Source: an optimization exercise on an open RTL-to-GDS flow (aim: a short achievable clock period and few clock cycles). Production flows keep margins and buffers that such runs may drop.
At most, simulation tests tie the RTL to the original design; equivalence was not proved.
Some runs may be left out. An edit can pass the tests and still lose a function that they never use.
Only the layout flow was run in runs 6 to 9; the RTL was not checked for function there.
No activity file was given, so power comes from the tool's default toggle rates.

Run 1, sequential cells grouped by signal name:
Scale: 1 px per um. Other cells in gray.
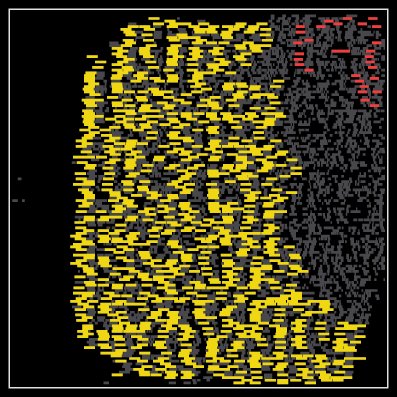
Run 1, signal wires on met2:
Scale: 2 px per um.
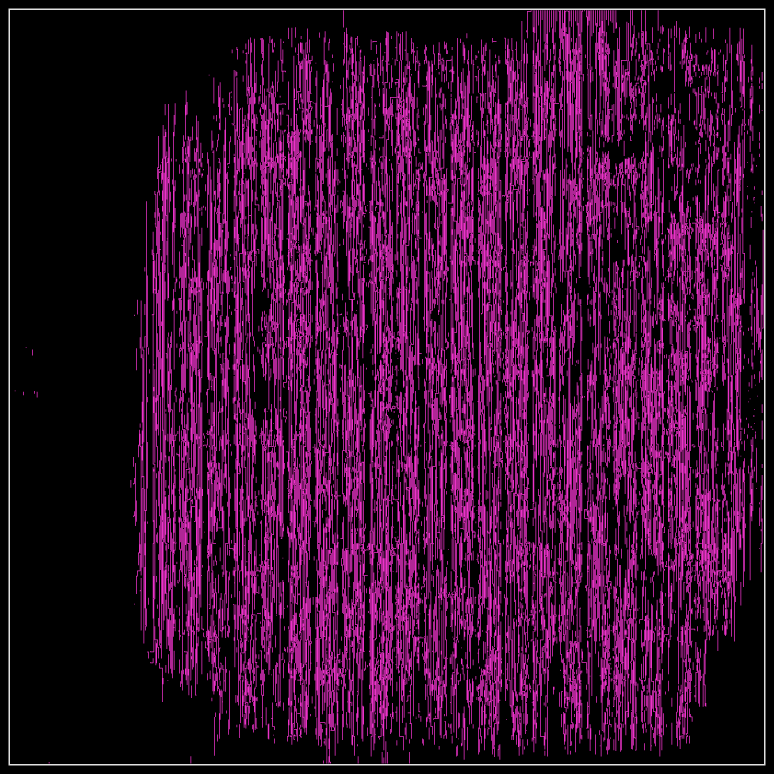
Run 1, the clock tree on the layout:
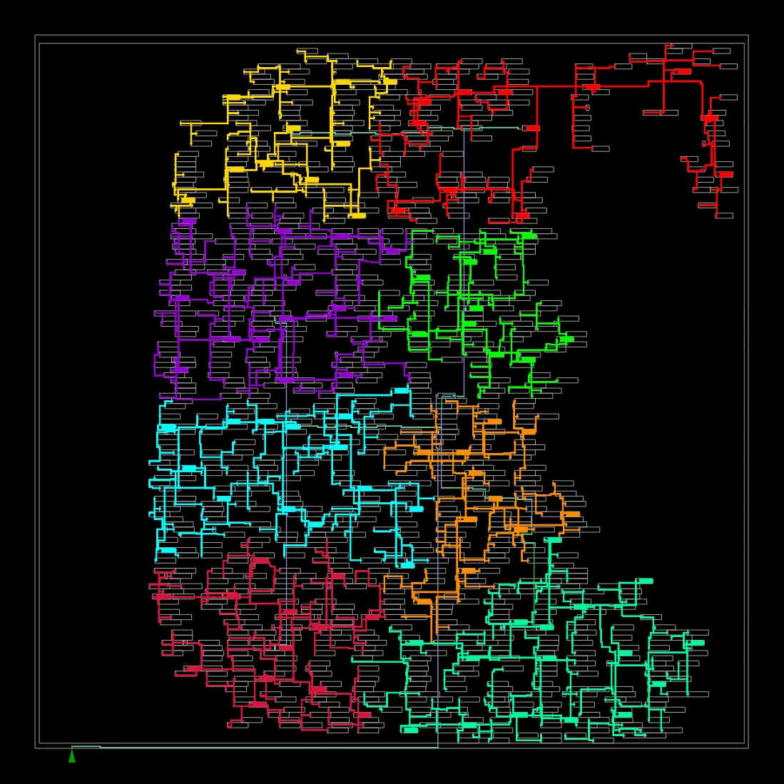
$ cat design.v
`timescale 1ns / 1ps
module ALU( 
    input [31:0] input1,
    input [31:0] input2,
    input [3:0] ALUCtrl,
    output [31:0] ALU_result,
	 output zero
    );
	assign ALU_result = (ALUCtrl == 4'b0000) ? input1 & input2 :
							  (ALUCtrl == 4'b0001) ? input1 | input2 :
							  (ALUCtrl == 4'b0010) ? input1 + input2 :
							  (ALUCtrl == 4'b0110) ? input1 - input2 : 
							  (ALUCtrl == 4'b0111) ? {31'b0, ($signed(input1) < $signed(input2))} : 32'b0;
	assign zero = ALU_result == 0;
endmodule
`timescale 1ns / 1ps
module ALU_control(
    input [5:0] funct,
    input [1:0] ALUOp,
    output reg [3:0] ALUCtrl
    );
	always @(*) begin
		ALUCtrl = 4'b1111;
		begin
			if(ALUOp == 2'b00) begin
				ALUCtrl = 4'b0010;  
			end
			else if(ALUOp == 2'b01) begin
				ALUCtrl = 4'b0110;
			end
			else if(ALUOp == 2'b10) begin
				case (funct)
					6'b100000: ALUCtrl = 4'b0010;
					6'b100010: ALUCtrl = 4'b0110;
					6'b100100: ALUCtrl = 4'b0000;
					6'b100101: ALUCtrl = 4'b0001;
					6'b101010: ALUCtrl = 4'b0111;
				endcase
			end
		end
	end
endmodule
`timescale 1ns / 1ps
module Control(
    input [5:0] opCode,
    output RegDst,
    output ALUSrc,
    output MemtoReg,
    output RegWrite,
    output MemRead,
    output MemWrite,
    output Branch,
    output [1:0] ALUOp
    );
	assign RegDst = (opCode == 6'b00_0000) ? 1 :
						 (opCode == 6'b10_0011) ? 0 :
						 (opCode == 6'b10_1011) ? 0 :  
						 (opCode == 6'b00_0100) ? 0 : 0;  
	assign ALUSrc = (opCode == 6'b00_0000) ? 0 :
						 (opCode == 6'b10_0011) ? 1 :
						 (opCode == 6'b10_1011) ? 1 : 
						 (opCode == 6'b00_0100) ? 0 : 0; 
	assign MemtoReg = (opCode == 6'b00_0000) ? 0 :
						 (opCode == 6'b10_0011) ? 1 :
						 (opCode == 6'b10_1011) ? 0 :  
						 (opCode == 6'b00_0100) ? 0 : 0;  
	assign RegWrite = (opCode == 6'b00_0000) ? 1 :
						 (opCode == 6'b10_0011) ? 1 :
						 (opCode == 6'b10_1011) ? 0 : 
						 (opCode == 6'b00_0100) ? 0 : 0;
	assign MemRead = (opCode == 6'b00_0000) ? 0 :
						 (opCode == 6'b10_0011) ? 1 :
						 (opCode == 6'b10_1011) ? 0 :
						 (opCode == 6'b00_0100) ? 0 : 0; 
	assign MemWrite = (opCode == 6'b00_0000) ? 0 :
						 (opCode == 6'b10_0011) ? 0 :
						 (opCode == 6'b10_1011) ? 1 : 
						 (opCode == 6'b00_0100) ? 0 : 0; 
	assign Branch = (opCode == 6'b00_0000) ? 0 :
						 (opCode == 6'b10_0011) ? 0 :
						 (opCode == 6'b10_1011) ? 0 : 
						 (opCode == 6'b00_0100) ? 1 : 0; 
	assign ALUOp = (opCode == 6'b00_0000) ? 2'b10 :
						 (opCode == 6'b10_0011) ? 2'b00 :
						 (opCode == 6'b10_1011) ? 2'b00 : 
						 (opCode == 6'b00_0100) ? 2'b01 : 2'b00; 
endmodule
`timescale 1ns / 1ps
module Mux32(
    input [31:0] input_l,
    input [31:0] input_h,
    input sel,
    output [31:0] mux_output
    );
	assign mux_output = (sel == 1'b1) ? input_h : input_l;
endmodule
`timescale 1ns / 1ps
module Mux5(
    input [4:0] input_l,
    input [4:0] input_h,
    input sel,
    output [4:0] mux_output
    );
	assign mux_output = (sel == 1'b1) ? input_h : input_l;
endmodule
`timescale 1ns / 1ps
module PC(
    input clk,
    input rst,
    input [31:0] pc_next,
    output reg [31:0] pc_now
    );
always @(posedge clk or posedge rst) begin
	if(rst == 1'b1) begin
		pc_now <= 32'b0;
	end
	else begin
		pc_now <= pc_next;
	end
end
endmodule
`timescale 1ns / 1ps
module Registers(
	 input clk,
    input [4:0] read_reg1,
    input [4:0] read_reg2,
    input [4:0] write_reg,
    input [31:0] write_data,
    input RegWrite,
    output [31:0] read_data1,
    output [31:0] read_data2
    );
	 reg [31:0] reg_mem[1:31];  
	 assign read_data1 = (read_reg1 == 5'b00000) ? 32'd0 : reg_mem[read_reg1];
	 assign read_data2 = (read_reg2 == 5'b00000) ? 32'd0 : reg_mem[read_reg2];
	 always @(posedge clk) begin
		if(RegWrite == 1'b1 && write_reg != 5'b00000) begin
			reg_mem[write_reg] <= write_data;
		end
	 end
endmodule
`timescale 1ns / 1ps
module Shift_left_2(
    input [31:0] sl_input,
    output [31:0] sl_output
    );
	assign sl_output = {sl_input[29:0] , 2'b0};
endmodule
`timescale 1ns / 1ps
module Sign_extend(
    input [15:0] inst,
    output [31:0] extended_inst
    );
	assign extended_inst = {{16{inst[15]}}, inst};
endmodule
`timescale 1ns / 1ps
module add4_32(
    input [31:0] add_input,
    output [31:0] add_output
    );
	assign add_output = add_input + 32'd4;
endmodule
`timescale 1ns / 1ps
module theProcessor(clk, 
                    rst, 
                    imem_addr, 
                    imem_rdata, 
                    dmem_addr, 
                    dmem_wdata, 
                    dmem_we, 
                    dmem_rdata);
    input clk;
    input rst;
   output [31:0] imem_addr;
    input [31:0] imem_rdata;
   output [31:0] dmem_addr;
   output [31:0] dmem_wdata;
   output dmem_we;
    input [31:0] dmem_rdata;
   wire [1:0] ALUOp;
   wire ALUSrc;
   wire [31:0] ALU_result;
   wire Branch;
   wire [3:0] ctrl_add;
   wire [31:0] extended_inst;
   wire MemRead;
   wire MemtoReg;
   wire MemWrite;
   wire [31:0] pc_next;
   wire [31:0] pc_now;
   wire [31:0] Read_memory;
   wire [31:0] Read_reg1;
   wire [31:0] Read_reg2;
   wire RegDst;
   wire RegWrite;
   wire [31:0] write_data;
   wire [4:0] write_reg;
   wire [31:0] XLXN_63;
   wire [31:0] XLXN_66;
   wire [3:0] XLXN_101;
   wire [31:0] XLXN_132;
   wire XLXN_137;
   wire XLXN_139;
   wire [31:0] XLXN_144;
   wire [31:0] inst_DUMMY;
   assign ctrl_add = 4'b0010;
   assign XLXN_139 = XLXN_137 & Branch;
   assign imem_addr = pc_now;
   assign inst_DUMMY = imem_rdata;
   assign dmem_addr = XLXN_66;
   assign dmem_wdata = Read_reg2;
   assign dmem_we = MemWrite;
   assign Read_memory = dmem_rdata;
   PC  XLXI_1 (.clk(clk), 
              .pc_next(pc_next[31:0]), 
              .rst(rst), 
              .pc_now(pc_now[31:0]));
   Sign_extend  XLXI_10 (.inst(inst_DUMMY[15:0]), 
                        .extended_inst(extended_inst[31:0]));
   ALU  XLXI_12 (.ALUCtrl(XLXN_101[3:0]), 
                .input1(Read_reg1[31:0]), 
                .input2(XLXN_63[31:0]), 
                .ALU_result(XLXN_66[31:0]), 
                .zero(XLXN_137));
   Control  XLXI_15 (.opCode(inst_DUMMY[31:26]), 
                    .ALUOp(ALUOp[1:0]), 
                    .ALUSrc(ALUSrc), 
                    .Branch(Branch), 
                    .MemRead(MemRead), 
                    .MemtoReg(MemtoReg), 
                    .MemWrite(MemWrite), 
                    .RegDst(RegDst), 
                    .RegWrite(RegWrite));
   Mux5  XLXI_16 (.input_h(inst_DUMMY[15:11]), 
                 .input_l(inst_DUMMY[20:16]), 
                 .sel(RegDst), 
                 .mux_output(write_reg[4:0]));
   Mux32  XLXI_20 (.input_h(extended_inst[31:0]), 
                  .input_l(Read_reg2[31:0]), 
                  .sel(ALUSrc), 
                  .mux_output(XLXN_63[31:0]));
   Mux32  XLXI_22 (.input_h(Read_memory[31:0]), 
                  .input_l(XLXN_66[31:0]), 
                  .sel(MemtoReg), 
                  .mux_output(write_data[31:0]));
   ALU_control  XLXI_23 (.ALUOp(ALUOp[1:0]), 
                        .funct(inst_DUMMY[5:0]), 
                        .ALUCtrl(XLXN_101[3:0]));
   add4_32  XLXI_24 (.add_input(pc_now[31:0]), 
                    .add_output(XLXN_132[31:0]));
   ALU  XLXI_26 (.ALUCtrl(ctrl_add[3:0]), 
                .input1(XLXN_132[31:0]), 
                .input2(XLXN_144[31:0]), 
                .ALU_result(ALU_result[31:0]), 
                .zero());
   Mux32  XLXI_33 (.input_h(ALU_result[31:0]), 
                  .input_l(XLXN_132[31:0]), 
                  .sel(XLXN_139), 
                  .mux_output(pc_next[31:0]));
   Shift_left_2  XLXI_35 (.sl_input(extended_inst[31:0]), 
                         .sl_output(XLXN_144[31:0]));
   Registers  XLXI_38 (.clk(clk), 
                      .read_reg1(inst_DUMMY[25:21]), 
                      .read_reg2(inst_DUMMY[20:16]), 
                      .RegWrite(RegWrite), 
                      .write_data(write_data[31:0]), 
                      .write_reg(write_reg[4:0]), 
                      .read_data1(Read_reg1[31:0]), 
                      .read_data2(Read_reg2[31:0]));
endmodule
$ cat run.sh
#!/bin/bash
# synth_recipe.tcl (not shown) runs the flow's synth.tcl, then flattens the netlist and writes it again
# the make line also repeats each setting of config.mk as NAME=value (left out here)
make -C /OpenROAD-flow-scripts/flow DESIGN_CONFIG=/design/flow/config.mk WORK_HOME=/design/flow/orfs CLKGATE_MAP_FILE= SYNTH_SCRIPT=/design/flow/synth_recipe.tcl finish
$ cat config.mk
export PLATFORM = sky130hd
export DESIGN_NAME = theProcessor
export DESIGN_NICKNAME = theProcessor
export VERILOG_FILES = /design/flow/design.v
export SDC_FILE = /design/flow/constraint.sdc
export NUM_CORES = 4
export LEC_CHECK = 0
export CAP_MARGIN = 20
export CORE_MARGIN = 2
export CORE_UTILIZATION = 40
export SETUP_SLACK_MARGIN = 0.3
export SLEW_MARGIN = 20
$ cat constraint.sdc
create_clock -name core_clock -period 9.0 [get_ports {clk}]
set_input_delay 1.8000 -clock core_clock [delete_from_list [all_inputs] [get_ports {clk}]]
set_output_delay 1.8000 -clock core_clock [all_outputs]
set_load 0.01 [all_outputs]
==> metrics.yaml, run 1 <==
postSynthCellCount: 3985
ios: 163
die_h_um: 377.1
synthMuxAreaShare: 0.2173
layout.cells.non_filler: 6298
cts_tree: "yes"
setup_tns_ps: 0
postLayoutCoreUtil: 0.4838
place_inst: 6089
post_cts_resize_count: 32
synth.distinct_cells: 86
synth_edf_count: 992
nets: 4613
outcome: "finished clean"
yosys-top-cells-count: "edfxtp_1, mux4_2, mux2i_1"
r2r_start: "XLXI_38.reg_mem[31][1]"
die_w_um: 377.1
final_area_um2: 66690
r2r_end: "XLXI_1.pc_now[16]"
ys.flop_type: "edfxtp_1"
clkTransAtPathRegs_ps: 50
cts_hold_buf: 0
finalSetupViolations: 0
final_layout_size_suffix_gt1_frac: 0.2757
preCtsSetupSlack_ps: -198.3
layout_min_cycle_time_ps: 8762
yosysTopAreaCell: "edfxtp_1"
synth-compound-area-share: 0.1076
synth_area_leaders: "edfxtp_1, mux4_2, mux2i_1"
synth_seq_cells: 1022
maxSlewHeadroom: 0.2077
worst_ep_arrival_time_ps: 6960
ir_worst_vdd_v: 0.0001588
max_cap_viol_count: 0
dr.pass1.iters: 5
num_vias: 40293
use_met3: 0.04695
hold_violations: 0
synth_top_family_by_area: "multiplexers"
synth_seq_area_share: 0.5486
critPathLaunchType: "input port"
finalClockSkew_ps: 65.17
yosys.area_share.simple: 0.05824
wl_met1_um: 78260
final_common_cell: "edfxtp_1"
fmax_ghz: 0.1141
p_total_mw: 13.38
rsz0062_at_grt: "yes"
area_growth_pct: 19.80
crit_path_top_delay_cell: "clkdlybuf4s50_1"
rows: 136
synth_xor_area_frac: 0.009755
wl_um: 200800
grt_pass1_wl_um: 283800
yosys_warnings: 3
start_util: 0.4039
cp_max_fo: 60
die-area_um2: 142200
crit_required_ps: 7200
initialDrtViolationCount: 5035
clock_path_buffers: 3
wl_met3_um: 18360
worst_path_largest_cell_delay_ps: 600
grt_pass1_vias: 39688
drcViolationCount: 0
Testbench counts for the RTL of run 1, summed over its fixed seeds: cycles 13,740.
About 'sequential cells grouped by signal name':
Red is XLXI_1.pc_now, flops 30, where upper right. Yellow is XLXI_38.reg_mem, flops 992.

About 'signal wires on met2':
The wires run mostly vertical. The layer holds 48% of the routed length. 3996 nets have wire on it. The longest straight run is 155 um.

About 'the clock tree on the layout':
seq_cells: 1022
cts bufs inserted: 104
CTS HTree Levels: 3
CTS Sinks: 1022
root buf cell: clkbuf_16

-- run 1: power breakdown --
part	total [mW]	leakage [nW]	switching [mW]	internal, mW
clock	4.40	1.67	1.91	2.49
combinational	3.19	12.6	2.01	1.18
sequential	5.79	9.30	0.00202	5.79
-- run 1: worst max-delay path by stage --
stage | to | depth (start not counted)
global placement | dmem_addr[31] | 17
detailed placement | dmem_addr[31] | 18
CTS | dmem_addr[31] | 20
floorplan | dmem_addr[30] | 18
global route | dmem_addr[31] | 20
finish | dmem_addr[31] | 19
-- run 1: flip-flops by register name, summed over array words and instances, names as in the netlist --
register,flops
XLXI_38.reg_mem,992
XLXI_1.pc_now,30
-- run 1: cell type report --
cell class                 instances  area [um^2]  share of cell area
antenna                            2        5.005          0.00007505
timing repair buffer             616         5702             0.08550
clock buffer                     128         2735             0.04101
tap                             1794         2245             0.03366
inverter                         132        495.5            0.007430
sequential                      1022        30540              0.4579
clock inverter                    62        688.2             0.01032
multi-input combinational       2542        24280              0.3641
-- run 1: critical path: cells and delay by family --
family          cells  cell delay, ps
mux                 3             720
simple gates        4             760
buf+inv             6            1860
fa+ha+maj           1             370
compound gates      5            1380
Run 1, clock distribution:
Scale: 1.5 px per um.
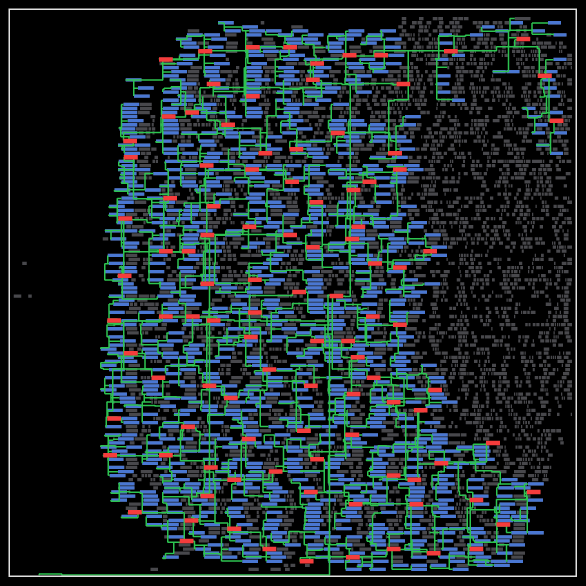

--- run 2 (changed files replaced; the others as in run 1) ---
==> design.v <==
`timescale 1ns / 1ps
module ALU( 
    input [31:0] input1,
    input [31:0] input2,
    input [3:0] ALUCtrl,
    output [31:0] ALU_result,
	 output zero
    );
	assign ALU_result = (ALUCtrl == 4'b0000) ? input1 & input2 :
							  (ALUCtrl == 4'b0001) ? input1 | input2 :
							  (ALUCtrl == 4'b0010) ? input1 + input2 :
							  (ALUCtrl == 4'b0110) ? input1 - input2 : 
							  (ALUCtrl == 4'b0111) ? {31'b0, ($signed(input1) < $signed(input2))} : 32'b0;
	assign zero = ALU_result == 0;
endmodule
`timescale 1ns / 1ps
module ALU_control(
    input [5:0] funct,
    input [1:0] ALUOp,
    output reg [3:0] ALUCtrl
    );
	always @(*) begin
		ALUCtrl = 4'b1111;
		begin
			if(ALUOp == 2'b00) begin
				ALUCtrl = 4'b0010;  
			end
			else if(ALUOp == 2'b01) begin
				ALUCtrl = 4'b0110;
			end
			else if(ALUOp == 2'b10) begin
				case (funct)
					6'b100000: ALUCtrl = 4'b0010;
					6'b100010: ALUCtrl = 4'b0110;
					6'b100100: ALUCtrl = 4'b0000;
					6'b100101: ALUCtrl = 4'b0001;
					6'b101010: ALUCtrl = 4'b0111;
				endcase
			end
		end
	end
endmodule
`timescale 1ns / 1ps
module Control(
    input [5:0] opCode,
    output RegDst,
    output ALUSrc,
    output MemtoReg,
    output RegWrite,
    output MemRead,
    output MemWrite,
    output Branch,
    output [1:0] ALUOp
    );
	assign RegDst = (opCode == 6'b00_0000) ? 1 :
						 (opCode == 6'b10_0011) ? 0 :
						 (opCode == 6'b10_1011) ? 0 :  
						 (opCode == 6'b00_0100) ? 0 : 0;  
	assign ALUSrc = (opCode == 6'b00_0000) ? 0 :
						 (opCode == 6'b10_0011) ? 1 :
						 (opCode == 6'b10_1011) ? 1 : 
						 (opCode == 6'b00_0100) ? 0 : 0; 
	assign MemtoReg = (opCode == 6'b00_0000) ? 0 :
						 (opCode == 6'b10_0011) ? 1 :
						 (opCode == 6'b10_1011) ? 0 :  
						 (opCode == 6'b00_0100) ? 0 : 0;  
	assign RegWrite = (opCode == 6'b00_0000) ? 1 :
						 (opCode == 6'b10_0011) ? 1 :
						 (opCode == 6'b10_1011) ? 0 : 
						 (opCode == 6'b00_0100) ? 0 : 0;
	assign MemRead = (opCode == 6'b00_0000) ? 0 :
						 (opCode == 6'b10_0011) ? 1 :
						 (opCode == 6'b10_1011) ? 0 :
						 (opCode == 6'b00_0100) ? 0 : 0; 
	assign MemWrite = (opCode == 6'b00_0000) ? 0 :
						 (opCode == 6'b10_0011) ? 0 :
						 (opCode == 6'b10_1011) ? 1 : 
						 (opCode == 6'b00_0100) ? 0 : 0; 
	assign Branch = (opCode == 6'b00_0000) ? 0 :
						 (opCode == 6'b10_0011) ? 0 :
						 (opCode == 6'b10_1011) ? 0 : 
						 (opCode == 6'b00_0100) ? 1 : 0; 
	assign ALUOp = (opCode == 6'b00_0000) ? 2'b10 :
						 (opCode == 6'b10_0011) ? 2'b00 :
						 (opCode == 6'b10_1011) ? 2'b00 : 
						 (opCode == 6'b00_0100) ? 2'b01 : 2'b00; 
endmodule
`timescale 1ns / 1ps
module Mux32(
    input [31:0] input_l,
    input [31:0] input_h,
    input sel,
    output [31:0] mux_output
    );
	assign mux_output = (sel == 1'b1) ? input_h : input_l;
endmodule
`timescale 1ns / 1ps
module Mux5(
    input [4:0] input_l,
    input [4:0] input_h,
    input sel,
    output [4:0] mux_output
    );
	assign mux_output = (sel == 1'b1) ? input_h : input_l;
endmodule
`timescale 1ns / 1ps
module PC(
    input clk,
    input rst,
    input [31:0] pc_next,
    output reg [31:0] pc_now
    );
always @(posedge clk or posedge rst) begin
	if(rst == 1'b1) begin
		pc_now <= 32'b0;
	end
	else begin
		pc_now <= pc_next;
	end
end
endmodule
`timescale 1ns / 1ps
module Registers(
	 input clk,
    input [4:0] read_reg1,
    input [4:0] read_reg2,
    input [4:0] write_reg,
    input [31:0] write_data,
    input RegWrite,
    output [31:0] read_data1,
    output [31:0] read_data2
    );
	 reg [31:0] reg_mem[1:31];  
	 assign read_data1 = (read_reg1 == 5'b00000) ? 32'd0 : reg_mem[read_reg1];
	 assign read_data2 = (read_reg2 == 5'b00000) ? 32'd0 : reg_mem[read_reg2];
	 always @(posedge clk) begin
		if(RegWrite == 1'b1 && write_reg != 5'b00000) begin
			reg_mem[write_reg] <= write_data;
		end
	 end
endmodule
`timescale 1ns / 1ps
module Shift_left_2(
    input [31:0] sl_input,
    output [31:0] sl_output
    );
	assign sl_output = {sl_input[29:0] , 2'b0};
endmodule
`timescale 1ns / 1ps
module Sign_extend(
    input [15:0] inst,
    output [31:0] extended_inst
    );
	assign extended_inst = {{16{inst[15]}}, inst};
endmodule
`timescale 1ns / 1ps
module add4_32(
    input [31:0] add_input,
    output [31:0] add_output
    );
	assign add_output = add_input + 32'd4;
endmodule
`timescale 1ns / 1ps
module theProcessor(clk,
                    rst,
                    imem_addr,
                    imem_rdata,
                    dmem_addr,
                    dmem_wdata,
                    dmem_we,
                    dmem_rdata);
    input clk;
    input rst;
   output [31:0] imem_addr;
    input [31:0] imem_rdata;
   output [31:0] dmem_addr;
   output [31:0] dmem_wdata;
   output dmem_we;
    input [31:0] dmem_rdata;
   reg  [31:0] pc;
   reg         id_valid;
   reg  [31:0] id_ir;
   reg  [31:0] id_pc4;
   reg         ex_we;         
   reg         ex_lw;
   reg         ex_sw;
   reg         ex_br;         
   reg  [4:0]  ex_dst;
   reg  [31:0] ex_a;
   reg  [31:0] ex_b;
   reg  [31:0] ex_imm;
   reg  [31:0] ex_target;
   reg  [1:0]  ex_op;         
   reg         ex_or;
   reg         ex_useimm;
   reg         ex_fa_mem, ex_fa_wb;
   reg         ex_fb_mem, ex_fb_wb;
   reg         ex_fs_mem, ex_fs_ld, ex_fs_wb;
   reg         mem_we;
   reg         mem_lw;
   reg         mem_sw;
   reg  [4:0]  mem_dst;
   reg  [31:0] mem_res;
   reg  [31:0] mem_wdata;
   reg         wb_we;
   reg  [4:0]  wb_dst;
   reg  [31:0] wb_val;
   reg  [31:0] rf [1:31];
   wire [5:0]  op  = id_ir[31:26];
   wire [4:0]  rs  = id_ir[25:21];
   wire [4:0]  rt  = id_ir[20:16];
   wire [4:0]  rd  = id_ir[15:11];
   wire [5:0]  fn  = id_ir[5:0];
   wire [31:0] sext = {{16{id_ir[15]}}, id_ir[15:0]};
   wire is_r   = ~op[5] & ~op[2];
   wire is_beq = ~op[5] &  op[2];
   wire is_lw  =  op[5] & ~op[3];
   wire is_sw  =  op[5] &  op[3];
   wire imm_nz   = |id_ir[15:0];
   wire br_same  = (rs == rt);
   wire br_uncond = is_beq & br_same;
   wire br_cond   = is_beq & ~br_same;
   wire [4:0] dst = is_r ? rd : rt;
   wire       we  = (is_r | is_lw) & (dst != 5'd0);
   wire use_rs = ~br_uncond;
   wire use_rt = is_r | br_cond;
   wire load_use = id_valid & ex_lw &
                   ((use_rs & (ex_dst == rs)) | (use_rt & (ex_dst == rt)));
   wire [31:0] id_target = id_pc4 + {sext[29:0], 2'b00};
   wire id_redirect = id_valid & br_uncond & imm_nz;
   wire [31:0] rf_rs = (rs == 5'd0) ? 32'd0 : rf[rs];
   wire [31:0] rf_rt = (rt == 5'd0) ? 32'd0 : rf[rt];
   wire [31:0] rs_val = (wb_we & (wb_dst == rs)) ? wb_val : rf_rs;
   wire [31:0] rt_val = (wb_we & (wb_dst == rt)) ? wb_val : rf_rt;
   wire fa_mem = ex_we & (ex_dst == rs);
   wire fa_wb  = mem_we & (mem_dst == rs) & ~fa_mem;
   wire fr_mem = ex_we & (ex_dst == rt);
   wire fr_wb  = mem_we & (mem_dst == rt) & ~fr_mem;
   wire [31:0] a = ex_fa_mem ? mem_res : ex_fa_wb ? wb_val : ex_a;
   wire [31:0] b = ex_fb_mem ? mem_res : ex_fb_wb ? wb_val :
                   ex_useimm ? ex_imm : ex_b;
   wire [31:0] sdata = ex_fs_ld ? dmem_rdata : ex_fs_mem ? mem_res :
                       ex_fs_wb ? wb_val : ex_b;
   wire        sub  = (ex_op == 2'd1) | (ex_op == 2'd3);
   wire [31:0] sum  = a + (sub ? ~b : b) + {31'd0, sub};
   wire        lt   = (a[31] ^ b[31]) ? a[31] : sum[31];
   wire [31:0] lg   = ex_or ? (a | b) : (a & b);
   wire [31:0] res  = (ex_op == 2'd2) ? lg :
                      (ex_op == 2'd3) ? {31'd0, lt} : sum;
   wire ex_eq = (a == b);
   wire ex_mispredict = ex_br & ex_eq;
   wire stall = load_use & ~ex_mispredict;
   wire [31:0] pc4 = pc + 32'd4;
   assign imem_addr  = pc;
   assign dmem_addr  = mem_res;
   assign dmem_wdata = mem_wdata;
   assign dmem_we    = mem_sw;
   wire id_kill = ex_mispredict | load_use;    
   always @(posedge clk or posedge rst) begin
      if (rst) begin
         pc       <= 32'd0;
         id_valid <= 1'b0;
         ex_we    <= 1'b0;
         ex_lw    <= 1'b0;
         ex_sw    <= 1'b0;
         ex_br    <= 1'b0;
         mem_we   <= 1'b0;
         mem_lw   <= 1'b0;
         mem_sw   <= 1'b0;
         wb_we    <= 1'b0;
      end else begin
         if (ex_mispredict) begin
            pc       <= ex_target;
            id_valid <= 1'b0;
         end else if (load_use) begin
         end else if (id_redirect) begin
            pc       <= id_target;
            id_valid <= 1'b0;
         end else begin
            pc       <= pc4;
            id_valid <= 1'b1;
         end
         ex_we <= id_valid & ~id_kill & we;
         ex_lw <= id_valid & ~id_kill & is_lw;
         ex_sw <= id_valid & ~id_kill & is_sw;
         ex_br <= id_valid & ~id_kill & br_cond & imm_nz;
         mem_we <= ex_we;
         mem_lw <= ex_lw;
         mem_sw <= ex_sw;
         wb_we  <= mem_we;
      end
   end
   always @(posedge clk) begin
      if (~ex_mispredict & ~load_use) begin
         id_ir  <= imem_rdata;
         id_pc4 <= pc4;
      end
      ex_dst    <= dst;
      ex_a      <= rs_val;
      ex_b      <= rt_val;
      ex_imm    <= sext;
      ex_target <= id_target;
      ex_op     <= is_r ? (fn[3] ? 2'd3 : fn[2] ? 2'd2 : fn[1] ? 2'd1 : 2'd0) :
                   is_beq ? 2'd1 : 2'd0;
      ex_or     <= fn[0];
      ex_useimm <= is_lw | is_sw;
      ex_fa_mem <= fa_mem;
      ex_fa_wb  <= fa_wb;
      ex_fb_mem <= fr_mem & ~(is_lw | is_sw);
      ex_fb_wb  <= fr_wb & ~(is_lw | is_sw);
      ex_fs_ld  <= ex_lw & ex_we & (ex_dst == rt);
      ex_fs_mem <= fr_mem;
      ex_fs_wb  <= fr_wb;
      mem_dst   <= ex_dst;
      mem_res   <= res;
      mem_wdata <= sdata;
      wb_dst    <= mem_dst;
      wb_val    <= mem_lw ? dmem_rdata : mem_res;
      if (wb_we) rf[wb_dst] <= wb_val;
   end
endmodule
Run 2, clock distribution:
Scale: 1.5 px per um.
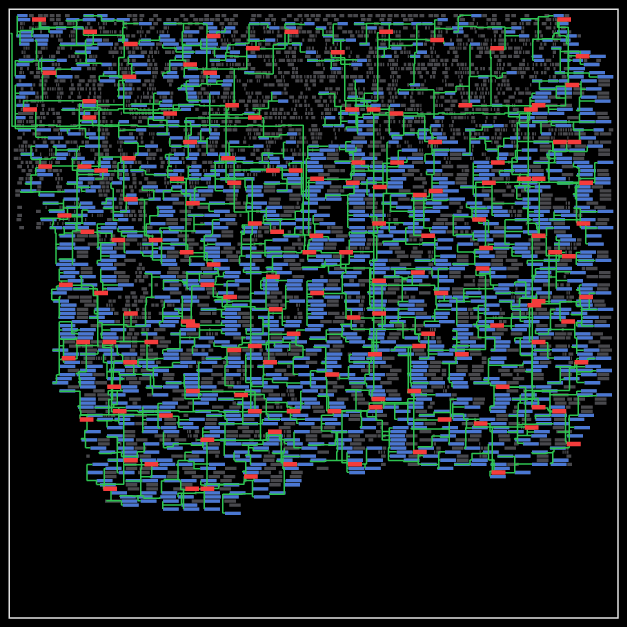
Blue is flip-flops, count 1337. Green is clock wires, length 16900 um. Red is clock-net drivers, count 143.
There are 144 routed clock nets.
Clock Latency Late Sink: 780 ps
clock network power: 5.73 mW
Clk pwr share: 0.313
Setup Skew: 28.10 ps

Run 2, signal wires on met2:
Scale: 1.5 px per um.
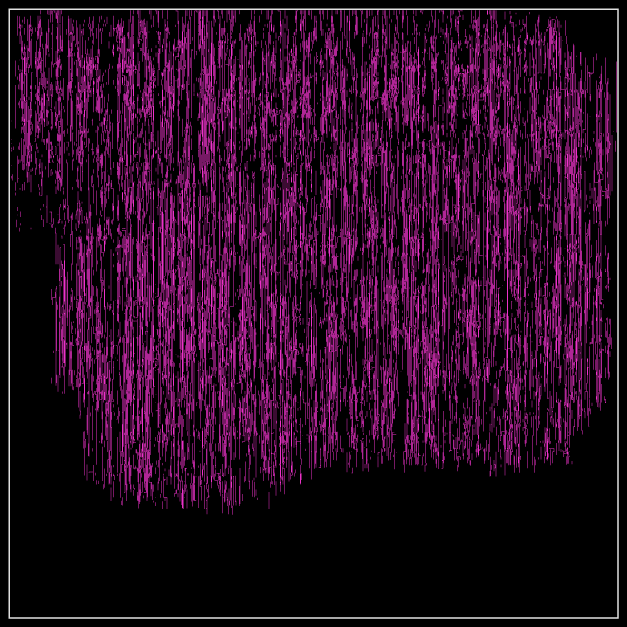
The wires run mostly vertical. The layer holds 47% of the routed length. The longest straight run is 174 um.

==> run 2 against run 1 <==
Net effect:
- still clean
- non-clock buffer count down 351
- final area is 9.5% higher
- hold slack got worse by 230 ps
- clock skew decreased by 37 ps
- wire length decreased by 6.9%
- via count is 2.9% lower
- critical path depth decreased by 3
- first-iteration DRC count down 14%
- cell count is 3.2% higher
- die area rose by 15%
- sequential share of layout area is 5.7 points higher
- critical path type is now reg2reg
- critical endpoint is now ex_lw
- largest cell class unchanged
==> metrics.yaml, run 2 <==
grt_pass1_vias: 39180  # -1.3%
p_total_mw: 18.27  # +37%
synth_edf_count: 1053  # +6.1%
cpLargestDelayFamily: "simple AND/OR/NAND/NOR gates"
switching_share: 0.2985  # +0.005306
ys.flop_type: "edfxtp_1"
worst_ep_arrival_time_ps: 6170  # -790 ps
cts_tree: "yes"
ir_worst_vdd_v: 0.0002456  # +55%
internal_power_mw: 12.82  # +36%
crit_path_top_delay_cell: "nand2_1"
detail_route.wl_per_cell_um: 28.78
gp_congestion: 0.8788
ant_nets: 0
area_growth_pct: 13.59
clock-root-buffer: "clkbuf_16"
wl_um: 187000  # -6.9%
layout.cells.non_filler: 6499  # +3.2%
fmax_ghz: 0.1814  # +59%
synth-compound-area-share: 0.05907  # -0.04857
final_layout_size_suffix_gt1_frac: 0.2225  # -0.05313
cts_num_sinks: 1337  # +31%
nets: 4494  # -2.6%
initialDrtViolationCount: 4309  # -14%
rsz0062_at_grt: "no"
numCtsBuffers: 143  # +38%
critPathLaunchType: "register"
rows: 147  # +8.1%
power.share.combinational: 0.226  # -0.012
synthMuxAreaShare: 0.2409  # +0.02365
cts_hold_buf: 0  # unchanged
hold_violations: 0  # unchanged
maxSlewHeadroom: 0.3414  # +0.1337
grt_pass1_wl_um: 270900  # -4.5%
yosys_warnings: 1  # -2
num_vias: 39107  # -2.9%
die-area_um2: 163900  # +15%
dr.pass1.iters: 6  # +1
synth_seq_area_share: 0.5835  # +0.03489
die_h_um: 404.9  # +7.4%
place_inst: 6243  # +2.5%
synth.distinct_cells: 73  # -15%
yosysTopAreaCell: "edfxtp_1"
max_cap_viol_count: 0  # unchanged
ios: 163  # unchanged
clock_path_buffers: 3  # unchanged
largest_register: "rf"
synth_top_family_by_area: "multiplexers"
num_antenna_cells: 0  # -2
power.group.top: "sequential cells"
synth_seq_cells: 1337  # +31%
drcViolationCount: 0  # unchanged
layout_min_cycle_time_ps: 5514  # -3248 ps
comb_power_mw: 4.13  # +29%
path_buf_inv: 4  # -2
crit_required_ps: 9650  # +2450 ps
setup_tns_ps: 0  # unchanged
cp_max_fo: 36  # -40%
post_cts_resize_count: 0  # -100%
clkTransAtPathRegs_ps: 60  # about the same
seq_power_mw: 8.41  # +45%
antenna_found_initial: 2
pwr-share-seq: 0.461  # +0.028
synth_area_leaders: "edfxtp_1, mux4_2, dfxtp_1"
leakage_nw: 24.77
start_util: 0.4018  # -0.002125
worst_path_largest_cell_delay_ps: 720  # +120 ps
postSynthCellCount: 4187  # +5.1%
p_sw_mw: 5.454  # +39%
outcome: "finished clean"
finalSetupViolations: 0  # unchanged
synth_xor_area_frac: 0.01989  # +0.01014
h-tree-depth: 4  # +1
synth.most_common_cell: "edfxtp_1"
postLayoutCoreUtil: 0.4564  # -0.02746
yosys-top-cells-count: "edfxtp_1, mux4_2, a21oi_1"
largest_register_ffs: 992  # unchanged
die_w_um: 404.9  # +7.4%
fill_cells: 13855
final_common_cell: "edfxtp_1"
yosys.area_share.simple: 0.04654  # -0.01170
Testbench counts for the RTL of run 2, summed over its fixed seeds: cycles 15,763.
Run 2, sequential cells grouped by signal name:
Scale: 1 px per um. Other sequential cells in the stronger gray, the rest of the logic in the fainter gray.
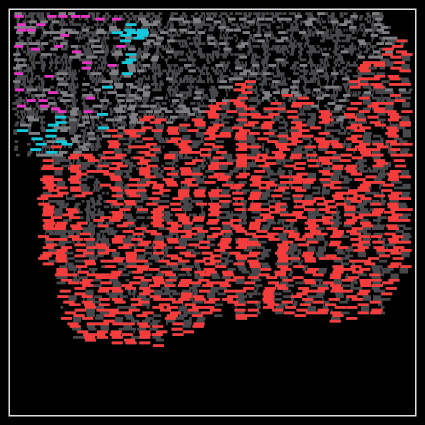
Magenta is pc, flops 32, where upper left. Red is rf, flops 992. Cyan is id_ir, flops 29, where upper left.
Another 284 sequential cells are not colored.

==> run 2: final cells by class <==
cell class              count  area (um^2)  area share
flip-flops and latches   1337        37570      0.5145
clock buffers             186         3928     0.05378
multi-input cells        2428        25420      0.3482
inverters                 127        478.0    0.006545
clock inverters            70        541.8    0.007419
well taps                2086         2610     0.03574
repair buffers            265         2475     0.03389
==> run 2: through the flow <==
step / setup slack (ps) / instance area (um^2)
after floorplan: 4137 / 64290
after global routing: 3171 / 73030
after detailed placement: 3633 / 68550
after global placement: 3654 / 68550
final: 3486 / 73030
after CTS: 3621 / 73020
==> run 2: path summary, 6_finish.rpt <==
check                           startpoint           end  slack [ps]  cells past startpoint
worst max-delay path             ex_useimm         ex_lw        3490                     16
worst min-delay path             id_pc4[0]  ex_target[0]         380                      0
worst max register to register   ex_useimm         ex_lw        3490                     16
worst min register to register   id_pc4[0]  ex_target[0]         380                      0
max in group asynchronous              rst         pc[8]        6980                      2
min in group asynchronous              rst        pc[17]        1500                      2
==> run 2: per-layer routing <==
layer  track usage  part of all wire
met4       0.07993             0.032
met1        0.3223              0.42
met3       0.03154             0.071
met5             0                 0
met2        0.3598              0.47
Run 2, M1 wires:
Scale: 1 px per um.
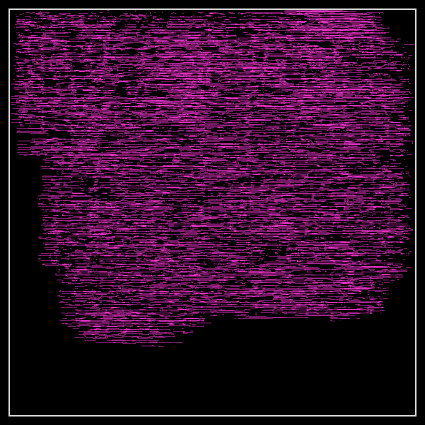

--- run 3 (diff from run 2) ---
--- a/design.v
+++ b/design.v
@@ -185,6 +185,7 @@
    reg         ex_lw;
    reg         ex_sw;
    reg         ex_br;         
+   reg         ex_k1;         
    reg  [4:0]  ex_dst;
    reg  [31:0] ex_a;
    reg  [31:0] ex_b;
@@ -224,10 +225,10 @@
    wire       we  = (is_r | is_lw) & (dst != 5'd0);
    wire use_rs = ~br_uncond;
    wire use_rt = is_r | br_cond;
-   wire load_use = id_valid & ex_lw &
+   wire id_live  = id_valid & ~ex_taken;
+   wire load_use = id_live & ex_lw &
                    ((use_rs & (ex_dst == rs)) | (use_rt & (ex_dst == rt)));
    wire [31:0] id_target = id_pc4 + {sext[29:0], 2'b00};
-   wire id_redirect = id_valid & br_uncond & imm_nz;
    wire [31:0] rf_rs = (rs == 5'd0) ? 32'd0 : rf[rs];
    wire [31:0] rf_rt = (rt == 5'd0) ? 32'd0 : rf[rt];
    wire [31:0] rs_val = (wb_we & (wb_dst == rs)) ? wb_val : rf_rs;
@@ -248,14 +249,25 @@
    wire [31:0] res  = (ex_op == 2'd2) ? lg :
                       (ex_op == 2'd3) ? {31'd0, lt} : sum;
    wire ex_eq = (a == b);
-   wire ex_mispredict = ex_br & ex_eq;
-   wire stall = load_use & ~ex_mispredict;
+   wire ex_taken = ex_br & ex_eq;
+   wire ex_mispredict = ex_taken & ~(ex_k1 & id_valid);
+   wire [5:0]  f_op  = imem_rdata[31:26];
+   wire        f_uncond = ~f_op[5] & f_op[2] &
+                          (imem_rdata[25:21] == imem_rdata[20:16]) &
+                          (|imem_rdata[15:0]);
+   wire [16:0] f_lo  = {1'b0, pc4[17:2]} + {1'b0, imem_rdata[15:0]};
+   wire [13:0] pc_up = pc4[31:18];
+   wire [13:0] up_inc = pc_up + 14'd1;
+   wire [13:0] up_dec = pc_up - 14'd1;
+   wire [13:0] f_up  = (f_lo[16] == imem_rdata[15]) ? pc_up :
+                       f_lo[16] ? up_inc : up_dec;
+   wire [31:0] f_target = {f_up, f_lo[15:0], 2'b00};
    wire [31:0] pc4 = pc + 32'd4;
    assign imem_addr  = pc;
    assign dmem_addr  = mem_res;
    assign dmem_wdata = mem_wdata;
    assign dmem_we    = mem_sw;
-   wire id_kill = ex_mispredict | load_use;    
+   wire id_kill = ex_taken | load_use;    
    always @(posedge clk or posedge rst) begin
       if (rst) begin
          pc       <= 32'd0;
@@ -273,8 +285,8 @@
             pc       <= ex_target;
             id_valid <= 1'b0;
          end else if (load_use) begin
-         end else if (id_redirect) begin
-            pc       <= id_target;
+         end else if (f_uncond) begin
+            pc       <= f_target;
             id_valid <= 1'b0;
          end else begin
             pc       <= pc4;
@@ -284,6 +296,7 @@
          ex_lw <= id_valid & ~id_kill & is_lw;
          ex_sw <= id_valid & ~id_kill & is_sw;
          ex_br <= id_valid & ~id_kill & br_cond & imm_nz;
+         ex_k1 <= id_ir[15:0] == 16'd1;
          mem_we <= ex_we;
          mem_lw <= ex_lw;
          mem_sw <= ex_sw;
--- a/config.mk
+++ b/config.mk
@@ -5,8 +5,10 @@
 export SDC_FILE = /design/flow/constraint.sdc
 export NUM_CORES = 4
 export LEC_CHECK = 0
+export ABC_CLOCK_PERIOD_IN_PS = 1000
 export CAP_MARGIN = 20
 export CORE_MARGIN = 2
 export CORE_UTILIZATION = 40
-export SETUP_SLACK_MARGIN = 0.3
+export SETUP_SLACK_MARGIN = 5
 export SLEW_MARGIN = 20
+export TNS_END_PERCENT = 100
Run 3, M1 wires:
Scale: 1 px per um.
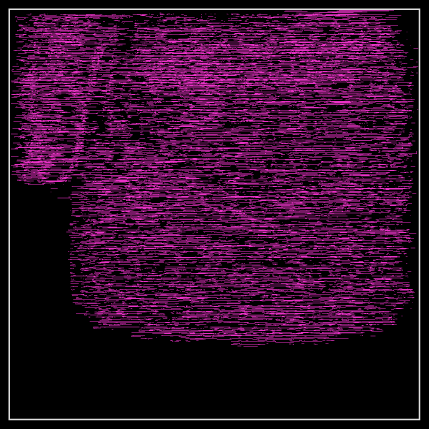
The longest straight run is 91.5 um. 4584 nets have wire on it.

Run 3, sequential cells grouped by signal name:
Scale: 1 px per um. Other sequential cells in the stronger gray, the rest of the logic in the fainter gray.
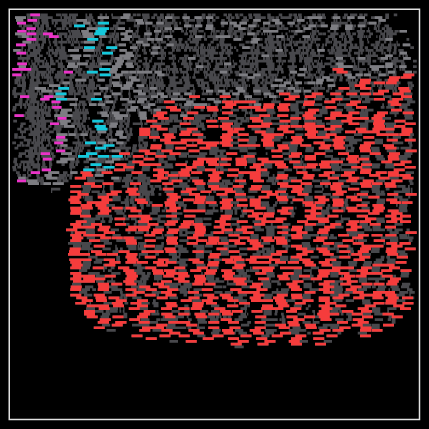
Cyan is id_ir, flops 29, where upper left. Red is rf, flops 992. Magenta is pc, flops 32, where upper left.
Another 285 sequential cells are not colored.
Seq group: 8.44 mW
fin util: 0.4722
Register Area: 37620 um^2
sequential share of cell area: 0.4895

==> run 3 against run 2 <==
Net effect:
- synthesized area up 2.0%
- clock power down 3.7%
- flip-flop and latch count up 1
- total power up 8.4%
- clock skew up 3.1 ps
- sequential power about the same
- via count up 5.2%
- wire length up 4.2%
- first-iteration DRC count up 6.2%
- combinational power up 42%
- final area up 5.2%
- largest cell class unchanged
- highest routed layer is now met5
- hold slack worse by 34 ps
==> metrics.yaml, run 3 <==
slew_viol_final: 0
buf_share: 0.04994  # +0.01605
top_layer: "met5"
grt-busiest-layer: "met2"
final_common_cell: "edfxtp_1"
crit_path_top_delay_cell: "a2111o_1"
num_vias: 41147  # +5.2%
dr.pass1.iters: 6  # unchanged
portBuffers: 159
period_share: 0.5502
r2r_end: "pc[29]"
worst_path_largest_cell_delay_ps: 410  # -310 ps
power_density_nw_per_um2: 257.7
yosys_warnings: 1  # unchanged
switching_share: 0.3176  # +0.01914
grt_util_met1: 0.3209  # -0.001393
fin_ws_ps: 4048  # +562.6 ps
r2r_slack_ps: 4140  # +650 ps
multi_input_area_share: 0.3625  # +0.01433
finalSetupViolations: 0  # unchanged
internal_power_mw: 13.51  # +5.4%
buffers: 392  # +48%
wl_met3_um: 13700  # +2.9%
critPathLaunchType: "input port"
wl_met1_um: 81380  # +2.5%
synthMuxAreaShare: 0.2353  # -0.005630
p_total_mw: 19.80  # +8.4%
vias_per_cell: 5.982
ys.flop_type: "edfxtp_1"
cpLargestDelayFamily: "compound AO/OA/AOI/OAI gates"
wl_um: 194800  # +4.2%
outcome: "finished clean"
syn_area_um2: 65560
synth_edf_count: 1054  # +0.095%
clock-root-buffer: "clkbuf_16"
pwr-share-seq: 0.426  # -0.035
cp_max_fo: 4  # -89%
rows: 148  # +0.68%
synth_seq_area_share: 0.5726  # -0.01091
nets: 4812  # +7.1%
antenna_found_initial: 5  # +3
hp-start: "id_pc4[1]"
path_buf_inv: 4  # unchanged
nClkBuffers: 177  # -4.8%
worst_ep_arrival_time_ps: 5580  # -590 ps
rsz0062_at_grt: "yes"
core_area_um2: 162800
synth_area_leaders: "edfxtp_1, mux4_2, dfxtp_1"
biggestCellCategory: "sequential cells"
final_cell_mix: "edfxtp_1, mux4_2, nand2_1"
setup_tns_ps: 0  # unchanged
synth_top_family_by_area: "multiplexers"
crit_end: "pc[29]"
overflow: 0
yosys-top-cells-count: "edfxtp_1, mux4_2, a21oi_1"
yosys.area_share.adder: 0.02924
power.share.combinational: 0.295  # +0.069
clock_path_buffers: 3  # unchanged
avgSynthCellArea_um2: 15.06
multiInputGateArea_um2: 27860  # +9.6%
hold_class: "reg2reg"
die_h_um: 408.9  # +0.98%
synth.most_common_cell: "edfxtp_1"
clock_area_frac: 0.05553  # -0.005674
crit_required_ps: 9630  # -20 ps
finalClockSkew_ps: 31.17  # +3.071 ps
grt_pass1_vias: 40748  # +4.0%
inv_count: 136  # +7.1%
ant_nets: 0  # unchanged
powerClk_mw: 5.52  # -3.7%
worst_pin_slew_ps: 1023
initialDrtViolationCount: 4575  # +6.2%
crit_top_cell: "ha_4"
power.group.top: "sequential cells"
maxSlewHeadroom: 0.3159  # -0.02548
synth_top_cell_area_share: 0.4827
area_growth_pct: 17.23
reg2reg_depth: 21  # +5
start_util: 0.4028  # +0.001048
fill_cells: 13874  # +0.14%
preCtsSetupSlack_ps: 2192  # -1441 ps
holdPathEnd: "ex_target[1]"
insertion_delay_ps: 760  # -20 ps
multi_input_cells: 2588  # +6.6%
synth_xor_area_frac: 0.02334  # +0.003448
wl_met2_um: 93230  # +5.5%
clkPwrFrac: 0.279  # -0.034
num_antenna_cells: 0  # unchanged
ir_worst_vdd_v: 0.0001971  # -20%
hold_violations: 0  # unchanged
largest_register: "rf"
layout_min_cycle_time_ps: 4952  # -562.6 ps
clkTransAtPathRegs_ps: 60  # about the same
leakage_nw: 26.22  # +5.9%
synth-compound-area-share: 0.06487  # +0.005795
use_met3: 0.03214  # +0.0005953
min_path_cells: 0  # unchanged
postSynthCellCount: 4353  # +4.0%
worstSetupPathType: "in2reg"
die-area_um2: 167200  # +2.0%
async_flop_share: 0.03064
grt_use_total: 0.2287
end_kind: "register"
synth.distinct_cells: 82  # +12%
p_sw_mw: 6.290  # +15%
gp_congestion: 0.8697  # -1.0%
dp_hpwl_um: 111300
cp_num_cells: 22  # +6
ios: 163  # unchanged
final_layout_size_suffix_gt1_frac: 0.2743  # +0.05177
n_tap_cell: 2175  # +4.3%
r2r_start: "pc[9]"
cts_tree: "yes"
path_cells: "buf_8 > ha_4 > inv_2 > fa_2 > nand2b_4 > a211o_1 > a311oi_2 > or2_4 > inv_8 > ha_4 > and3_4 > o41ai_4 > o211ai_2 > o21bai_1 > a2111o_1 > a31oi_4 > buf_6 > a21oi_2 > or3_1 > nand3_2 > xor2_1 > o21ai_1"
place_inst: 6496  # +4.1%
yosysTopAreaCell: "edfxtp_1"
crit_path_start: "imem_rdata[0]"
largest_register_ffs: 992  # unchanged
fmax_ghz: 0.2020  # +11%
comb_power_mw: 5.85  # +42%
detail_route.wl_per_cell_um: 28.32  # -1.6%
max_cap_viol_count: 0  # unchanged
grt_start_max_net_pins: 134
synth_seq_cells: 1338  # +0.075%
drcViolationCount: 0  # unchanged
use_met2: 0.3666  # +0.006850
grt_pass1_wl_um: 280400  # +3.5%
layout.cells.non_filler: 6878  # +5.8%
die_w_um: 408.9  # +0.98%
yosys.area_share.simple: 0.04990  # +0.003368
Testbench counts for the RTL of run 3, summed over its fixed seeds: cycles 14,362.
Run 3, the clock tree on the layout:
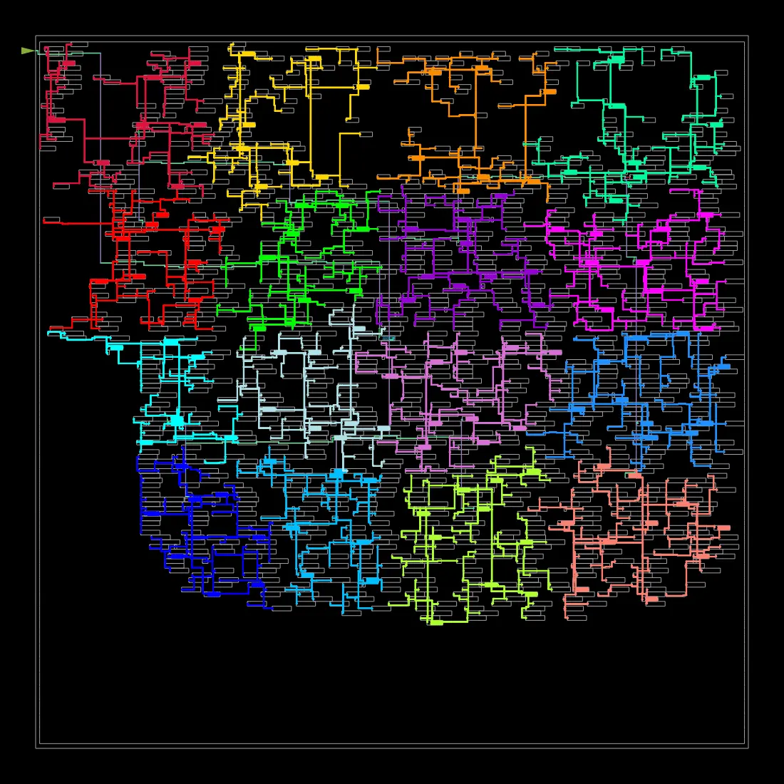
CTS Sinks: 1338
cts bufs inserted: 140
seq_cells: 1338
CTS HTree Levels: 4

## run 3: cell types whose count changed after synthesis, sizes merged, moves of 5 or more
| cell | before | now |
|---|---|---|
| a2111oi | 0 | 7 |
| mux2i | 247 | 242 |
| a22oi | 1 | 8 |
| ha | 124 | 146 |
| a21o | 24 | 38 |
| a21oi | 253 | 259 |
| nor2 | 245 | 256 |
| inv | 126 | 134 |
| o21ai | 155 | 175 |
| a211oi | 57 | 62 |
| nand4 | 15 | 20 |
| xor2 | 41 | 67 |
| nand2 | 243 | 254 |
| nor3 | 15 | 23 |
## run 3: per-stage QoR
step / util / hold WS (ps) / cell area (um^2)
global route: 0.4722 / 360.3 / 76860
global placement: 0.4303 / 333.4 / 70040
finish: 0.4722 / 343.7 / 76860
CTS: 0.4664 / 345.2 / 75920
detailed placement: 0.4303 / 330.8 / 70040
floorplan: - / 323.3 / 65710
## run 3: repair_timing
| action | CTS | global route |
|---|---|---|
| hold buffers | 0 | 0 |
| gates resized for setup | 229 | 108 |
| gates cloned | 5 | 3 |
| buffers inserted | 68 | 57 |
| pin swaps | 64 | 74 |
| endpoints found under the setup margin | 140 | 97 |
Run 3, clock distribution:
Scale: 1.5 px per um.
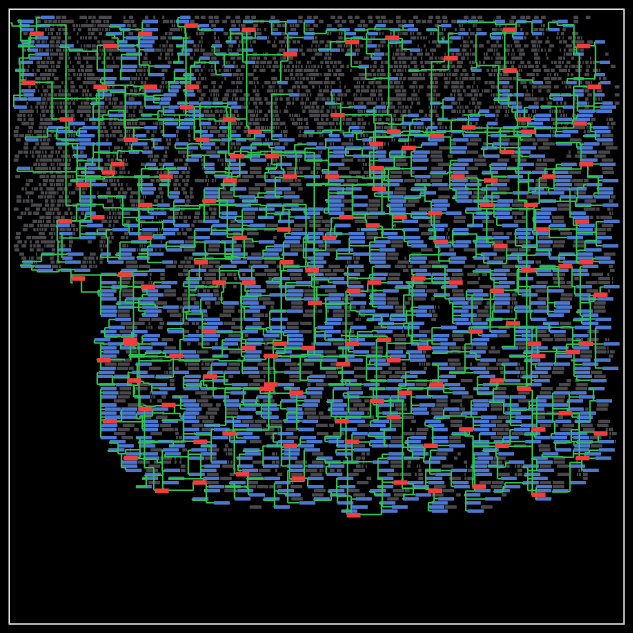

--- run 4 (diff from run 3) ---
==> flow/run.sh (new file) <==
#!/bin/bash
set -euo pipefail
bash standard.sh SETUP_SLACK_MARGIN=6 finish > standard_flow.log 2>&1
==> standard.sh (new file) <==
#!/bin/bash
# synth_recipe.tcl (not shown) runs the flow's synth.tcl, then flattens the netlist and writes it again
# the make line also repeats each setting of config.mk as NAME=value (left out here)
make -C /OpenROAD-flow-scripts/flow DESIGN_CONFIG=/design/flow/config.mk WORK_HOME=/design/flow/orfs CLKGATE_MAP_FILE= SYNTH_SCRIPT=/design/flow/synth_recipe.tcl "${@:-finish}"
removed: run.sh
Run 4, clock distribution:
Scale: 1.5 px per um.
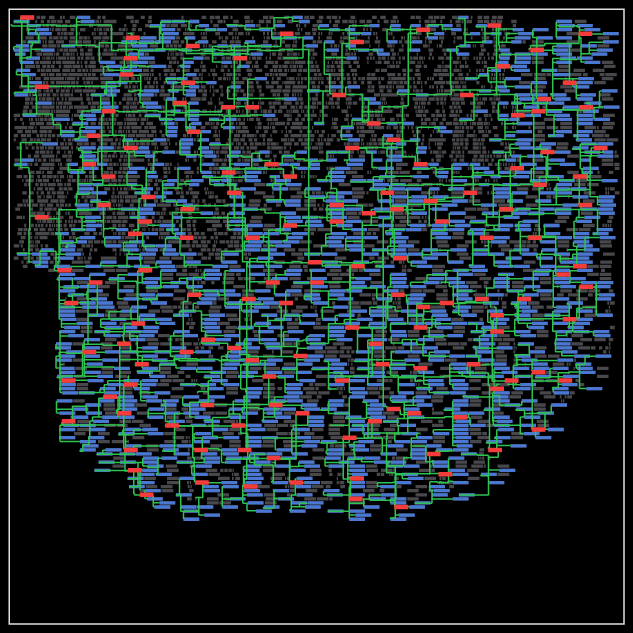
Green is clock wires, length 16700 um. Red is clock-net drivers, count 140. Blue is flip-flops, count 1338.
Position of the flops: all over the die.
clock network power: 5.68 mW
Setup Skew: 28.59 ps
Clock Latency Late Sink: 800 ps
Clk pwr share: 0.275

Run 4, sequential cells grouped by signal name:
Scale: 1 px per um. Other sequential cells in the stronger gray, the rest of the logic in the fainter gray.
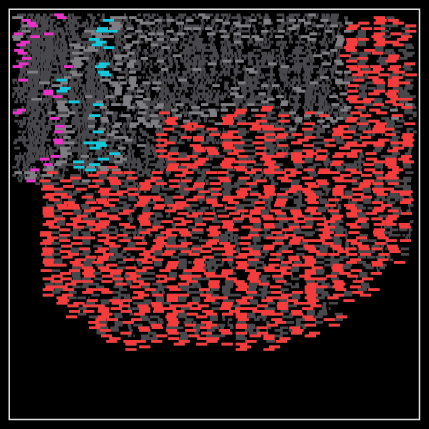
Magenta is pc, flops 32, where upper left. Cyan is id_ir, flops 29, where upper left. Red is rf, flops 992.
Another 285 sequential cells are not colored.
Seq group: 8.55 mW
Register Area: 37780 um^2
fin util: 0.4916

Run 4, signal wires on met2:
Scale: 1.5 px per um.
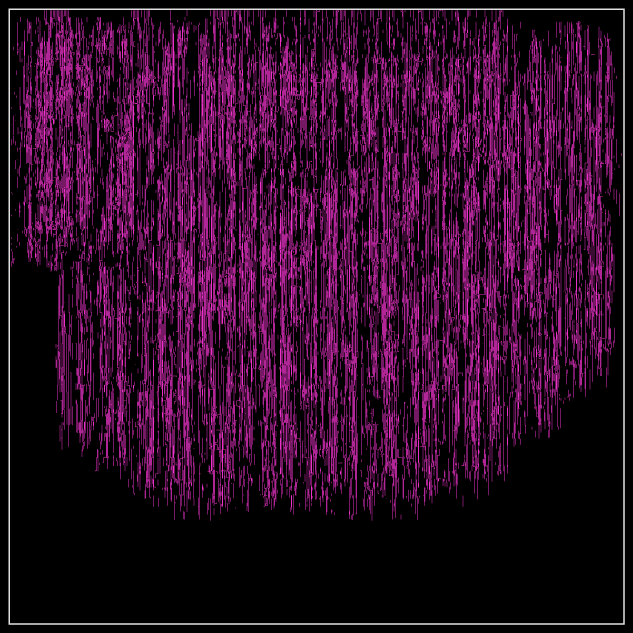
The layer carries 98.5 mm of wire. The layer holds 48% of the routed length.
routed via count: 42586
met2 Use GR: 0.3897
DRT Wirelength: 206400 um

==> run 4 against run 3 <==
Net effect:
- flip-flop and latch count unchanged
- first-iteration DRC count up 6.8%
- still clean
- non-clock buffer count up 162
- largest power group unchanged
- worst setup slack worse by 100 ps
- wire length up 6.0%
- cell count up 2.7%
- via count up 3.5%
- clock skew down 2.6 ps
- sequential power up 1%
- global-route usage up 1.3 points
- critical path depth unchanged
- combinational power up 9.4%
==> metrics.yaml, run 4 <==
outcome: "finished clean"
synth_top_cell_area_share: 0.4827  # unchanged
wl_met1_um: 83630  # +2.8%
grt_start_max_net_pins: 65  # -51%
min_path_cells: 0  # unchanged
synth-compound-area-share: 0.06487  # unchanged
hold_violations: 0  # unchanged
nets: 4990  # +3.7%
synth_seq_cells: 1338  # unchanged
worst_pin_slew_ps: 971.4  # -51.82 ps
h-tree-depth: 4  # unchanged
yosys-top-cells-count: "edfxtp_1, mux4_2, a21oi_1"
gp_congestion: 0.8895  # +2.3%
p_total_mw: 20.63  # +4.2%
dp_hpwl_um: 112200  # +0.84%
vias_per_cell: 6.026  # +0.73%
ios: 163  # unchanged
worstSetupPathType: "in2reg"
die-area_um2: 167200  # unchanged
final_layout_size_suffix_gt1_frac: 0.3588  # +0.08447
placed_area_um2: 70270  # +0.32%
grt_util_met1: 0.3305  # +0.009607
critPathLaunchType: "input port"
hp-start: "id_pc4[0]"
largest_register_ffs: 992  # unchanged
yosys_warnings: 1  # unchanged
rsz0062_at_grt: "yes"
portBuffers: 159  # unchanged
rows: 148  # unchanged
ant_nets: 0  # unchanged
detail_route.wl_per_cell_um: 29.21  # +3.1%
path_cells: "buf_8 > ha_4 > inv_2 > fa_2 > nand2b_4 > a211o_1 > a311oi_2 > or2_4 > inv_8 > ha_4 > and3_4 > o41ai_4 > o211ai_2 > o21bai_1 > a2111o_1 > a31oi_4 > buf_6 > and2_4 > nor3_4 > o31ai_2 > xor2_1 > o21ai_1"
power_density_nw_per_um2: 257.9  # about the same
antenna_found_initial: 2  # -3
fmax_ghz: 0.1979  # -2.0%
inv_count: 149  # +9.6%
multiInputGateArea_um2: 28630  # +2.8%
dr.pass1.iters: 5  # -1
yosysTopAreaCell: "edfxtp_1"
num_antenna_cells: 3  # +3
r2r_start: "pc[6]"
die_w_um: 408.9  # unchanged
cts_setup_buffers: 211  # +210%
grt_pass1_wl_um: 294400  # +5.0%
r2r_slack_ps: 4010  # -130 ps
synth_edf_count: 1054  # unchanged
layout_min_cycle_time_ps: 5052  # +100.3 ps
grt-busiest-layer: "met2"
buf_share: 0.07096  # +0.02102
multi_input_area_share: 0.3578  # -0.004668
finalSetupViolations: 0  # unchanged
seq_share: 0.4721  # -0.01736
period_share: 0.5613  # +0.01114
ys.flop_type: "edfxtp_1"
grt_pass1_vias: 42541  # +4.4%
wl_met2_um: 98510  # +5.7%
synth.most_common_cell: "edfxtp_1"
cpLargestDelayFamily: "compound AO/OA/AOI/OAI gates"
yosys.area_share.simple: 0.04990  # unchanged
synth.distinct_cells: 82  # unchanged
crit_path_top_delay_cell: "a2111o_1"
worst_path_largest_cell_delay_ps: 420  # about the same
switching_share: 0.3226  # +0.004929
nClkBuffers: 183  # +3.4%
die_h_um: 408.9  # unchanged
n_tap_cell: 2175  # unchanged
core_area_um2: 162800  # unchanged
final_common_cell: "edfxtp_1"
leakage_nw: 27.76  # +5.8%
pwr-share-seq: 0.415  # -0.011
ir_worst_vdd_v: 0.0002454  # +25%
power.share.combinational: 0.310  # +0.015
wl_met3_um: 16500  # +20%
slew_viol_final: 0  # unchanged
final_cell_mix: "edfxtp_1, mux4_2, buf_4"
grt_use_total: 0.2417  # +0.01304
cts_num_sinks: 1338  # unchanged
yosys.area_share.adder: 0.02924  # unchanged
synth_seq_area_share: 0.5726  # unchanged
power.group.top: "sequential cells"
internal_power_mw: 13.98  # +3.4%
synth_area_leaders: "edfxtp_1, mux4_2, dfxtp_1"
comb_power_mw: 6.40  # +9.4%
crit_top_cell: "ha_4"
multi_input_cells: 2591  # +0.12%
overflow: 0  # unchanged
design.seq.count: 1338  # unchanged
syn_area_um2: 65560  # unchanged
biggestCellCategory: "sequential cells"
hold_class: "reg2reg"
setup_tns_ps: 0  # unchanged
drcViolationCount: 0  # unchanged
postSynthCellCount: 4353  # unchanged
initialDrtViolationCount: 4885  # +6.8%
synth_top_family_by_area: "multiplexers"
holdPathEnd: "ex_target[0]"
clkTransAtPathRegs_ps: 60  # about the same
post_cts_resize_count: 884  # +290%
start_util: 0.4028  # unchanged
clock-root-buffer: "clkbuf_16"
cts_hold_buf: 0  # unchanged
clock_path_buffers: 3  # unchanged
cts_tree: "yes"
clock_area_frac: 0.05504  # -0.0004861
numCtsBuffers: 140  # unchanged
reg2reg_depth: 23  # +9.5%
end_kind: "register"
top_layer: "met5"
path_buf_inv: 4  # unchanged
use_met3: 0.03772  # +0.005580
largest_register: "rf"
buffers: 554  # +41%
worst_ep_arrival_time_ps: 5720  # +140 ps
final_area_um2: 80020  # +4.1%
fill_cells: 13472  # -2.9%
avgSynthCellArea_um2: 15.06  # unchanged
synth_xor_area_frac: 0.02334  # unchanged
-- run 4: cell types whose count changed in the layout (fill, tap and decap cells not counted), moves of 18 or more --
cell / previous run / this run
dfxtp_4: 15 / 48
a21oi_2: 40 / 58
o21ai_0: 150 / 122
buf_4: 176 / 261
dfxtp_1: 218 / 172
buf_12: 17 / 35
clkdlybuf4s50_1: 143 / 46
buf_6: 29 / 130
nand2_1: 242 / 218
buf_2: 0 / 35
-- run 4: worst max-delay path by stage --
stage	start	endpoint	slack [ps]	depth (start not counted)
2_1_floorplan	imem_rdata[0]	pc[31]	3420	22
5_1_grt	pc[7]	pc[31]	3850	24
3_3_place_gp	imem_rdata[0]	pc[31]	2200	21
6_report	imem_rdata[0]	pc[31]	3950	22
3_5_place_dp	imem_rdata[0]	pc[31]	2100	21
4_1_cts	imem_rdata[0]	pc[31]	3960	21
-- run 4: through the flow --
step	hold slack (ps)	worst slack [ps]
global route	372.0	3852
detailed placement	332.0	2105
CTS	350.8	3962
finish	347.9	3948
floorplan	323.3	3419
global placement	330.6	2196
--- run 5 (diff from run 4) ---
==> run.sh (new file) <==
#!/bin/bash
# synth_recipe.tcl (not shown) runs the flow's synth.tcl, then flattens the netlist and writes it again
# the make line also repeats each setting of config.mk as NAME=value (left out here)
make -C /OpenROAD-flow-scripts/flow DESIGN_CONFIG=/design/flow/config.mk WORK_HOME=/design/flow/orfs CLKGATE_MAP_FILE= SYNTH_SCRIPT=/design/flow/synth_recipe.tcl finish
--- a/config.mk
+++ b/config.mk
@@ -5,7 +5,7 @@
 export SDC_FILE = /design/flow/constraint.sdc
 export NUM_CORES = 4
 export LEC_CHECK = 0
-export ABC_CLOCK_PERIOD_IN_PS = 1000
+export ABC_CLOCK_PERIOD_IN_PS = 2500
 export CAP_MARGIN = 20
 export CORE_MARGIN = 2
 export CORE_UTILIZATION = 40
removed: flow/run.sh
removed: standard.sh
Run 5, signal wires on met2:
Scale: 1.5 px per um.
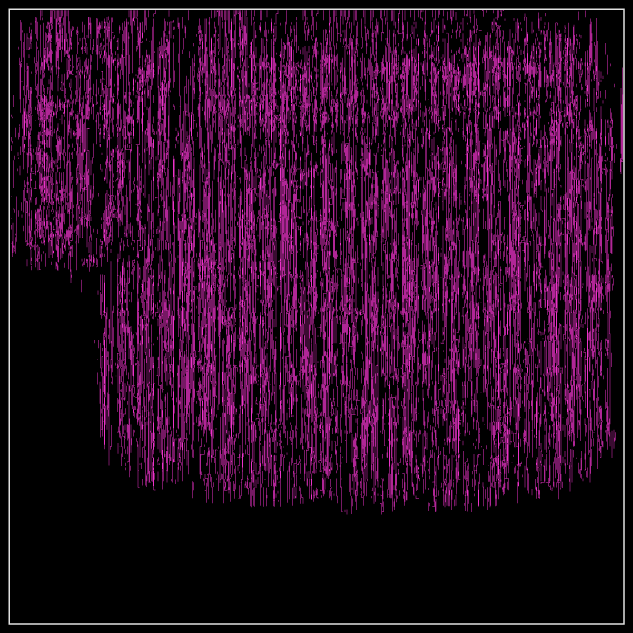
The wires run mostly vertical. The layer holds 48% of the routed length. The longest straight run is 200 um. 4199 nets have wire on it. The layer carries 93.2 mm of wire.

==> run 5 against run 4 <==
Net effect:
- clock power is 3% lower
- maximum frequency up 2.0%
- combinational power down 8.6%
- global-route usage is 1.3 points lower
- synthesized area stayed put
- clock skew up 2.6 ps
- critical path type unchanged
==> metrics.yaml, run 5 <==
area_growth_pct: 17.23
final_cell_mix: "edfxtp_1, mux4_2, nand2_1"
grt_util_met1: 0.3209  # -0.009607
largest_register_ffs: 992  # unchanged
comb_power_mw: 5.85  # -8.6%
core_area_um2: 162800  # unchanged
clkPwrFrac: 0.279  # +0.004
cts_hold_buf: 0  # unchanged
drcViolationCount: 0  # unchanged
ys.flop_type: "edfxtp_1"
synth_edf_count: 1054  # unchanged
ios: 163  # unchanged
holdPathEnd: "ex_target[1]"
hp-start: "id_pc4[1]"
fmax_ghz: 0.2020  # +2.0%
portBuffers: 159  # unchanged
grt_start_max_net_pins: 134  # +110%
worst_path_largest_cell_delay_ps: 410  # about the same
yosysTopAreaCell: "edfxtp_1"
critPathLaunchType: "input port"
wl_um: 194800  # -5.6%
synth-compound-area-share: 0.06487  # unchanged
synth_top_family_by_area: "multiplexers"
outcome: "finished clean"
path_cells: "buf_8 > ha_4 > inv_2 > fa_2 > nand2b_4 > a211o_1 > a311oi_2 > or2_4 > inv_8 > ha_4 > and3_4 > o41ai_4 > o211ai_2 > o21bai_1 > a2111o_1 > a31oi_4 > buf_6 > a21oi_2 > or3_1 > nand3_2 > xor2_1 > o21ai_1"
crit_path_top_delay_cell: "a2111o_1"
hold_violations: 0  # unchanged
worst_ep_arrival_time_ps: 5580  # -140 ps
final_common_cell: "edfxtp_1"
overflow: 0  # unchanged
insertion_delay_ps: 760  # -40 ps
seq_power_mw: 8.44  # -1%
power.share.combinational: 0.295  # -0.015
finalClockSkew_ps: 31.17  # +2.578 ps
reg2reg_depth: 21  # -8.7%
r2r_slack_ps: 4140  # +130 ps
syn_area_um2: 65560  # unchanged
yosys-top-cells-count: "edfxtp_1, mux4_2, a21oi_1"
synth_seq_cells: 1338  # unchanged
leakage_nw: 26.22  # -5.5%
powerClk_mw: 5.52  # -3%
clock-root-buffer: "clkbuf_16"
finalSetupViolations: 0  # unchanged
internal_power_mw: 13.51  # -3.3%
hold_class: "reg2reg"
p_total_mw: 19.80  # -4.0%
final_area_um2: 76860  # -3.9%
grt_pass1_wl_um: 280400  # -4.8%
clkTransAtPathRegs_ps: 60  # about the same
grt-busiest-layer: "met2"
dr.pass1.iters: 6  # +1
slew_viol_final: 0  # unchanged
placed_area_um2: 70040  # -0.32%
hold_slack_ps: 343.7  # -4.268 ps
cts_tree: "yes"
switching_share: 0.3176  # -0.004929
synth.most_common_cell: "edfxtp_1"
h-tree-depth: 4  # unchanged
pwr-share-seq: 0.426  # +0.011
yosys_warnings: 1  # unchanged
worstSetupPathType: "in2reg"
rsz0062_at_grt: "yes"
initialDrtViolationCount: 4575  # -6.3%
largest_register: "rf"
setup_tns_ps: 0  # unchanged
postLayoutCoreUtil: 0.4722  # -0.01939
gp_congestion: 0.8697  # -2.2%
grt_use_total: 0.2287  # -0.01304
numCtsBuffers: 140  # unchanged
synth_area_leaders: "edfxtp_1, mux4_2, dfxtp_1"
vias_per_cell: 5.982  # -0.72%
avgSynthCellArea_um2: 15.06  # unchanged
dp_hpwl_um: 111300  # -0.83%
cpLargestDelayFamily: "compound AO/OA/AOI/OAI gates"
r2r_start: "pc[9]"
power_density_nw_per_um2: 257.7  # about the same
synth_top_cell_area_share: 0.4827  # unchanged
detail_route.wl_per_cell_um: 28.32  # -3.0%
worst_pin_slew_ps: 1023  # +51.82 ps
min_path_cells: 0  # unchanged
cp_max_fo: 4
final_layout_size_suffix_gt1_frac: 0.2743  # -0.08447
crit_top_cell: "ha_4"
end_kind: "register"
power.group.top: "sequential cells"
grt_pass1_vias: 40748  # -4.2%
ir_worst_vdd_v: 0.0001971  # -20%
start_util: 0.4028  # unchanged
crit_end: "pc[29]"
fin_ws_ps: 4048  # +100.3 ps
synth.distinct_cells: 82  # unchanged
preCtsSetupSlack_ps: 2192  # +87.72 ps
die_w_um: 408.9  # unchanged
use_met2: 0.3666  # -0.02302
num_vias: 41147  # -3.4%
layout_min_cycle_time_ps: 4952  # -100.3 ps
antenna_found_initial: 5  # +3
die-area_um2: 167200  # unchanged
crit_path_start: "imem_rdata[0]"
yosys.area_share.simple: 0.04990  # unchanged
num_antenna_cells: 0  # -3
path_buf_inv: 4  # unchanged
cts_num_sinks: 1338  # unchanged
synth_xor_area_frac: 0.02334  # unchanged
rows: 148  # unchanged
die_h_um: 408.9  # unchanged
ant_nets: 0  # unchanged
postSynthCellCount: 4353  # unchanged
[run 5: metal layers]
| metal | share of wire | routed length, um |
|---|---|---|
| met1 | 0.42 | 81380 |
| met5 | 0.00011 | 22 |
| met2 | 0.48 | 93230 |
| met3 | 0.070 | 13700 |
| met4 | 0.033 | 6472 |
[run 5: what timing repair did]
action,in CTS,in global routing
hold endpoints to repair,0,0
cloned,5,3
setup endpoints to repair,140,97
buffers inserted,68,57
gates resized for setup,229,108
pin swaps,64,74
[run 5: final cells by class]
| cell class | count | area [um^2] | area share |
|---|---|---|---|
| repair buffers | 392 | 3839 | 0.04994 |
| repair inverters | 1 | 8.758 | 0.0001140 |
| flip-flops and latches | 1338 | 37620 | 0.4895 |
| well taps | 2175 | 2721 | 0.03541 |
| inverters | 135 | 540.5 | 0.007033 |
| clock inverters | 72 | 501.7 | 0.006528 |
| multi-input cells | 2588 | 27860 | 0.3625 |
| clock buffers | 177 | 3766 | 0.04900 |
==> run 6: a larger rewrite; changed files in full <==
removed: run.sh
==> design.v <==
`timescale 1ns / 1ps
module ALU( 
    input [31:0] input1,
    input [31:0] input2,
    input [3:0] ALUCtrl,
    output [31:0] ALU_result,
	 output zero
    );
	assign ALU_result = (ALUCtrl == 4'b0000) ? input1 & input2 :
							  (ALUCtrl == 4'b0001) ? input1 | input2 :
							  (ALUCtrl == 4'b0010) ? input1 + input2 :
							  (ALUCtrl == 4'b0110) ? input1 - input2 : 
							  (ALUCtrl == 4'b0111) ? {31'b0, ($signed(input1) < $signed(input2))} : 32'b0;
	assign zero = ALU_result == 0;
endmodule
`timescale 1ns / 1ps
module ALU_control(
    input [5:0] funct,
    input [1:0] ALUOp,
    output reg [3:0] ALUCtrl
    );
	always @(*) begin
		ALUCtrl = 4'b1111;
		begin
			if(ALUOp == 2'b00) begin
				ALUCtrl = 4'b0010;  
			end
			else if(ALUOp == 2'b01) begin
				ALUCtrl = 4'b0110;
			end
			else if(ALUOp == 2'b10) begin
				case (funct)
					6'b100000: ALUCtrl = 4'b0010;
					6'b100010: ALUCtrl = 4'b0110;
					6'b100100: ALUCtrl = 4'b0000;
					6'b100101: ALUCtrl = 4'b0001;
					6'b101010: ALUCtrl = 4'b0111;
				endcase
			end
		end
	end
endmodule
`timescale 1ns / 1ps
module Control(
    input [5:0] opCode,
    output RegDst,
    output ALUSrc,
    output MemtoReg,
    output RegWrite,
    output MemRead,
    output MemWrite,
    output Branch,
    output [1:0] ALUOp
    );
	assign RegDst = (opCode == 6'b00_0000) ? 1 :
						 (opCode == 6'b10_0011) ? 0 :
						 (opCode == 6'b10_1011) ? 0 :  
						 (opCode == 6'b00_0100) ? 0 : 0;  
	assign ALUSrc = (opCode == 6'b00_0000) ? 0 :
						 (opCode == 6'b10_0011) ? 1 :
						 (opCode == 6'b10_1011) ? 1 : 
						 (opCode == 6'b00_0100) ? 0 : 0; 
	assign MemtoReg = (opCode == 6'b00_0000) ? 0 :
						 (opCode == 6'b10_0011) ? 1 :
						 (opCode == 6'b10_1011) ? 0 :  
						 (opCode == 6'b00_0100) ? 0 : 0;  
	assign RegWrite = (opCode == 6'b00_0000) ? 1 :
						 (opCode == 6'b10_0011) ? 1 :
						 (opCode == 6'b10_1011) ? 0 : 
						 (opCode == 6'b00_0100) ? 0 : 0;
	assign MemRead = (opCode == 6'b00_0000) ? 0 :
						 (opCode == 6'b10_0011) ? 1 :
						 (opCode == 6'b10_1011) ? 0 :
						 (opCode == 6'b00_0100) ? 0 : 0; 
	assign MemWrite = (opCode == 6'b00_0000) ? 0 :
						 (opCode == 6'b10_0011) ? 0 :
						 (opCode == 6'b10_1011) ? 1 : 
						 (opCode == 6'b00_0100) ? 0 : 0; 
	assign Branch = (opCode == 6'b00_0000) ? 0 :
						 (opCode == 6'b10_0011) ? 0 :
						 (opCode == 6'b10_1011) ? 0 : 
						 (opCode == 6'b00_0100) ? 1 : 0; 
	assign ALUOp = (opCode == 6'b00_0000) ? 2'b10 :
						 (opCode == 6'b10_0011) ? 2'b00 :
						 (opCode == 6'b10_1011) ? 2'b00 : 
						 (opCode == 6'b00_0100) ? 2'b01 : 2'b00; 
endmodule
`timescale 1ns / 1ps
module Mux32(
    input [31:0] input_l,
    input [31:0] input_h,
    input sel,
    output [31:0] mux_output
    );
	assign mux_output = (sel == 1'b1) ? input_h : input_l;
endmodule
`timescale 1ns / 1ps
module Mux5(
    input [4:0] input_l,
    input [4:0] input_h,
    input sel,
    output [4:0] mux_output
    );
	assign mux_output = (sel == 1'b1) ? input_h : input_l;
endmodule
`timescale 1ns / 1ps
module PC(
    input clk,
    input rst,
    input [31:0] pc_next,
    output reg [31:0] pc_now
    );
always @(posedge clk or posedge rst) begin
	if(rst == 1'b1) begin
		pc_now <= 32'b0;
	end
	else begin
		pc_now <= pc_next;
	end
end
endmodule
`timescale 1ns / 1ps
module Registers(
	 input clk,
    input [4:0] read_reg1,
    input [4:0] read_reg2,
    input [4:0] write_reg,
    input [31:0] write_data,
    input RegWrite,
    output [31:0] read_data1,
    output [31:0] read_data2
    );
	 reg [31:0] reg_mem[1:31];  
	 assign read_data1 = (read_reg1 == 5'b00000) ? 32'd0 : reg_mem[read_reg1];
	 assign read_data2 = (read_reg2 == 5'b00000) ? 32'd0 : reg_mem[read_reg2];
	 always @(posedge clk) begin
		if(RegWrite == 1'b1 && write_reg != 5'b00000) begin
			reg_mem[write_reg] <= write_data;
		end
	 end
endmodule
`timescale 1ns / 1ps
module Shift_left_2(
    input [31:0] sl_input,
    output [31:0] sl_output
    );
	assign sl_output = {sl_input[29:0] , 2'b0};
endmodule
`timescale 1ns / 1ps
module Sign_extend(
    input [15:0] inst,
    output [31:0] extended_inst
    );
	assign extended_inst = {{16{inst[15]}}, inst};
endmodule
`timescale 1ns / 1ps
module add4_32(
    input [31:0] add_input,
    output [31:0] add_output
    );
	assign add_output = add_input + 32'd4;
endmodule
module ks_add #(parameter W = 32) (
    input  [W-1:0] a,
    input  [W-1:0] b,
    input          cin,
    output [W-1:0] s
    );
	localparam L = $clog2(W);
	wire [W-1:0] g [0:L];
	wire [W-1:0] p [0:L];
	wire [W-1:0] x = a ^ b;
	assign g[0] = (a & b) | {{(W-1){1'b0}}, x[0] & cin};
	assign p[0] = x;
	genvar k, i;
	generate
		for (k = 1; k <= L; k = k + 1) begin : lvl
			for (i = 0; i < W; i = i + 1) begin : bit_
				if (i >= (1 << (k-1))) begin : comb
					assign g[k][i] = g[k-1][i] | (p[k-1][i] & g[k-1][i - (1 << (k-1))]);
					assign p[k][i] = p[k-1][i] & p[k-1][i - (1 << (k-1))];
				end else begin : pass
					assign g[k][i] = g[k-1][i];
					assign p[k][i] = p[k-1][i];
				end
			end
		end
	endgenerate
	assign s = x ^ {g[L][W-2:0], cin};
endmodule
`timescale 1ns / 1ps
module theProcessor(clk,
                    rst,
                    imem_addr,
                    imem_rdata,
                    dmem_addr,
                    dmem_wdata,
                    dmem_we,
                    dmem_rdata);
    input clk;
    input rst;
   output [31:0] imem_addr;
    input [31:0] imem_rdata;
   output [31:0] dmem_addr;
   output [31:0] dmem_wdata;
   output dmem_we;
    input [31:0] dmem_rdata;
   reg  [31:0] pc;
   reg         id_valid;
   reg  [31:0] id_ir;
   reg  [31:0] id_pc;
   reg         ex_we;         
   reg         ex_lw;
   reg         ex_sw;
   reg         ex_br;         
   reg         ex_k1;         
   reg  [4:0]  ex_dst;
   reg  [31:0] ex_a;
   reg  [31:0] ex_b;
   reg  [31:0] ex_imm;
   reg  [31:0] ex_target;
   reg         ex_sub;        
   reg         ex_slt;
   reg         ex_and;
   reg         ex_or;
   reg         ex_add;        
   reg         ex_a_id, ex_a_mem, ex_a_wb;
   reg         ex_b_id, ex_b_mem, ex_b_wb, ex_b_imm;
   reg         ex_s_id, ex_s_mem, ex_s_wb, ex_s_ld;
   reg         mem_we;
   reg         mem_lw;
   reg         mem_sw;
   reg  [4:0]  mem_dst;
   reg  [31:0] mem_res;
   reg  [31:0] mem_wdata;
   reg         wb_we;
   reg  [4:0]  wb_dst;
   reg  [31:0] wb_val;
   reg  [31:0] rf [1:31];
   wire [29:0] pc_w4;
   assign pc_w4 = pc[31:2] + 30'd1;
   wire [31:0] pc4 = {pc_w4, 2'b00};
   wire [5:0]  f_op = imem_rdata[31:26];
   wire        f_uncond = ~f_op[5] & f_op[2] &
                          (imem_rdata[25:21] == imem_rdata[20:16]) &
                          (|imem_rdata[15:0]);
   wire [29:0] f_tw;
   ks_add #(30) f_add (.a(pc[31:2]), .b({{14{imem_rdata[15]}}, imem_rdata[15:0]}),
                       .cin(1'b1), .s(f_tw));
   wire [31:0] f_target = {f_tw, 2'b00};
   wire [5:0]  op  = id_ir[31:26];
   wire [4:0]  rs  = id_ir[25:21];
   wire [4:0]  rt  = id_ir[20:16];
   wire [4:0]  rd  = id_ir[15:11];
   wire [5:0]  fn  = id_ir[5:0];
   wire [31:0] sext = {{16{id_ir[15]}}, id_ir[15:0]};
   wire is_r   = ~op[5] & ~op[2];
   wire is_beq = ~op[5] &  op[2];
   wire is_lw  =  op[5] & ~op[3];
   wire is_sw  =  op[5] &  op[3];
   wire is_mem = op[5];
   wire imm_nz    = |id_ir[15:0];
   wire br_cond   = is_beq & (rs != rt);
   wire [4:0] dst = is_r ? rd : rt;
   wire       we  = (is_r | is_lw) & (dst != 5'd0);
   wire use_rt = is_r | br_cond;
   wire [29:0] id_tw;
   ks_add #(30) id_add (.a(id_pc[31:2]), .b(sext[29:0]), .cin(1'b1), .s(id_tw));
   wire [31:0] id_target = {id_tw, 2'b00};
   wire [31:0] rf_rs = (rs == 5'd0) ? 32'd0 : rf[rs];
   wire [31:0] rf_rt = (rt == 5'd0) ? 32'd0 : rf[rt];
   wire [31:0] rs_val = (wb_we & (wb_dst == rs)) ? wb_val : rf_rs;
   wire [31:0] rt_val = (wb_we & (wb_dst == rt)) ? wb_val : rf_rt;
   wire rs_ex  = ex_we & (ex_dst == rs);
   wire rs_mem = mem_we & (mem_dst == rs);
   wire rt_ex  = ex_we & (ex_dst == rt);
   wire rt_mem = mem_we & (mem_dst == rt);
   wire [31:0] a = ({32{ex_a_id}}  & ex_a) |
                   ({32{ex_a_mem}} & mem_res) |
                   ({32{ex_a_wb}}  & wb_val);
   wire [31:0] b = ({32{ex_b_id}}  & ex_b) |
                   ({32{ex_b_mem}} & mem_res) |
                   ({32{ex_b_wb}}  & wb_val) |
                   ({32{ex_b_imm}} & ex_imm);
   wire [31:0] sdata = ({32{ex_s_id}}  & ex_b) |
                       ({32{ex_s_mem}} & mem_res) |
                       ({32{ex_s_wb}}  & wb_val) |
                       ({32{ex_s_ld}}  & dmem_rdata);
   wire [31:0] sum;
   ks_add #(32) alu_add (.a(a), .b(b ^ {32{ex_sub}}), .cin(ex_sub), .s(sum));
   wire        lt  = (a[31] ^ b[31]) ? a[31] : sum[31];
   wire [31:0] res = ({32{ex_add}} & sum) |
                     ({32{ex_and}} & (a & b)) |
                     ({32{ex_or}}  & (a | b)) |
                     {31'd0, ex_slt & lt};
   wire eq_ii = (ex_a == ex_b);
   wire eq_im = (ex_a == mem_res);
   wire eq_iw = (ex_a == wb_val);
   wire eq_mi = (mem_res == ex_b);
   wire eq_mw = (mem_res == wb_val);
   wire eq_wi = (wb_val == ex_b);
   wire ex_eq = (ex_a_id  & ex_b_id  & eq_ii) |
                (ex_a_id  & ex_b_mem & eq_im) |
                (ex_a_id  & ex_b_wb  & eq_iw) |
                (ex_a_mem & ex_b_id  & eq_mi) |
                (ex_a_mem & ex_b_mem) |
                (ex_a_mem & ex_b_wb  & eq_mw) |
                (ex_a_wb  & ex_b_id  & eq_wi) |
                (ex_a_wb  & ex_b_mem & eq_mw) |
                (ex_a_wb  & ex_b_wb);
   wire ex_taken    = ex_br & ex_eq;
   wire ex_redirect = ex_taken & ~(ex_k1 & id_valid);
   wire id_live  = id_valid & ~ex_taken;
   wire load_use = id_live & ex_lw & (rs_ex | (use_rt & rt_ex));
   wire id_go    = id_live & ~load_use;      
   assign imem_addr  = pc;
   assign dmem_addr  = mem_res;
   assign dmem_wdata = mem_wdata;
   assign dmem_we    = mem_sw;
   always @(posedge clk or posedge rst) begin
      if (rst) begin
         pc       <= 32'd0;
         id_valid <= 1'b0;
         ex_we    <= 1'b0;
         ex_lw    <= 1'b0;
         ex_sw    <= 1'b0;
         ex_br    <= 1'b0;
         mem_we   <= 1'b0;
         mem_lw   <= 1'b0;
         mem_sw   <= 1'b0;
         wb_we    <= 1'b0;
      end else begin
         if (ex_redirect) begin
            pc       <= ex_target;
            id_valid <= 1'b0;
         end else if (load_use) begin
         end else if (f_uncond) begin
            pc       <= f_target;
            id_valid <= 1'b0;
         end else begin
            pc       <= pc4;
            id_valid <= 1'b1;
         end
         ex_we <= id_go & we;
         ex_lw <= id_go & is_lw;
         ex_sw <= id_go & is_sw;
         ex_br <= id_go & br_cond & imm_nz;
         mem_we <= ex_we;
         mem_lw <= ex_lw;
         mem_sw <= ex_sw;
         wb_we  <= mem_we;
      end
   end
   always @(posedge clk) begin
      if (~load_use) begin
         id_ir <= imem_rdata;
         id_pc <= pc;
      end
      ex_k1     <= id_ir[15:0] == 16'd1;
      ex_dst    <= dst;
      ex_a      <= rs_val;
      ex_b      <= rt_val;
      ex_imm    <= sext;
      ex_target <= id_target;
      ex_sub    <= is_r & (fn[1] | fn[3]);
      ex_slt    <= is_r & fn[3];
      ex_and    <= is_r & ~fn[3] & fn[2] & ~fn[0];
      ex_or     <= is_r & ~fn[3] & fn[2] & fn[0];
      ex_add    <= is_mem | (is_r & ~fn[3] & ~fn[2]);
      ex_a_mem  <= rs_ex;
      ex_a_wb   <= ~rs_ex & rs_mem;
      ex_a_id   <= ~rs_ex & ~rs_mem;
      ex_b_imm  <= is_mem;
      ex_b_mem  <= ~is_mem & rt_ex;
      ex_b_wb   <= ~is_mem & ~rt_ex & rt_mem;
      ex_b_id   <= ~is_mem & ~rt_ex & ~rt_mem;
      ex_s_ld   <= rt_ex & ex_lw;
      ex_s_mem  <= rt_ex & ~ex_lw;
      ex_s_wb   <= ~rt_ex & rt_mem;
      ex_s_id   <= ~rt_ex & ~rt_mem;
      mem_dst   <= ex_dst;
      mem_res   <= res;
      mem_wdata <= sdata;
      wb_dst    <= mem_dst;
      wb_val    <= mem_lw ? dmem_rdata : mem_res;
      if (wb_we) rf[wb_dst] <= wb_val;
   end
endmodule
==> flow/run.sh <==
#!/bin/bash
set -euo pipefail
bash standard.sh SETUP_SLACK_MARGIN=6 finish > standard_flow.log 2>&1
==> standard.sh <==
#!/bin/bash
# synth_recipe.tcl (not shown) runs the flow's synth.tcl, then flattens the netlist and writes it again
# the make line also repeats each setting of config.mk as NAME=value (left out here)
make -C /OpenROAD-flow-scripts/flow DESIGN_CONFIG=/design/flow/config.mk WORK_HOME=/design/flow/orfs CLKGATE_MAP_FILE= SYNTH_SCRIPT=/design/flow/synth_recipe.tcl "${@:-finish}"
==> config.mk <==
export PLATFORM = sky130hd
export DESIGN_NAME = theProcessor
export DESIGN_NICKNAME = theProcessor
export VERILOG_FILES = /design/flow/design.v
export SDC_FILE = /design/flow/constraint.sdc
export NUM_CORES = 4
export LEC_CHECK = 0
export ABC_CLOCK_PERIOD_IN_PS = 1000
export CAP_MARGIN = 20
export CORE_MARGIN = 2
export CORE_UTILIZATION = 40
export SETUP_SLACK_MARGIN = 5
export SLEW_MARGIN = 20
export TNS_END_PERCENT = 100
Run 6, signal wires on met2:
Scale: 1.5 px per um.
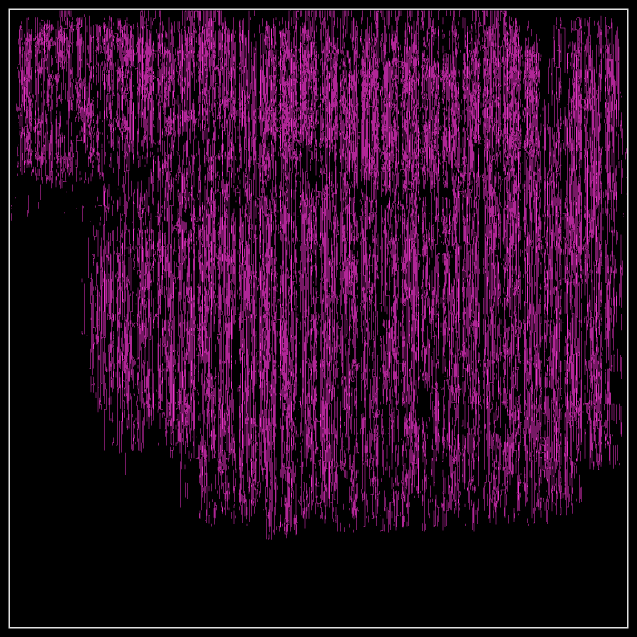
4438 nets have wire on it. The wires run mostly vertical.

Run 6, M1 wires:
Scale: 1 px per um.
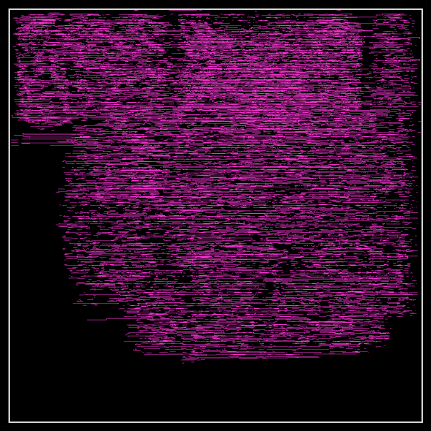
The layer carries 86.8 mm of wire. The layer holds 38% of the routed length. The longest straight run is 82.1 um. 4806 nets have wire on it.
DRT Wirelength: 228400 um
GR Util met1: 0.3435

==> run 6 against run 5 <==
Net effect:
- critical endpoint is now mem_res[31]
- cell count up 4.3%
- first-iteration DRC count is 24% higher
- critical path type is now reg2reg
- worst setup slack better by 1400 ps
- critical path depth decreased by 9
- non-clock buffer count grew 223
- highest routed layer unchanged
- synthesized cell count increased by 3.0%
- global-route usage is 3.4 points higher
- wire length is 17% higher
- largest power group unchanged
- still clean on timing, DRC and antenna
- total power up 6.2%
- sequential share of layout area decreased by 2.0 points
- synthesized area rose by 1.3%
==> metrics.yaml, run 6 <==
leakage_nw: 27.85  # +6.2%
start_util: 0.4024  # -0.0004108
end_kind: "register"
multiInputGateArea_um2: 28720  # +3.1%
final_cell_mix: "edfxtp_1, mux4_2, buf_4"
pwr-share-seq: 0.408  # -0.018
preCtsSetupSlack_ps: 3602  # +1409 ps
ir_worst_vdd_v: 0.0001829  # -7.2%
hold_class: "reg2reg"
grt_pass1_vias: 44409  # +9.0%
synth-compound-area-share: 0.07380  # +0.008937
portBuffers: 157  # -1.3%
num_vias: 45039  # +9.5%
synth_xor_area_frac: 0.04525  # +0.02191
comb_power_mw: 6.65  # +14%
h-tree-depth: 4  # unchanged
path_cells: "a22oi_2 > nand2_1 > xor2_1 > ha_1 > and3_1 > a32o_2 > o31a_1 > o31ai_4 > a21oi_4 > o2111a_2 > o2111ai_4 > and3_4 > o31ai_2"
cts_setup_buffers: 265  # +290%
dp_hpwl_um: 124000  # +11%
switching_share: 0.3299  # +0.01225
post_cts_resize_count: 954  # +320%
seq_power_mw: 8.59  # +2%
numCtsBuffers: 143  # +2.1%
vias_per_cell: 6.276  # +4.9%
ios: 163  # unchanged
synth.distinct_cells: 81  # -1.2%
path_buf_inv: 0  # -4
ys.flop_type: "edfxtp_1"
yosys.area_share.simple: 0.05462  # +0.004713
grt_use_total: 0.2629  # +0.03416
area_growth_pct: 21.35
final_layout_size_suffix_gt1_frac: 0.3527  # +0.07844
gp_congestion: 0.9641  # +11%
yosysTopAreaCell: "edfxtp_1"
cp_max_fo: 5  # +1
detail_route.wl_per_cell_um: 31.83  # +12%
p_total_mw: 21.04  # +6.2%
worst_pin_slew_ps: 964.2  # -59.11 ps
hold_slack_ps: 360.3  # +16.65 ps
use_met2: 0.4217  # +0.05503
fin_ws_ps: 5418  # +1370 ps
drcViolationCount: 0  # unchanged
setup_tns_ps: 0  # unchanged
synth_top_family_by_area: "multiplexers"
die-area_um2: 169300  # +1.2%
synth_area_leaders: "edfxtp_1, mux4_2, dfxtp_1"
die_w_um: 411.4  # +0.62%
crit_path_top_delay_cell: "dfxtp_2"
finalSetupViolations: 0  # unchanged
final_area_um2: 80560  # +4.8%
worst_ep_arrival_time_ps: 4230  # -1350 ps
grt_start_max_net_pins: 87  # -35%
clock-root-buffer: "clkbuf_16"
core_area_um2: 165000  # +1.4%
avgSynthCellArea_um2: 14.80  # -1.7%
hold_violations: 0  # unchanged
clkTransAtPathRegs_ps: 60  # about the same
syn_area_um2: 66390  # +1.3%
die_h_um: 411.4  # +0.62%
synth_top_cell_area_share: 0.4754  # -0.007361
power.group.top: "sequential cells"
grt_pass1_wl_um: 319500  # +14%
yosys_warnings: 3  # +2
layout_min_cycle_time_ps: 3582  # -1370 ps
final_common_cell: "edfxtp_1"
dr.pass1.iters: 21  # +15
critPathLaunchType: "register"
overflow: 0  # unchanged
cts_num_sinks: 1338  # unchanged
power_density_nw_per_um2: 261.1  # +1.3%
antenna_found_initial: 8  # +3
worstSetupPathType: "reg2reg"
clkPwrFrac: 0.275  # -0.004
fmax_ghz: 0.2792  # +38%
largest_register_ffs: 992  # unchanged
outcome: "finished clean"
placed_area_um2: 70580  # +0.77%
slew_viol_final: 0  # unchanged
initialDrtViolationCount: 5665  # +24%
worst_path_largest_cell_delay_ps: 420  # about the same
internal_power_mw: 14.10  # +4.3%
cts_tree: "yes"
synth.most_common_cell: "edfxtp_1"
Run 6, clock distribution:
Scale: 1.5 px per um.
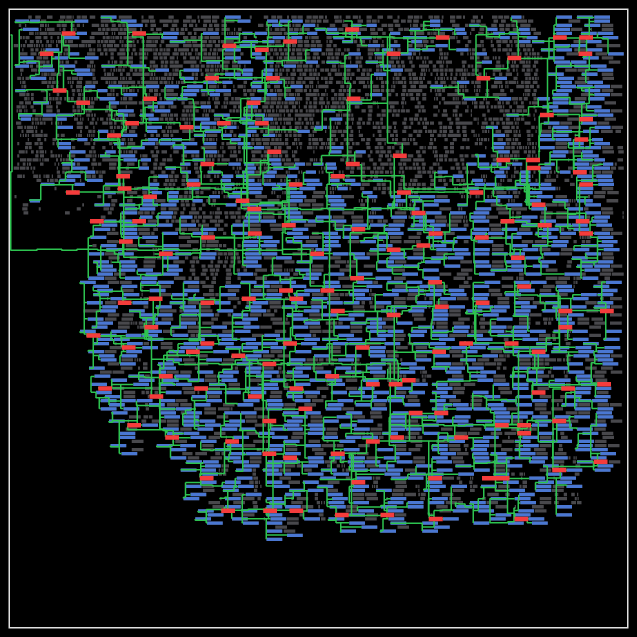
Green is clock wires, length 16400 um. Blue is flip-flops, count 1338. Red is clock-net drivers, count 143.
Position of the flops: all over the die. There are 144 routed clock nets.
Clock Latency Late Sink: 790 ps
clock network power: 5.79 mW
Setup Skew: 36.16 ps

-- run 6: final timing paths --
path	slack (ps)	end	startpoint	cells past startpoint
hold reg to reg	360	wb_dst[3]	mem_dst[3]	0
setup / recovery	5420	mem_res[31]	ex_b[2]	13
hold / removal	360	wb_dst[3]	mem_dst[3]	0
min in group asynchronous	1510	pc[25]	rst	2
setup reg to reg	5420	mem_res[31]	ex_b[2]	13
max in group asynchronous	6880	pc[4]	rst	2
-- run 6: per-stage QoR --
stage | util | cells
CTS | 0.4807 | 7090
detailed placement | 0.4278 | 6551
floorplan | - | 4486
global route | 0.4883 | 7173
finish | 0.4883 | 7176
global placement | 0.4278 | 6551
-- run 6: per-layer routing --
metal | share of wire | vias up
met5 | 0.00036 | -
met4 | 0.056 | 14
met3 | 0.091 | 587
met2 | 0.47 | 2526
met1 | 0.38 | 23305
li1 | - | 18607
-- run 6: layout make-up --
class | instances | share of cell area
antenna | 3 | 0.00009318
tap | 2189 | 0.03400
multi-input combinational | 2705 | 0.3565
clock inverter | 68 | 0.007765
timing repair buffer | 615 | 0.07975
inverter | 68 | 0.003448
sequential | 1338 | 0.4698
clock buffer | 190 | 0.04869
Run 6, sequential cells grouped by signal name:
Scale: 1 px per um. Other sequential cells in the stronger gray, the rest of the logic in the fainter gray.
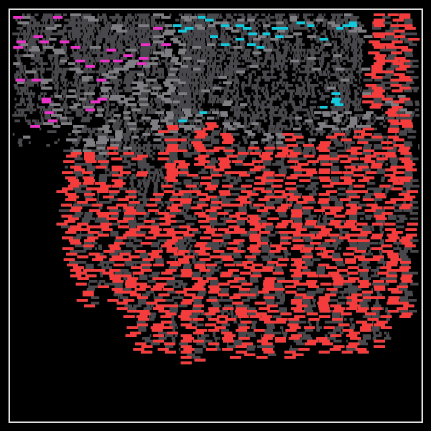

--- run 7 (diff from run 6) ---
--- a/design.v
+++ b/design.v
@@ -213,7 +213,6 @@
    reg         ex_lw;
    reg         ex_sw;
    reg         ex_br;         
-   reg         ex_k1;         
    reg  [4:0]  ex_dst;
    reg  [31:0] ex_a;
    reg  [31:0] ex_b;
@@ -237,6 +236,11 @@
    reg  [4:0]  wb_dst;
    reg  [31:0] wb_val;
    reg  [31:0] rf [1:31];
+   reg  [7:0]  fold_v;
+   reg  [31:5] fold_key [0:7];
+   reg  [31:2] fold_tgt [0:7];
+   reg  [31:0] last_pc;       
+   reg         last_seq;      
    wire [29:0] pc_w4;
    assign pc_w4 = pc[31:2] + 30'd1;
    wire [31:0] pc4 = {pc_w4, 2'b00};
@@ -248,6 +252,10 @@
    ks_add #(30) f_add (.a(pc[31:2]), .b({{14{imem_rdata[15]}}, imem_rdata[15:0]}),
                        .cin(1'b1), .s(f_tw));
    wire [31:0] f_target = {f_tw, 2'b00};
+   wire [2:0]  fi = pc[4:2];
+   wire        fold_hit = fold_v[fi] & (fold_key[fi] == pc[31:5]);
+   wire [31:0] fold_target = {fold_tgt[fi], 2'b00};
+   wire [2:0]  wi = last_pc[4:2];
    wire [5:0]  op  = id_ir[31:26];
    wire [4:0]  rs  = id_ir[25:21];
    wire [4:0]  rt  = id_ir[20:16];
@@ -309,7 +317,7 @@
                 (ex_a_wb  & ex_b_mem & eq_mw) |
                 (ex_a_wb  & ex_b_wb);
    wire ex_taken    = ex_br & ex_eq;
-   wire ex_redirect = ex_taken & ~(ex_k1 & id_valid);
+   wire ex_redirect = ex_taken;
    wire id_live  = id_valid & ~ex_taken;
    wire load_use = id_live & ex_lw & (rs_ex | (use_rt & rt_ex));
    wire id_go    = id_live & ~load_use;      
@@ -321,6 +329,8 @@
       if (rst) begin
          pc       <= 32'd0;
          id_valid <= 1'b0;
+         fold_v   <= 8'd0;
+         last_seq <= 1'b0;
          ex_we    <= 1'b0;
          ex_lw    <= 1'b0;
          ex_sw    <= 1'b0;
@@ -333,14 +343,22 @@
          if (ex_redirect) begin
             pc       <= ex_target;
             id_valid <= 1'b0;
+            last_seq <= 1'b0;
          end else if (load_use) begin
          end else if (f_uncond) begin
             pc       <= f_target;
             id_valid <= 1'b0;
+            last_seq <= 1'b0;
+         end else if (fold_hit) begin
+            pc       <= fold_target;
+            id_valid <= 1'b1;
+            last_seq <= 1'b0;
          end else begin
             pc       <= pc4;
             id_valid <= 1'b1;
+            last_seq <= 1'b1;
          end
+         if (f_uncond & last_seq) fold_v[wi] <= 1'b1;
          ex_we <= id_go & we;
          ex_lw <= id_go & is_lw;
          ex_sw <= id_go & is_sw;
@@ -355,8 +373,12 @@
       if (~load_use) begin
          id_ir <= imem_rdata;
          id_pc <= pc;
+         last_pc <= pc;
+      end
+      if (f_uncond & last_seq) begin
+         fold_key[wi] <= last_pc[31:5];
+         fold_tgt[wi] <= f_target[31:2];
       end
-      ex_k1     <= id_ir[15:0] == 16'd1;
       ex_dst    <= dst;
       ex_a      <= rs_val;
       ex_b      <= rt_val;
Run 7, sequential cells grouped by signal name:
Scale: 1 px per um. Other sequential cells in the stronger gray, the rest of the logic in the fainter gray.
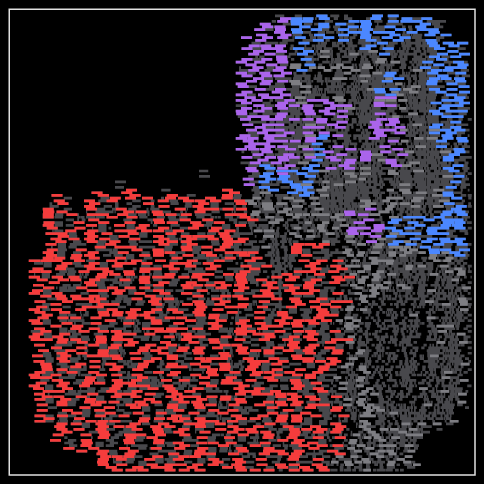
Red is rf, flops 992. Blue is fold_tgt, flops 240. Purple is fold_key, flops 216, where top center.
Another 354 sequential cells are not colored.

Run 7, the clock tree on the layout:
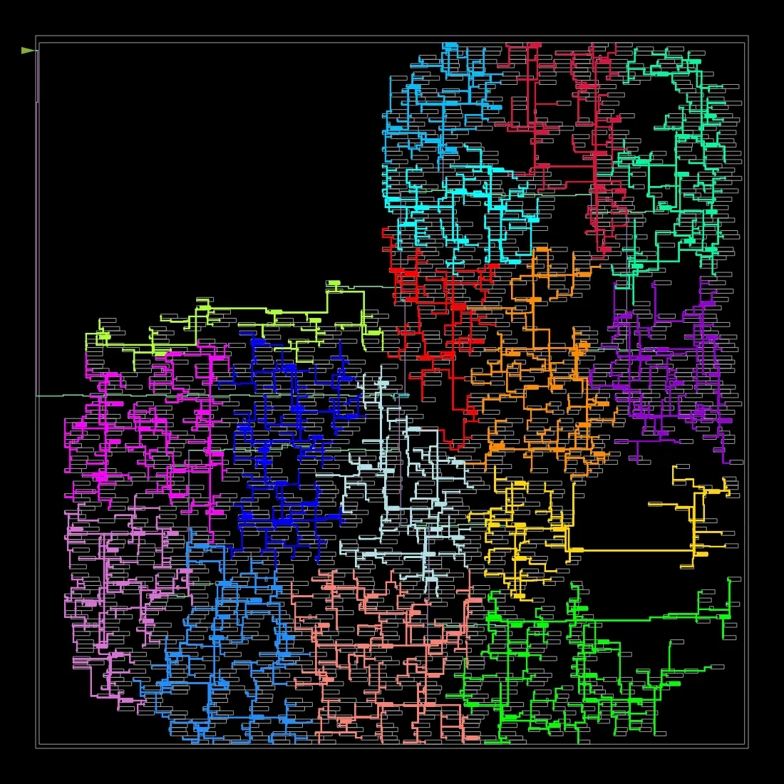
CTS Sinks: 1802
seq_cells: 1802
cts bufs inserted: 186

==> run 7 against run 6 <==
Net effect:
- sequential power up 37%
- still clean
- combinational power up 53%
- non-clock buffer count up 236
- critical path depth up 2
- cell count up 24%
- highest routed layer unchanged
- die area up 27%
- hold slack better by 2.5 ps
- worst setup slack worse by 240 ps
==> metrics.yaml, run 7 <==
crit_end: "fold_tgt[0][26]"
postLayoutCoreUtil: 0.5071  # +0.01880
r2r_end: "fold_tgt[0][26]"
crit_path_start: "imem_rdata[0]"
synth_top_family_by_area: "multiplexers"
ir_worst_vdd_v: 0.0002386  # +30%
p_total_mw: 29.74  # +41%
comb_power_mw: 10.2  # +53%
grt_pass1_vias: 53882  # +21%
path_buf_inv: 4  # +4
slew_viol_final: 0  # unchanged
outcome: "finished clean"
fin_ws_ps: 5177  # -241.1 ps
use_met2: 0.3947  # -0.02701
end_kind: "register"
crit_path_top_delay_cell: "fa_2"
final_common_cell: "edfxtp_1"
drcViolationCount: 0  # unchanged
leakage_nw: 36.46  # +31%
power_density_nw_per_um2: 279.3  # +7.0%
cp_num_cells: 15  # +2
reg2reg_depth: 17  # +4
cts_tree: "yes"
cts_setup_buffers: 358  # +35%
post_cts_resize_count: 1232  # +29%
start_util: 0.4036  # +0.001170
setup_tns_ps: 0  # unchanged
hold_class: "reg2reg"
yosys_warnings: 3  # unchanged
avgSynthCellArea_um2: 15.91  # +7.5%
place_inst: 7980  # +22%
synth_top_cell_area_share: 0.5340  # +0.05863
gp_congestion: 0.9935  # +3.0%
synth.most_common_cell: "edfxtp_1"
r2r_slack_ps: 5230  # -190 ps
internal_power_mw: 19.65  # +39%
synth_area_leaders: "edfxtp_1, mux4_2, dfxtp_1"
powerClk_mw: 7.71  # +33%
fmax_ghz: 0.2616  # -6.3%
grt_start_max_net_pins: 61  # -30%
placed_area_um2: 90170  # +28%
clock-root-buffer: "clkbuf_16"
dp_hpwl_um: 159500  # +29%
clkTransAtPathRegs_ps: 60  # about the same
initialDrtViolationCount: 8438  # +49%
worst_pin_slew_ps: 1128  # +163.6 ps
die_h_um: 464.3  # +13%
worstSetupPathType: "in2reg"
final_layout_size_suffix_gt1_frac: 0.3813  # +0.02854
ios: 163  # unchanged
layout.cells.non_filler: 8911  # +24%
synth_xor_area_frac: 0.03886  # -0.006390
layout_min_cycle_time_ps: 3823  # +241.1 ps
dr.pass1.iters: 6  # -71%
hold_slack_ps: 362.8  # +2.497 ps
critPathLaunchType: "input port"
pwr-share-seq: 0.398  # -0.010
worst_ep_arrival_time_ps: 4410  # +180 ps
yosys.area_share.simple: 0.04719  # -0.007429
vias_per_cell: 6.357  # +1.3%
finalSetupViolations: 0  # unchanged
power.group.top: "sequential cells"
grt_use_total: 0.2682  # +0.005303
Run 7, M1 wires:
Scale: 1 px per um.
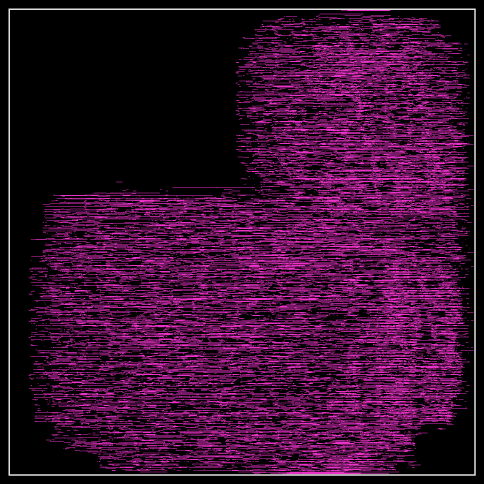
The longest straight run is 83.0 um. The layer carries 117 mm of wire.
routed via count: 56644
DRT Wirelength: 305300 um
GR Util met1: 0.3734

run 7: cell types whose count changed after synthesis, sizes merged, moves of 43 or more:
cell,change
xor2,+78
xnor2,-45
mux2i,+85
mux4,+94
clkbuf,+43
edfxtp,+456
run 7: worst min path at each step:
stage                from  slack [ps]  cells past startpoint      to
CTS                 ex_sw         360                      0  mem_sw
global route        ex_sw         380                      0  mem_sw
floorplan           ex_sw         330                      0  mem_sw
finish              ex_sw         360                      0  mem_sw
global placement    ex_sw         340                      0  mem_sw
detailed placement  ex_sw         350                      0  mem_sw
run 7: layout make-up:
class                           count  area share
Sequential cell                  1802      0.4866
Inverter                           63    0.002409
Clock buffer                      236     0.04687
Clock inverter                    108    0.009917
Multi-Input combinational cell   3038      0.3205
Timing Repair Buffer              851      0.1006
Tap cell                         2805     0.03296
Antenna cell                        8   0.0001880
run 7: cells by family after synthesis:
kind of cell / Yosys count
XOR/XNOR: 376
AO/OA/AOI/OAI: 785
adder cells (fa/ha/maj): 98
multiplexers: 939
AND/OR/NAND/NOR: 837
flip-flops: 1802
buffers and inverters: 489
other: 1
Run 7, clock distribution:
Scale: 1 px per um.
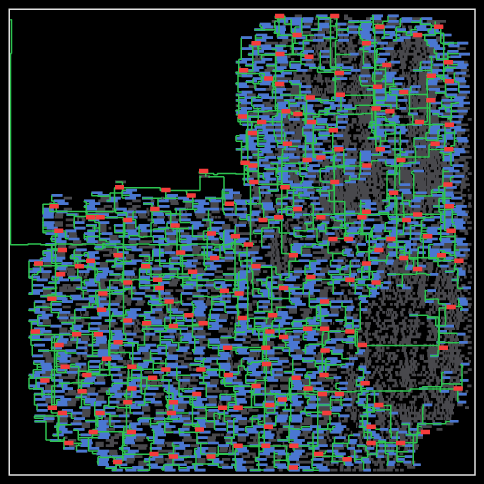

## Run 8: large edit since run 7, in outline
design.v: 410 -> 410 lines; modules unchanged: 11
  theProcessor: edited, 219 -> 219 lines
Run 8, clock distribution:
Scale: 1 px per um.
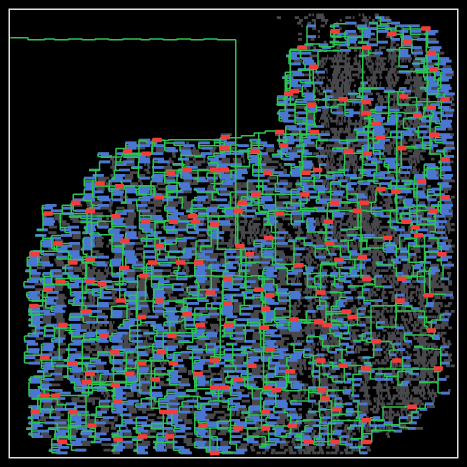
Green is clock wires, length 20.7 mm. Blue is flip-flops, count 1678. Red is clock-net drivers, count 177.
Position of the flops: all over the die. There are 178 routed clock nets.
Clk pwr share: 0.290
clock network power: 7.36 mW
Clock Latency Late Sink: 860 ps

Run 8, signal wires on met2:
Scale: 1.5 px per um.
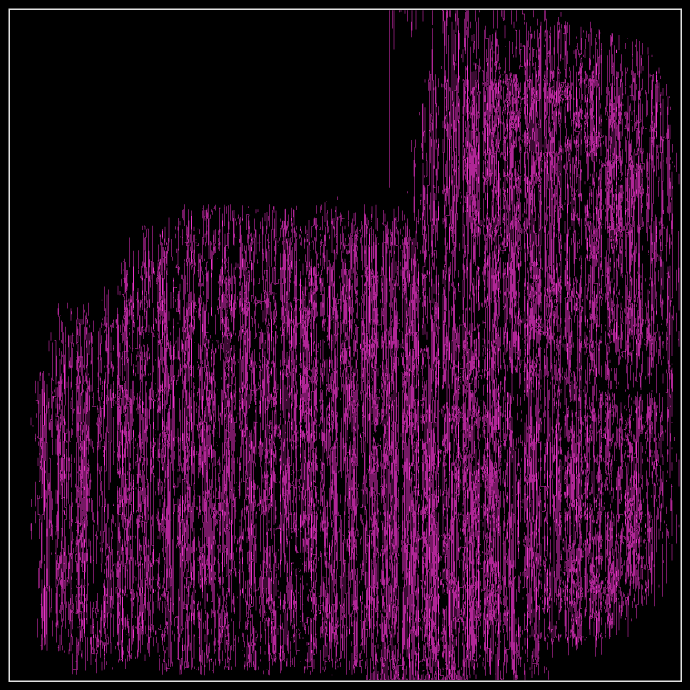
5031 nets have wire on it. The layer carries 122 mm of wire.

Run 8, sequential cells grouped by signal name:
Scale: 1 px per um. Other sequential cells in the stronger gray, the rest of the logic in the fainter gray.
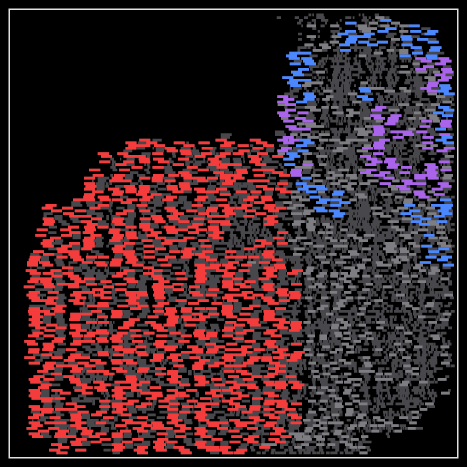
Purple is fold_key, flops 112. Blue is fold_tgt, flops 120. Red is rf, flops 992.
Another 454 sequential cells are not colored.
Seq group: 11.1 mW
fin util: 0.4980

==> run 8 against run 7 <==
Net effect:
- still clean
- worst setup slack improved by 64 ps
- total power down 15%
- flip-flop and latch count down 124
- via count decreased by 10%
- non-clock buffer count shrank 193
- combinational power fell by 31%
- first-iteration DRC count is 30% lower
- sequential power down 6%
- count of clock-buffer cells in the layout decreased by 7
- clock power shrank 4.5%
- synthesized area decreased by 7.4%
- critical path type unchanged
- critical endpoint is now pc_o[18]
- highest routed layer unchanged
==> metrics.yaml, run 8 <==
finalSetupViolations: 0  # unchanged
worst_ep_arrival_time_ps: 4500  # +90 ps
end_kind: "register"
synth_edf_count: 1283
setup_tns_ps: 0  # unchanged
r2r_end: "mem_res[28]"
vias_per_cell: 6.124  # -3.7%
hold_class: "reg2reg"
synth_top_family_by_area: "multiplexers"
postSynthCellCount: 5033
fill_cells: 16153
grt_start_max_net_pins: 65  # +6.6%
dr.pass1.iters: 6  # unchanged
regArea_um2: 47080
crit_end: "pc_o[18]"
initialDrtViolationCount: 5905  # -30%
synthMuxAreaShare: 0.2170
power_density_nw_per_um2: 261.8  # -6.3%
inv_count: 95  # +51%
biggestCellCategory: "sequential cells"
num_antenna_cells: 7  # -1
layout_min_cycle_time_ps: 3759  # -64.05 ps
yosys.area_share.simple: 0.04417  # -0.003015
rows: 162
r2r_start: "ex_fa"
maxSlewHeadroom: 0.1938
portBuffers: 159
multi_input_cells: 2902  # -4.5%
final_common_cell: "edfxtp_1"
wl_um: 263200  # -14%
clock_area_frac: 0.05987  # +0.003088
seq_share: 0.4849  # -0.001769
final_cell_mix: "edfxtp_1, mux4_2, buf_4"
buffers: 658  # -23%
crit_path_start: "imem_rdata[0]"
async_flop_share: 0.04589
cp_num_cells: 18  # +3
worstSetupPathType: "in2reg"
avgSynthCellArea_um2: 15.59  # -2.0%
ant_nets: 0
design.seq.count: 1678  # -6.9%
reg2reg_depth: 15  # -2
placed_area_um2: 83620  # -7.3%
ir_worst_vdd_v: 0.0002156  # -9.6%
multi_input_area_share: 0.3383  # +0.01784
hp-start: "ex_sw"
ios: 163  # unchanged
start_util: 0.4025  # -0.001034
r2r_slack_ps: 5440  # +210 ps
outcome: "finished clean"
syn_area_um2: 78490
holdPathEnd: "mem_sw"
crit_required_ps: 9740
slew_viol_final: 0  # unchanged
dp_hpwl_um: 150000  # -6.0%
clkTransAtPathRegs_ps: 60  # about the same
worst_pin_slew_ps: 1208  # +79.90 ps
synth-compound-area-share: 0.06820
yosys_warnings: 3  # unchanged
synth.most_common_cell: "edfxtp_1"
post_cts_resize_count: 1169  # -5.1%
path_buf_inv: 7  # +3
cts_setup_buffers: 235  # -34%
nClkBuffers: 229  # -3.0%
yosys-top-cells-count: "edfxtp_1, mux4_2, dfxtp_1"
leakage_nw: 33.47  # -8.2%
die-area_um2: 199800
largest_register: "rf"
clock-root-buffer: "clkbuf_16"
min_path_cells: 0  # unchanged
h-tree-depth: 4
grt_pass1_vias: 49416  # -8.3%
n_tap_cell: 2624  # -6.5%
cts_num_sinks: 1678  # -6.9%
final_layout_size_suffix_gt1_frac: 0.3716  # -0.009718
gp_congestion: 0.9299  # -6.4%
fmax_ghz: 0.2660  # +1.7%
synth_area_leaders: "edfxtp_1, mux4_2, dfxtp_1"
synth_xor_area_frac: 0.03526  # -0.003599
numCtsBuffers: 177  # -4.8%
drcViolationCount: 0  # unchanged
crit_path_top_delay_cell: "fa_2"
grt_use_total: 0.2578  # -0.01040
yosys.area_share.adder: 0.01553
die_h_um: 447.0  # -3.7%
critPathLaunchType: "input port"
cp_max_fo: 2
num_vias: 50773  # -10%
cts_tree: "yes"
buf_share: 0.07901  # -0.02155
synth_top_cell_area_share: 0.4909  # -0.04314
clock_path_buffers: 3
## run 8: per-layer routing
metal,vias up,global-route usage,routed length [um]
li1,21066,-,-
met1,26482,0.3551,104700
met2,2693,0.4062,122400
met3,526,0.04581,24130
met4,6,0.1016,11920
met5,-,0,53
## run 8: through the flow
step | hold slack (ps) | worst slack, ps | cells | utilization | power, mW
detailed placement | 340.2 | 3503 | 7558 | 0.4288 | 16.67
floorplan | 331.2 | 4837 | 5033 | - | 14.39
finish | 348.5 | 5241 | 8291 | 0.4980 | 25.42
global route | 376.7 | 5168 | 8290 | 0.4980 | 26.32
global placement | 337.5 | 3502 | 7556 | 0.4286 | 16.58
CTS | 352.7 | 5272 | 8158 | 0.4869 | 25.06
## run 8: power breakdown
part	internal [mW]	leakage, nW	switching (mW)
clock	4.17	2.81	3.19
combinational	3.26	15.3	3.74
sequential	9.82	15.3	1.24
## run 8: worst register-to-register path: stages, from the launching register on
cell and delay (ps):
dfxtp_4 350, buf_12 130, mux2_4 310, inv_2 70, fa_2 210, inv_2 40
fa_2 380, a211oi_4 290, o21ai_2 120, and3_4 180, o311ai_4 290, a21boi_2 130
o32ai_4 450, o21ai_1 130, xnor2_1 180, o221ai_1 140
Run 8, the clock tree on the layout:
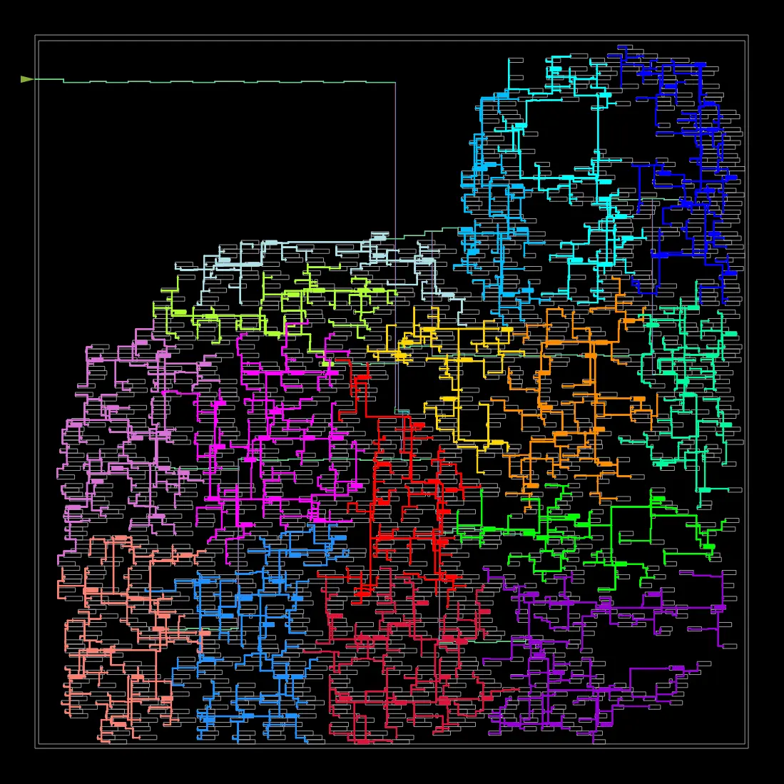

--- run 9 (diff from run 8) ---
==> run.sh (new file) <==
#!/bin/bash
# synth_recipe.tcl (not shown) runs the flow's synth.tcl, then flattens the netlist and writes it again
# the make line also repeats each setting of config.mk as NAME=value (left out here)
make -C /OpenROAD-flow-scripts/flow DESIGN_CONFIG=/design/flow/config.mk WORK_HOME=/design/flow/orfs CLKGATE_MAP_FILE= SYNTH_SCRIPT=/design/flow/synth_recipe.tcl finish
removed: flow/run.sh
removed: standard.sh
Run 9, the clock tree on the layout:
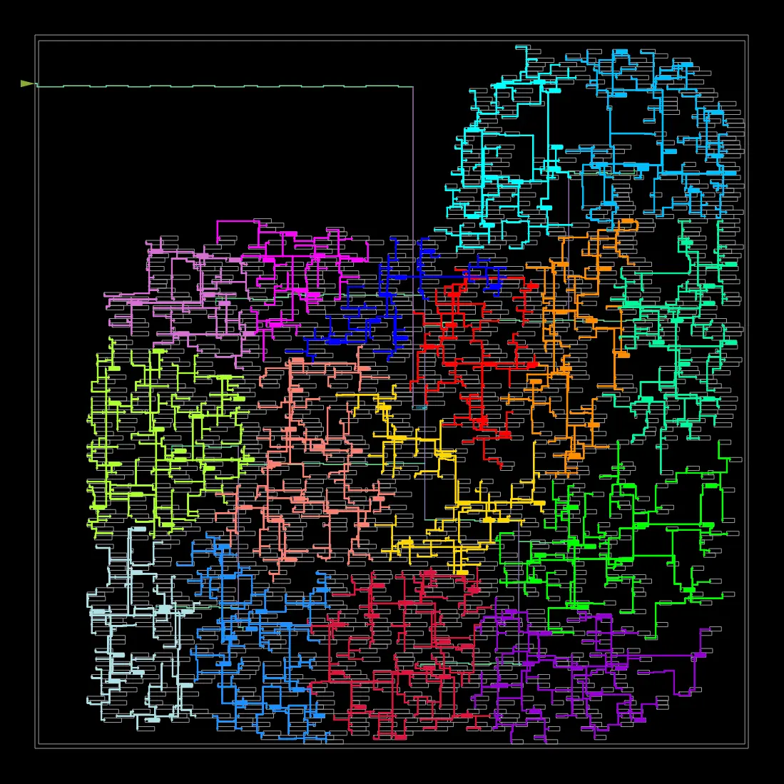
seq_cells: 1678
cts bufs inserted: 177
CTS Sinks: 1678

Run 9, signal wires on met2:
Scale: 1.5 px per um.
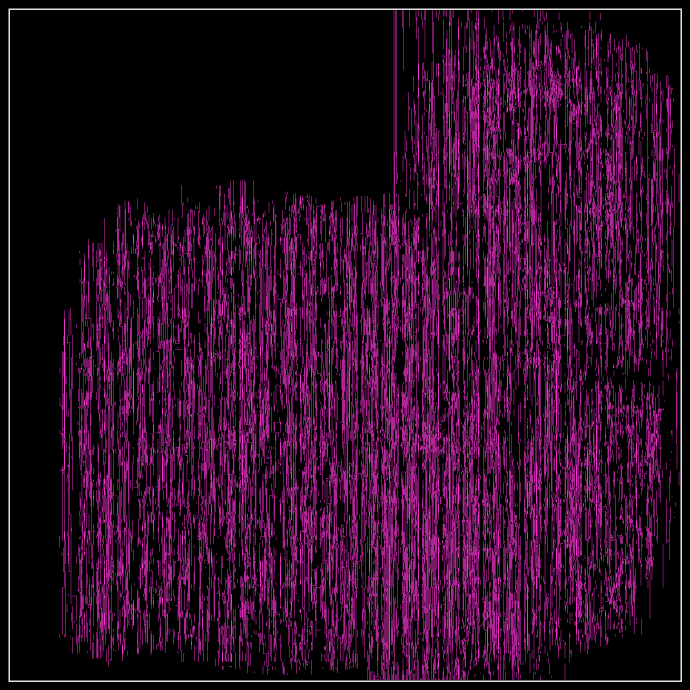
The longest straight run is 151 um. The layer carries 117 mm of wire. The wires run mostly vertical.
routed via count: 48246
met2 Use GR: 0.3854
DRT Wirelength: 247200 um

==> run 9 against run 8 <==
Net effect:
- critical path depth down 10
- count of clock-buffer cells in the layout up 12
- worst setup slack worse by 250 ps
- critical path type is now reg2reg
==> metrics.yaml, run 9 <==
gp_congestion: 0.9131  # -1.8%
finalSetupViolations: 0  # unchanged
multiInputGateArea_um2: 30630
regArea_um2: 46920  # -0.36%
path_cells: "buf_6 > mux4_2 > mux4_2 > a21oi_1 > nor2_1 > a221oi_1 > xor2_1 > o21ai_1"
crit_top_cell: "mux4_2"
crit_end: "ex_bx[18]"
hold_slack_ps: 361.0  # +12.50 ps
use_met3: 0.03996  # -0.005852
r2r_end: "ex_bx[18]"
critPathLaunchType: "register"
yosys_warnings: 3  # unchanged
final_common_cell: "edfxtp_1"
powerClk_mw: 7.38  # about the same
postSynthCellCount: 5033  # unchanged
ios: 163  # unchanged
yosysTopAreaCell: "edfxtp_1"
die_w_um: 447.0
synth-compound-area-share: 0.06820  # unchanged
vias_per_cell: 6.073  # -0.83%
synth.most_common_cell: "edfxtp_1"
seq_power_mw: 11.1  # about the same
ir_worst_vdd_v: 0.0001887  # -12%
syn_area_um2: 78490  # unchanged
internal_power_mw: 16.47  # -4.5%
fmax_ghz: 0.2492  # -6.3%
top_layer: "met5"
dr.pass1.iters: 6  # unchanged
clock_path_buffers: 3  # unchanged
largest_register_ffs: 992
end_kind: "register"
cp_num_cells: 8  # -10
synth_top_family_by_area: "multiplexers"
worst_path_largest_cell_delay_ps: 650
p_sw_mw: 7.708  # -5.7%
power_density_nw_per_um2: 267.4  # +2.2%
synth_seq_cells: 1678
outcome: "finished clean"
max_cap_viol_count: 0
wl_met2_um: 116800  # -4.6%
synth_xor_area_frac: 0.03526  # unchanged
ys.flop_type: "edfxtp_1"
setup_tns_ps: 0  # unchanged
comb_power_mw: 5.69  # -19%
synth_area_leaders: "edfxtp_1, mux4_2, dfxtp_1"
slew_viol_final: 0  # unchanged
insertion_delay_ps: 840  # -20 ps
largest_register: "rf"
reg2reg_depth: 8  # -7
drcViolationCount: 0  # unchanged
grt_use_total: 0.2437  # -0.01403
antenna_found_initial: 15
h-tree-depth: 4  # unchanged
yosys.area_share.simple: 0.04417  # unchanged
synth_top_cell_area_share: 0.4909  # unchanged
grt_start_max_net_pins: 98  # +51%
r2r_slack_ps: 4990  # -450 ps
portBuffers: 159  # unchanged
yosys-top-cells-count: "edfxtp_1, mux4_2, dfxtp_1"
overflow: 0
cts_setup_buffers: 25  # -89%
leakage_nw: 30.58  # -8.6%
dp_hpwl_um: 148700  # -0.90%
power.share.combinational: 0.235  # -0.040
clkPwrFrac: 0.305  # +0.015
worstSetupPathType: "reg2reg"
path_buf_inv: 1  # -6
synthMuxAreaShare: 0.2170  # unchanged
area_growth_pct: 15.20
worst_pin_slew_ps: 1143  # -64.89 ps
core_area_um2: 195000
holdPathEnd: "mem_sw"
wl_met1_um: 101700  # -2.8%
synth_seq_area_share: 0.5965
switching_share: 0.3187  # -0.002756
worst_ep_arrival_time_ps: 4760  # +260 ps
cpLargestDelayFamily: "compound AO/OA/AOI/OAI gates"
rsz0062_at_grt: "yes"
rows: 162  # unchanged
detail_route.wl_per_cell_um: 31.12
finalClockSkew_ps: 58.83
grt-busiest-layer: "met2"
period_share: 0.4458
clock-root-buffer: "clkbuf_16"
ant_nets: 0  # unchanged
die_h_um: 447.0  # unchanged
clkTransAtPathRegs_ps: 60  # about the same
hp-start: "ex_sw"
hold_class: "reg2reg"
async_flop_share: 0.04589  # unchanged
nets: 5319
post_cts_resize_count: 101  # -91%
crit_required_ps: 9750  # about the same
initialDrtViolationCount: 5324  # -9.8%
layout_min_cycle_time_ps: 4013  # +253.7 ps
die-area_um2: 199800  # unchanged
wl_met3_um: 19510  # -19%
cp_max_fo: 63  # +61
final_cell_mix: "edfxtp_1, mux4_2, dfxtp_1"
grt_pass1_wl_um: 349500
start_util: 0.4025  # unchanged
pwr-share-seq: 0.460  # +0.025
final_layout_size_suffix_gt1_frac: 0.2480  # -0.1235
grt_pass1_vias: 47606  # -3.7%
synth.distinct_cells: 82
cts_tree: "yes"
hold_violations: 0
yosys.area_share.adder: 0.01553  # unchanged
synth_edf_count: 1283  # unchanged
min_path_cells: 0  # unchanged
cts_hold_buf: 0
fill_cells: 16820  # +4.1%
avgSynthCellArea_um2: 15.59  # unchanged
maxSlewHeadroom: 0.2372  # +0.04332
crit_path_top_delay_cell: "dfxtp_4"
power.group.top: "sequential cells"
Run 9, M1 wires:
Scale: 1 px per um.
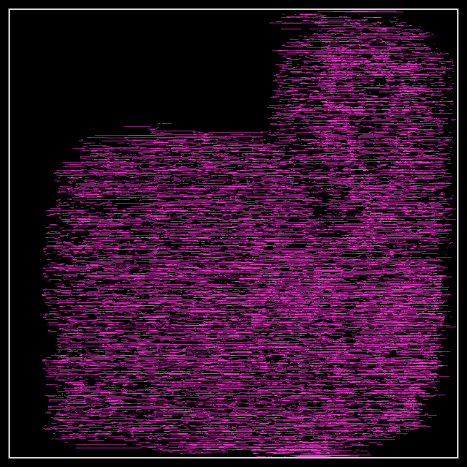
The layer holds 41% of the routed length. The wires run mostly horizontal. The longest straight run is 96.1 um.
GR Util met1: 0.3396

-- run 9: cell counts after synthesis --
No cell type changed its count.
-- run 9: layout make-up --
type                    count  share of cell area
repair buffers            312             0.03653
diodes                     14           0.0003875
clock inverters            86             0.01005
flip-flops and latches   1678              0.5189
well taps                2624             0.03631
inverters                  94            0.004124
multi-input cells        2895              0.3387
clock buffers             241             0.05498
-- run 9: cells by family after synthesis --
logic type	Yosys count
XOR/XNOR	316
multiplexers	942
adder cells (fa/ha/maj)	95
AND/OR/NAND/NOR	724
AO/OA/AOI/OAI	818
flip-flops	1678
buffers and inverters	460
-- run 9: through the flow --
| stage | std cells | area, um^2 | utilization | worst slack (ps) | total power, mW |
|---|---|---|---|---|---|
| floorplan | 5033 | 78590 | - | 4834 | 14.26 |
| global placement | 7561 | 83270 | 0.4270 | 3316 | 16.49 |
| detailed placement | 7563 | 83280 | 0.4271 | 3298 | 16.58 |
| CTS | 7918 | 89930 | 0.4612 | 4897 | 24.11 |
| global route | 7938 | 90400 | 0.4636 | 4921 | 25.06 |
| finish | 7944 | 90420 | 0.4637 | 4987 | 24.18 |

==> separate check: timing with driven ports <==
Ports are ideal in the flow. The routed layouts listed here were re-timed in OpenROAD.
Step 1 sets driving cells, clkbuf_16 on the clock port and buf_2 on the other inputs (assumed; they add their load-dependent delay and slew).
Step 2 adds t to the input delays and takes it off the output delays; t is the mean of the earliest and latest rising clock arrival at the registers after step 1. Input paths then give back, and output paths get back, about the clock's delay inside the block.
Slacks: ideal ports / drivers / drivers and shift; pairs: ideal ports / drivers.
run | shift t [ns] | setup WS [ns] | hold slack, ns | worst setup path after step 2 | slew at the worst register clock pin (ns)
run 1 | 0.796 | 0.238 / 0.188 / 0.188 | 0.606 / 0.606 / 0.606 | input to output | 0.07 / 0.07
run 2 | 0.847 | 3.486 / 3.486 / 3.486 | 0.378 / 0.378 / 0.378 | register to register | 0.07 / 0.07
run 3 | 0.837 | 4.048 / 4.076 / 3.239 | 0.344 / 0.344 / 0.344 | input to register | 0.07 / 0.07
run 4 | 0.867 | 3.948 / 3.983 / 3.116 | 0.348 / 0.348 / 0.348 | input to register | 0.07 / 0.07
run 5 | 0.837 | 4.048 / 4.076 / 3.239 | 0.344 / 0.344 / 0.344 | input to register | 0.07 / 0.07
run 6 | 0.847 | 5.418 / 5.418 / 4.723 | 0.360 / 0.360 / 0.360 | input to register | 0.07 / 0.07
run 7 | 0.911 | 5.177 / 5.212 / 4.301 | 0.363 / 0.363 / 0.363 | input to register | 0.07 / 0.07
run 8 | 0.907 | 5.241 / 5.265 / 4.358 | 0.349 / 0.349 / 0.349 | input to register | 0.06 / 0.06
run 9 | 0.903 | 4.987 / 4.978 / 4.172 | 0.361 / 0.361 / 0.361 | input to register | 0.07 / 0.07
After both steps setup and hold are still met in every run listed. The setup slack of run 8, which loses most, moves by +0.024 ns with the drivers and by -0.883 ns with both steps.
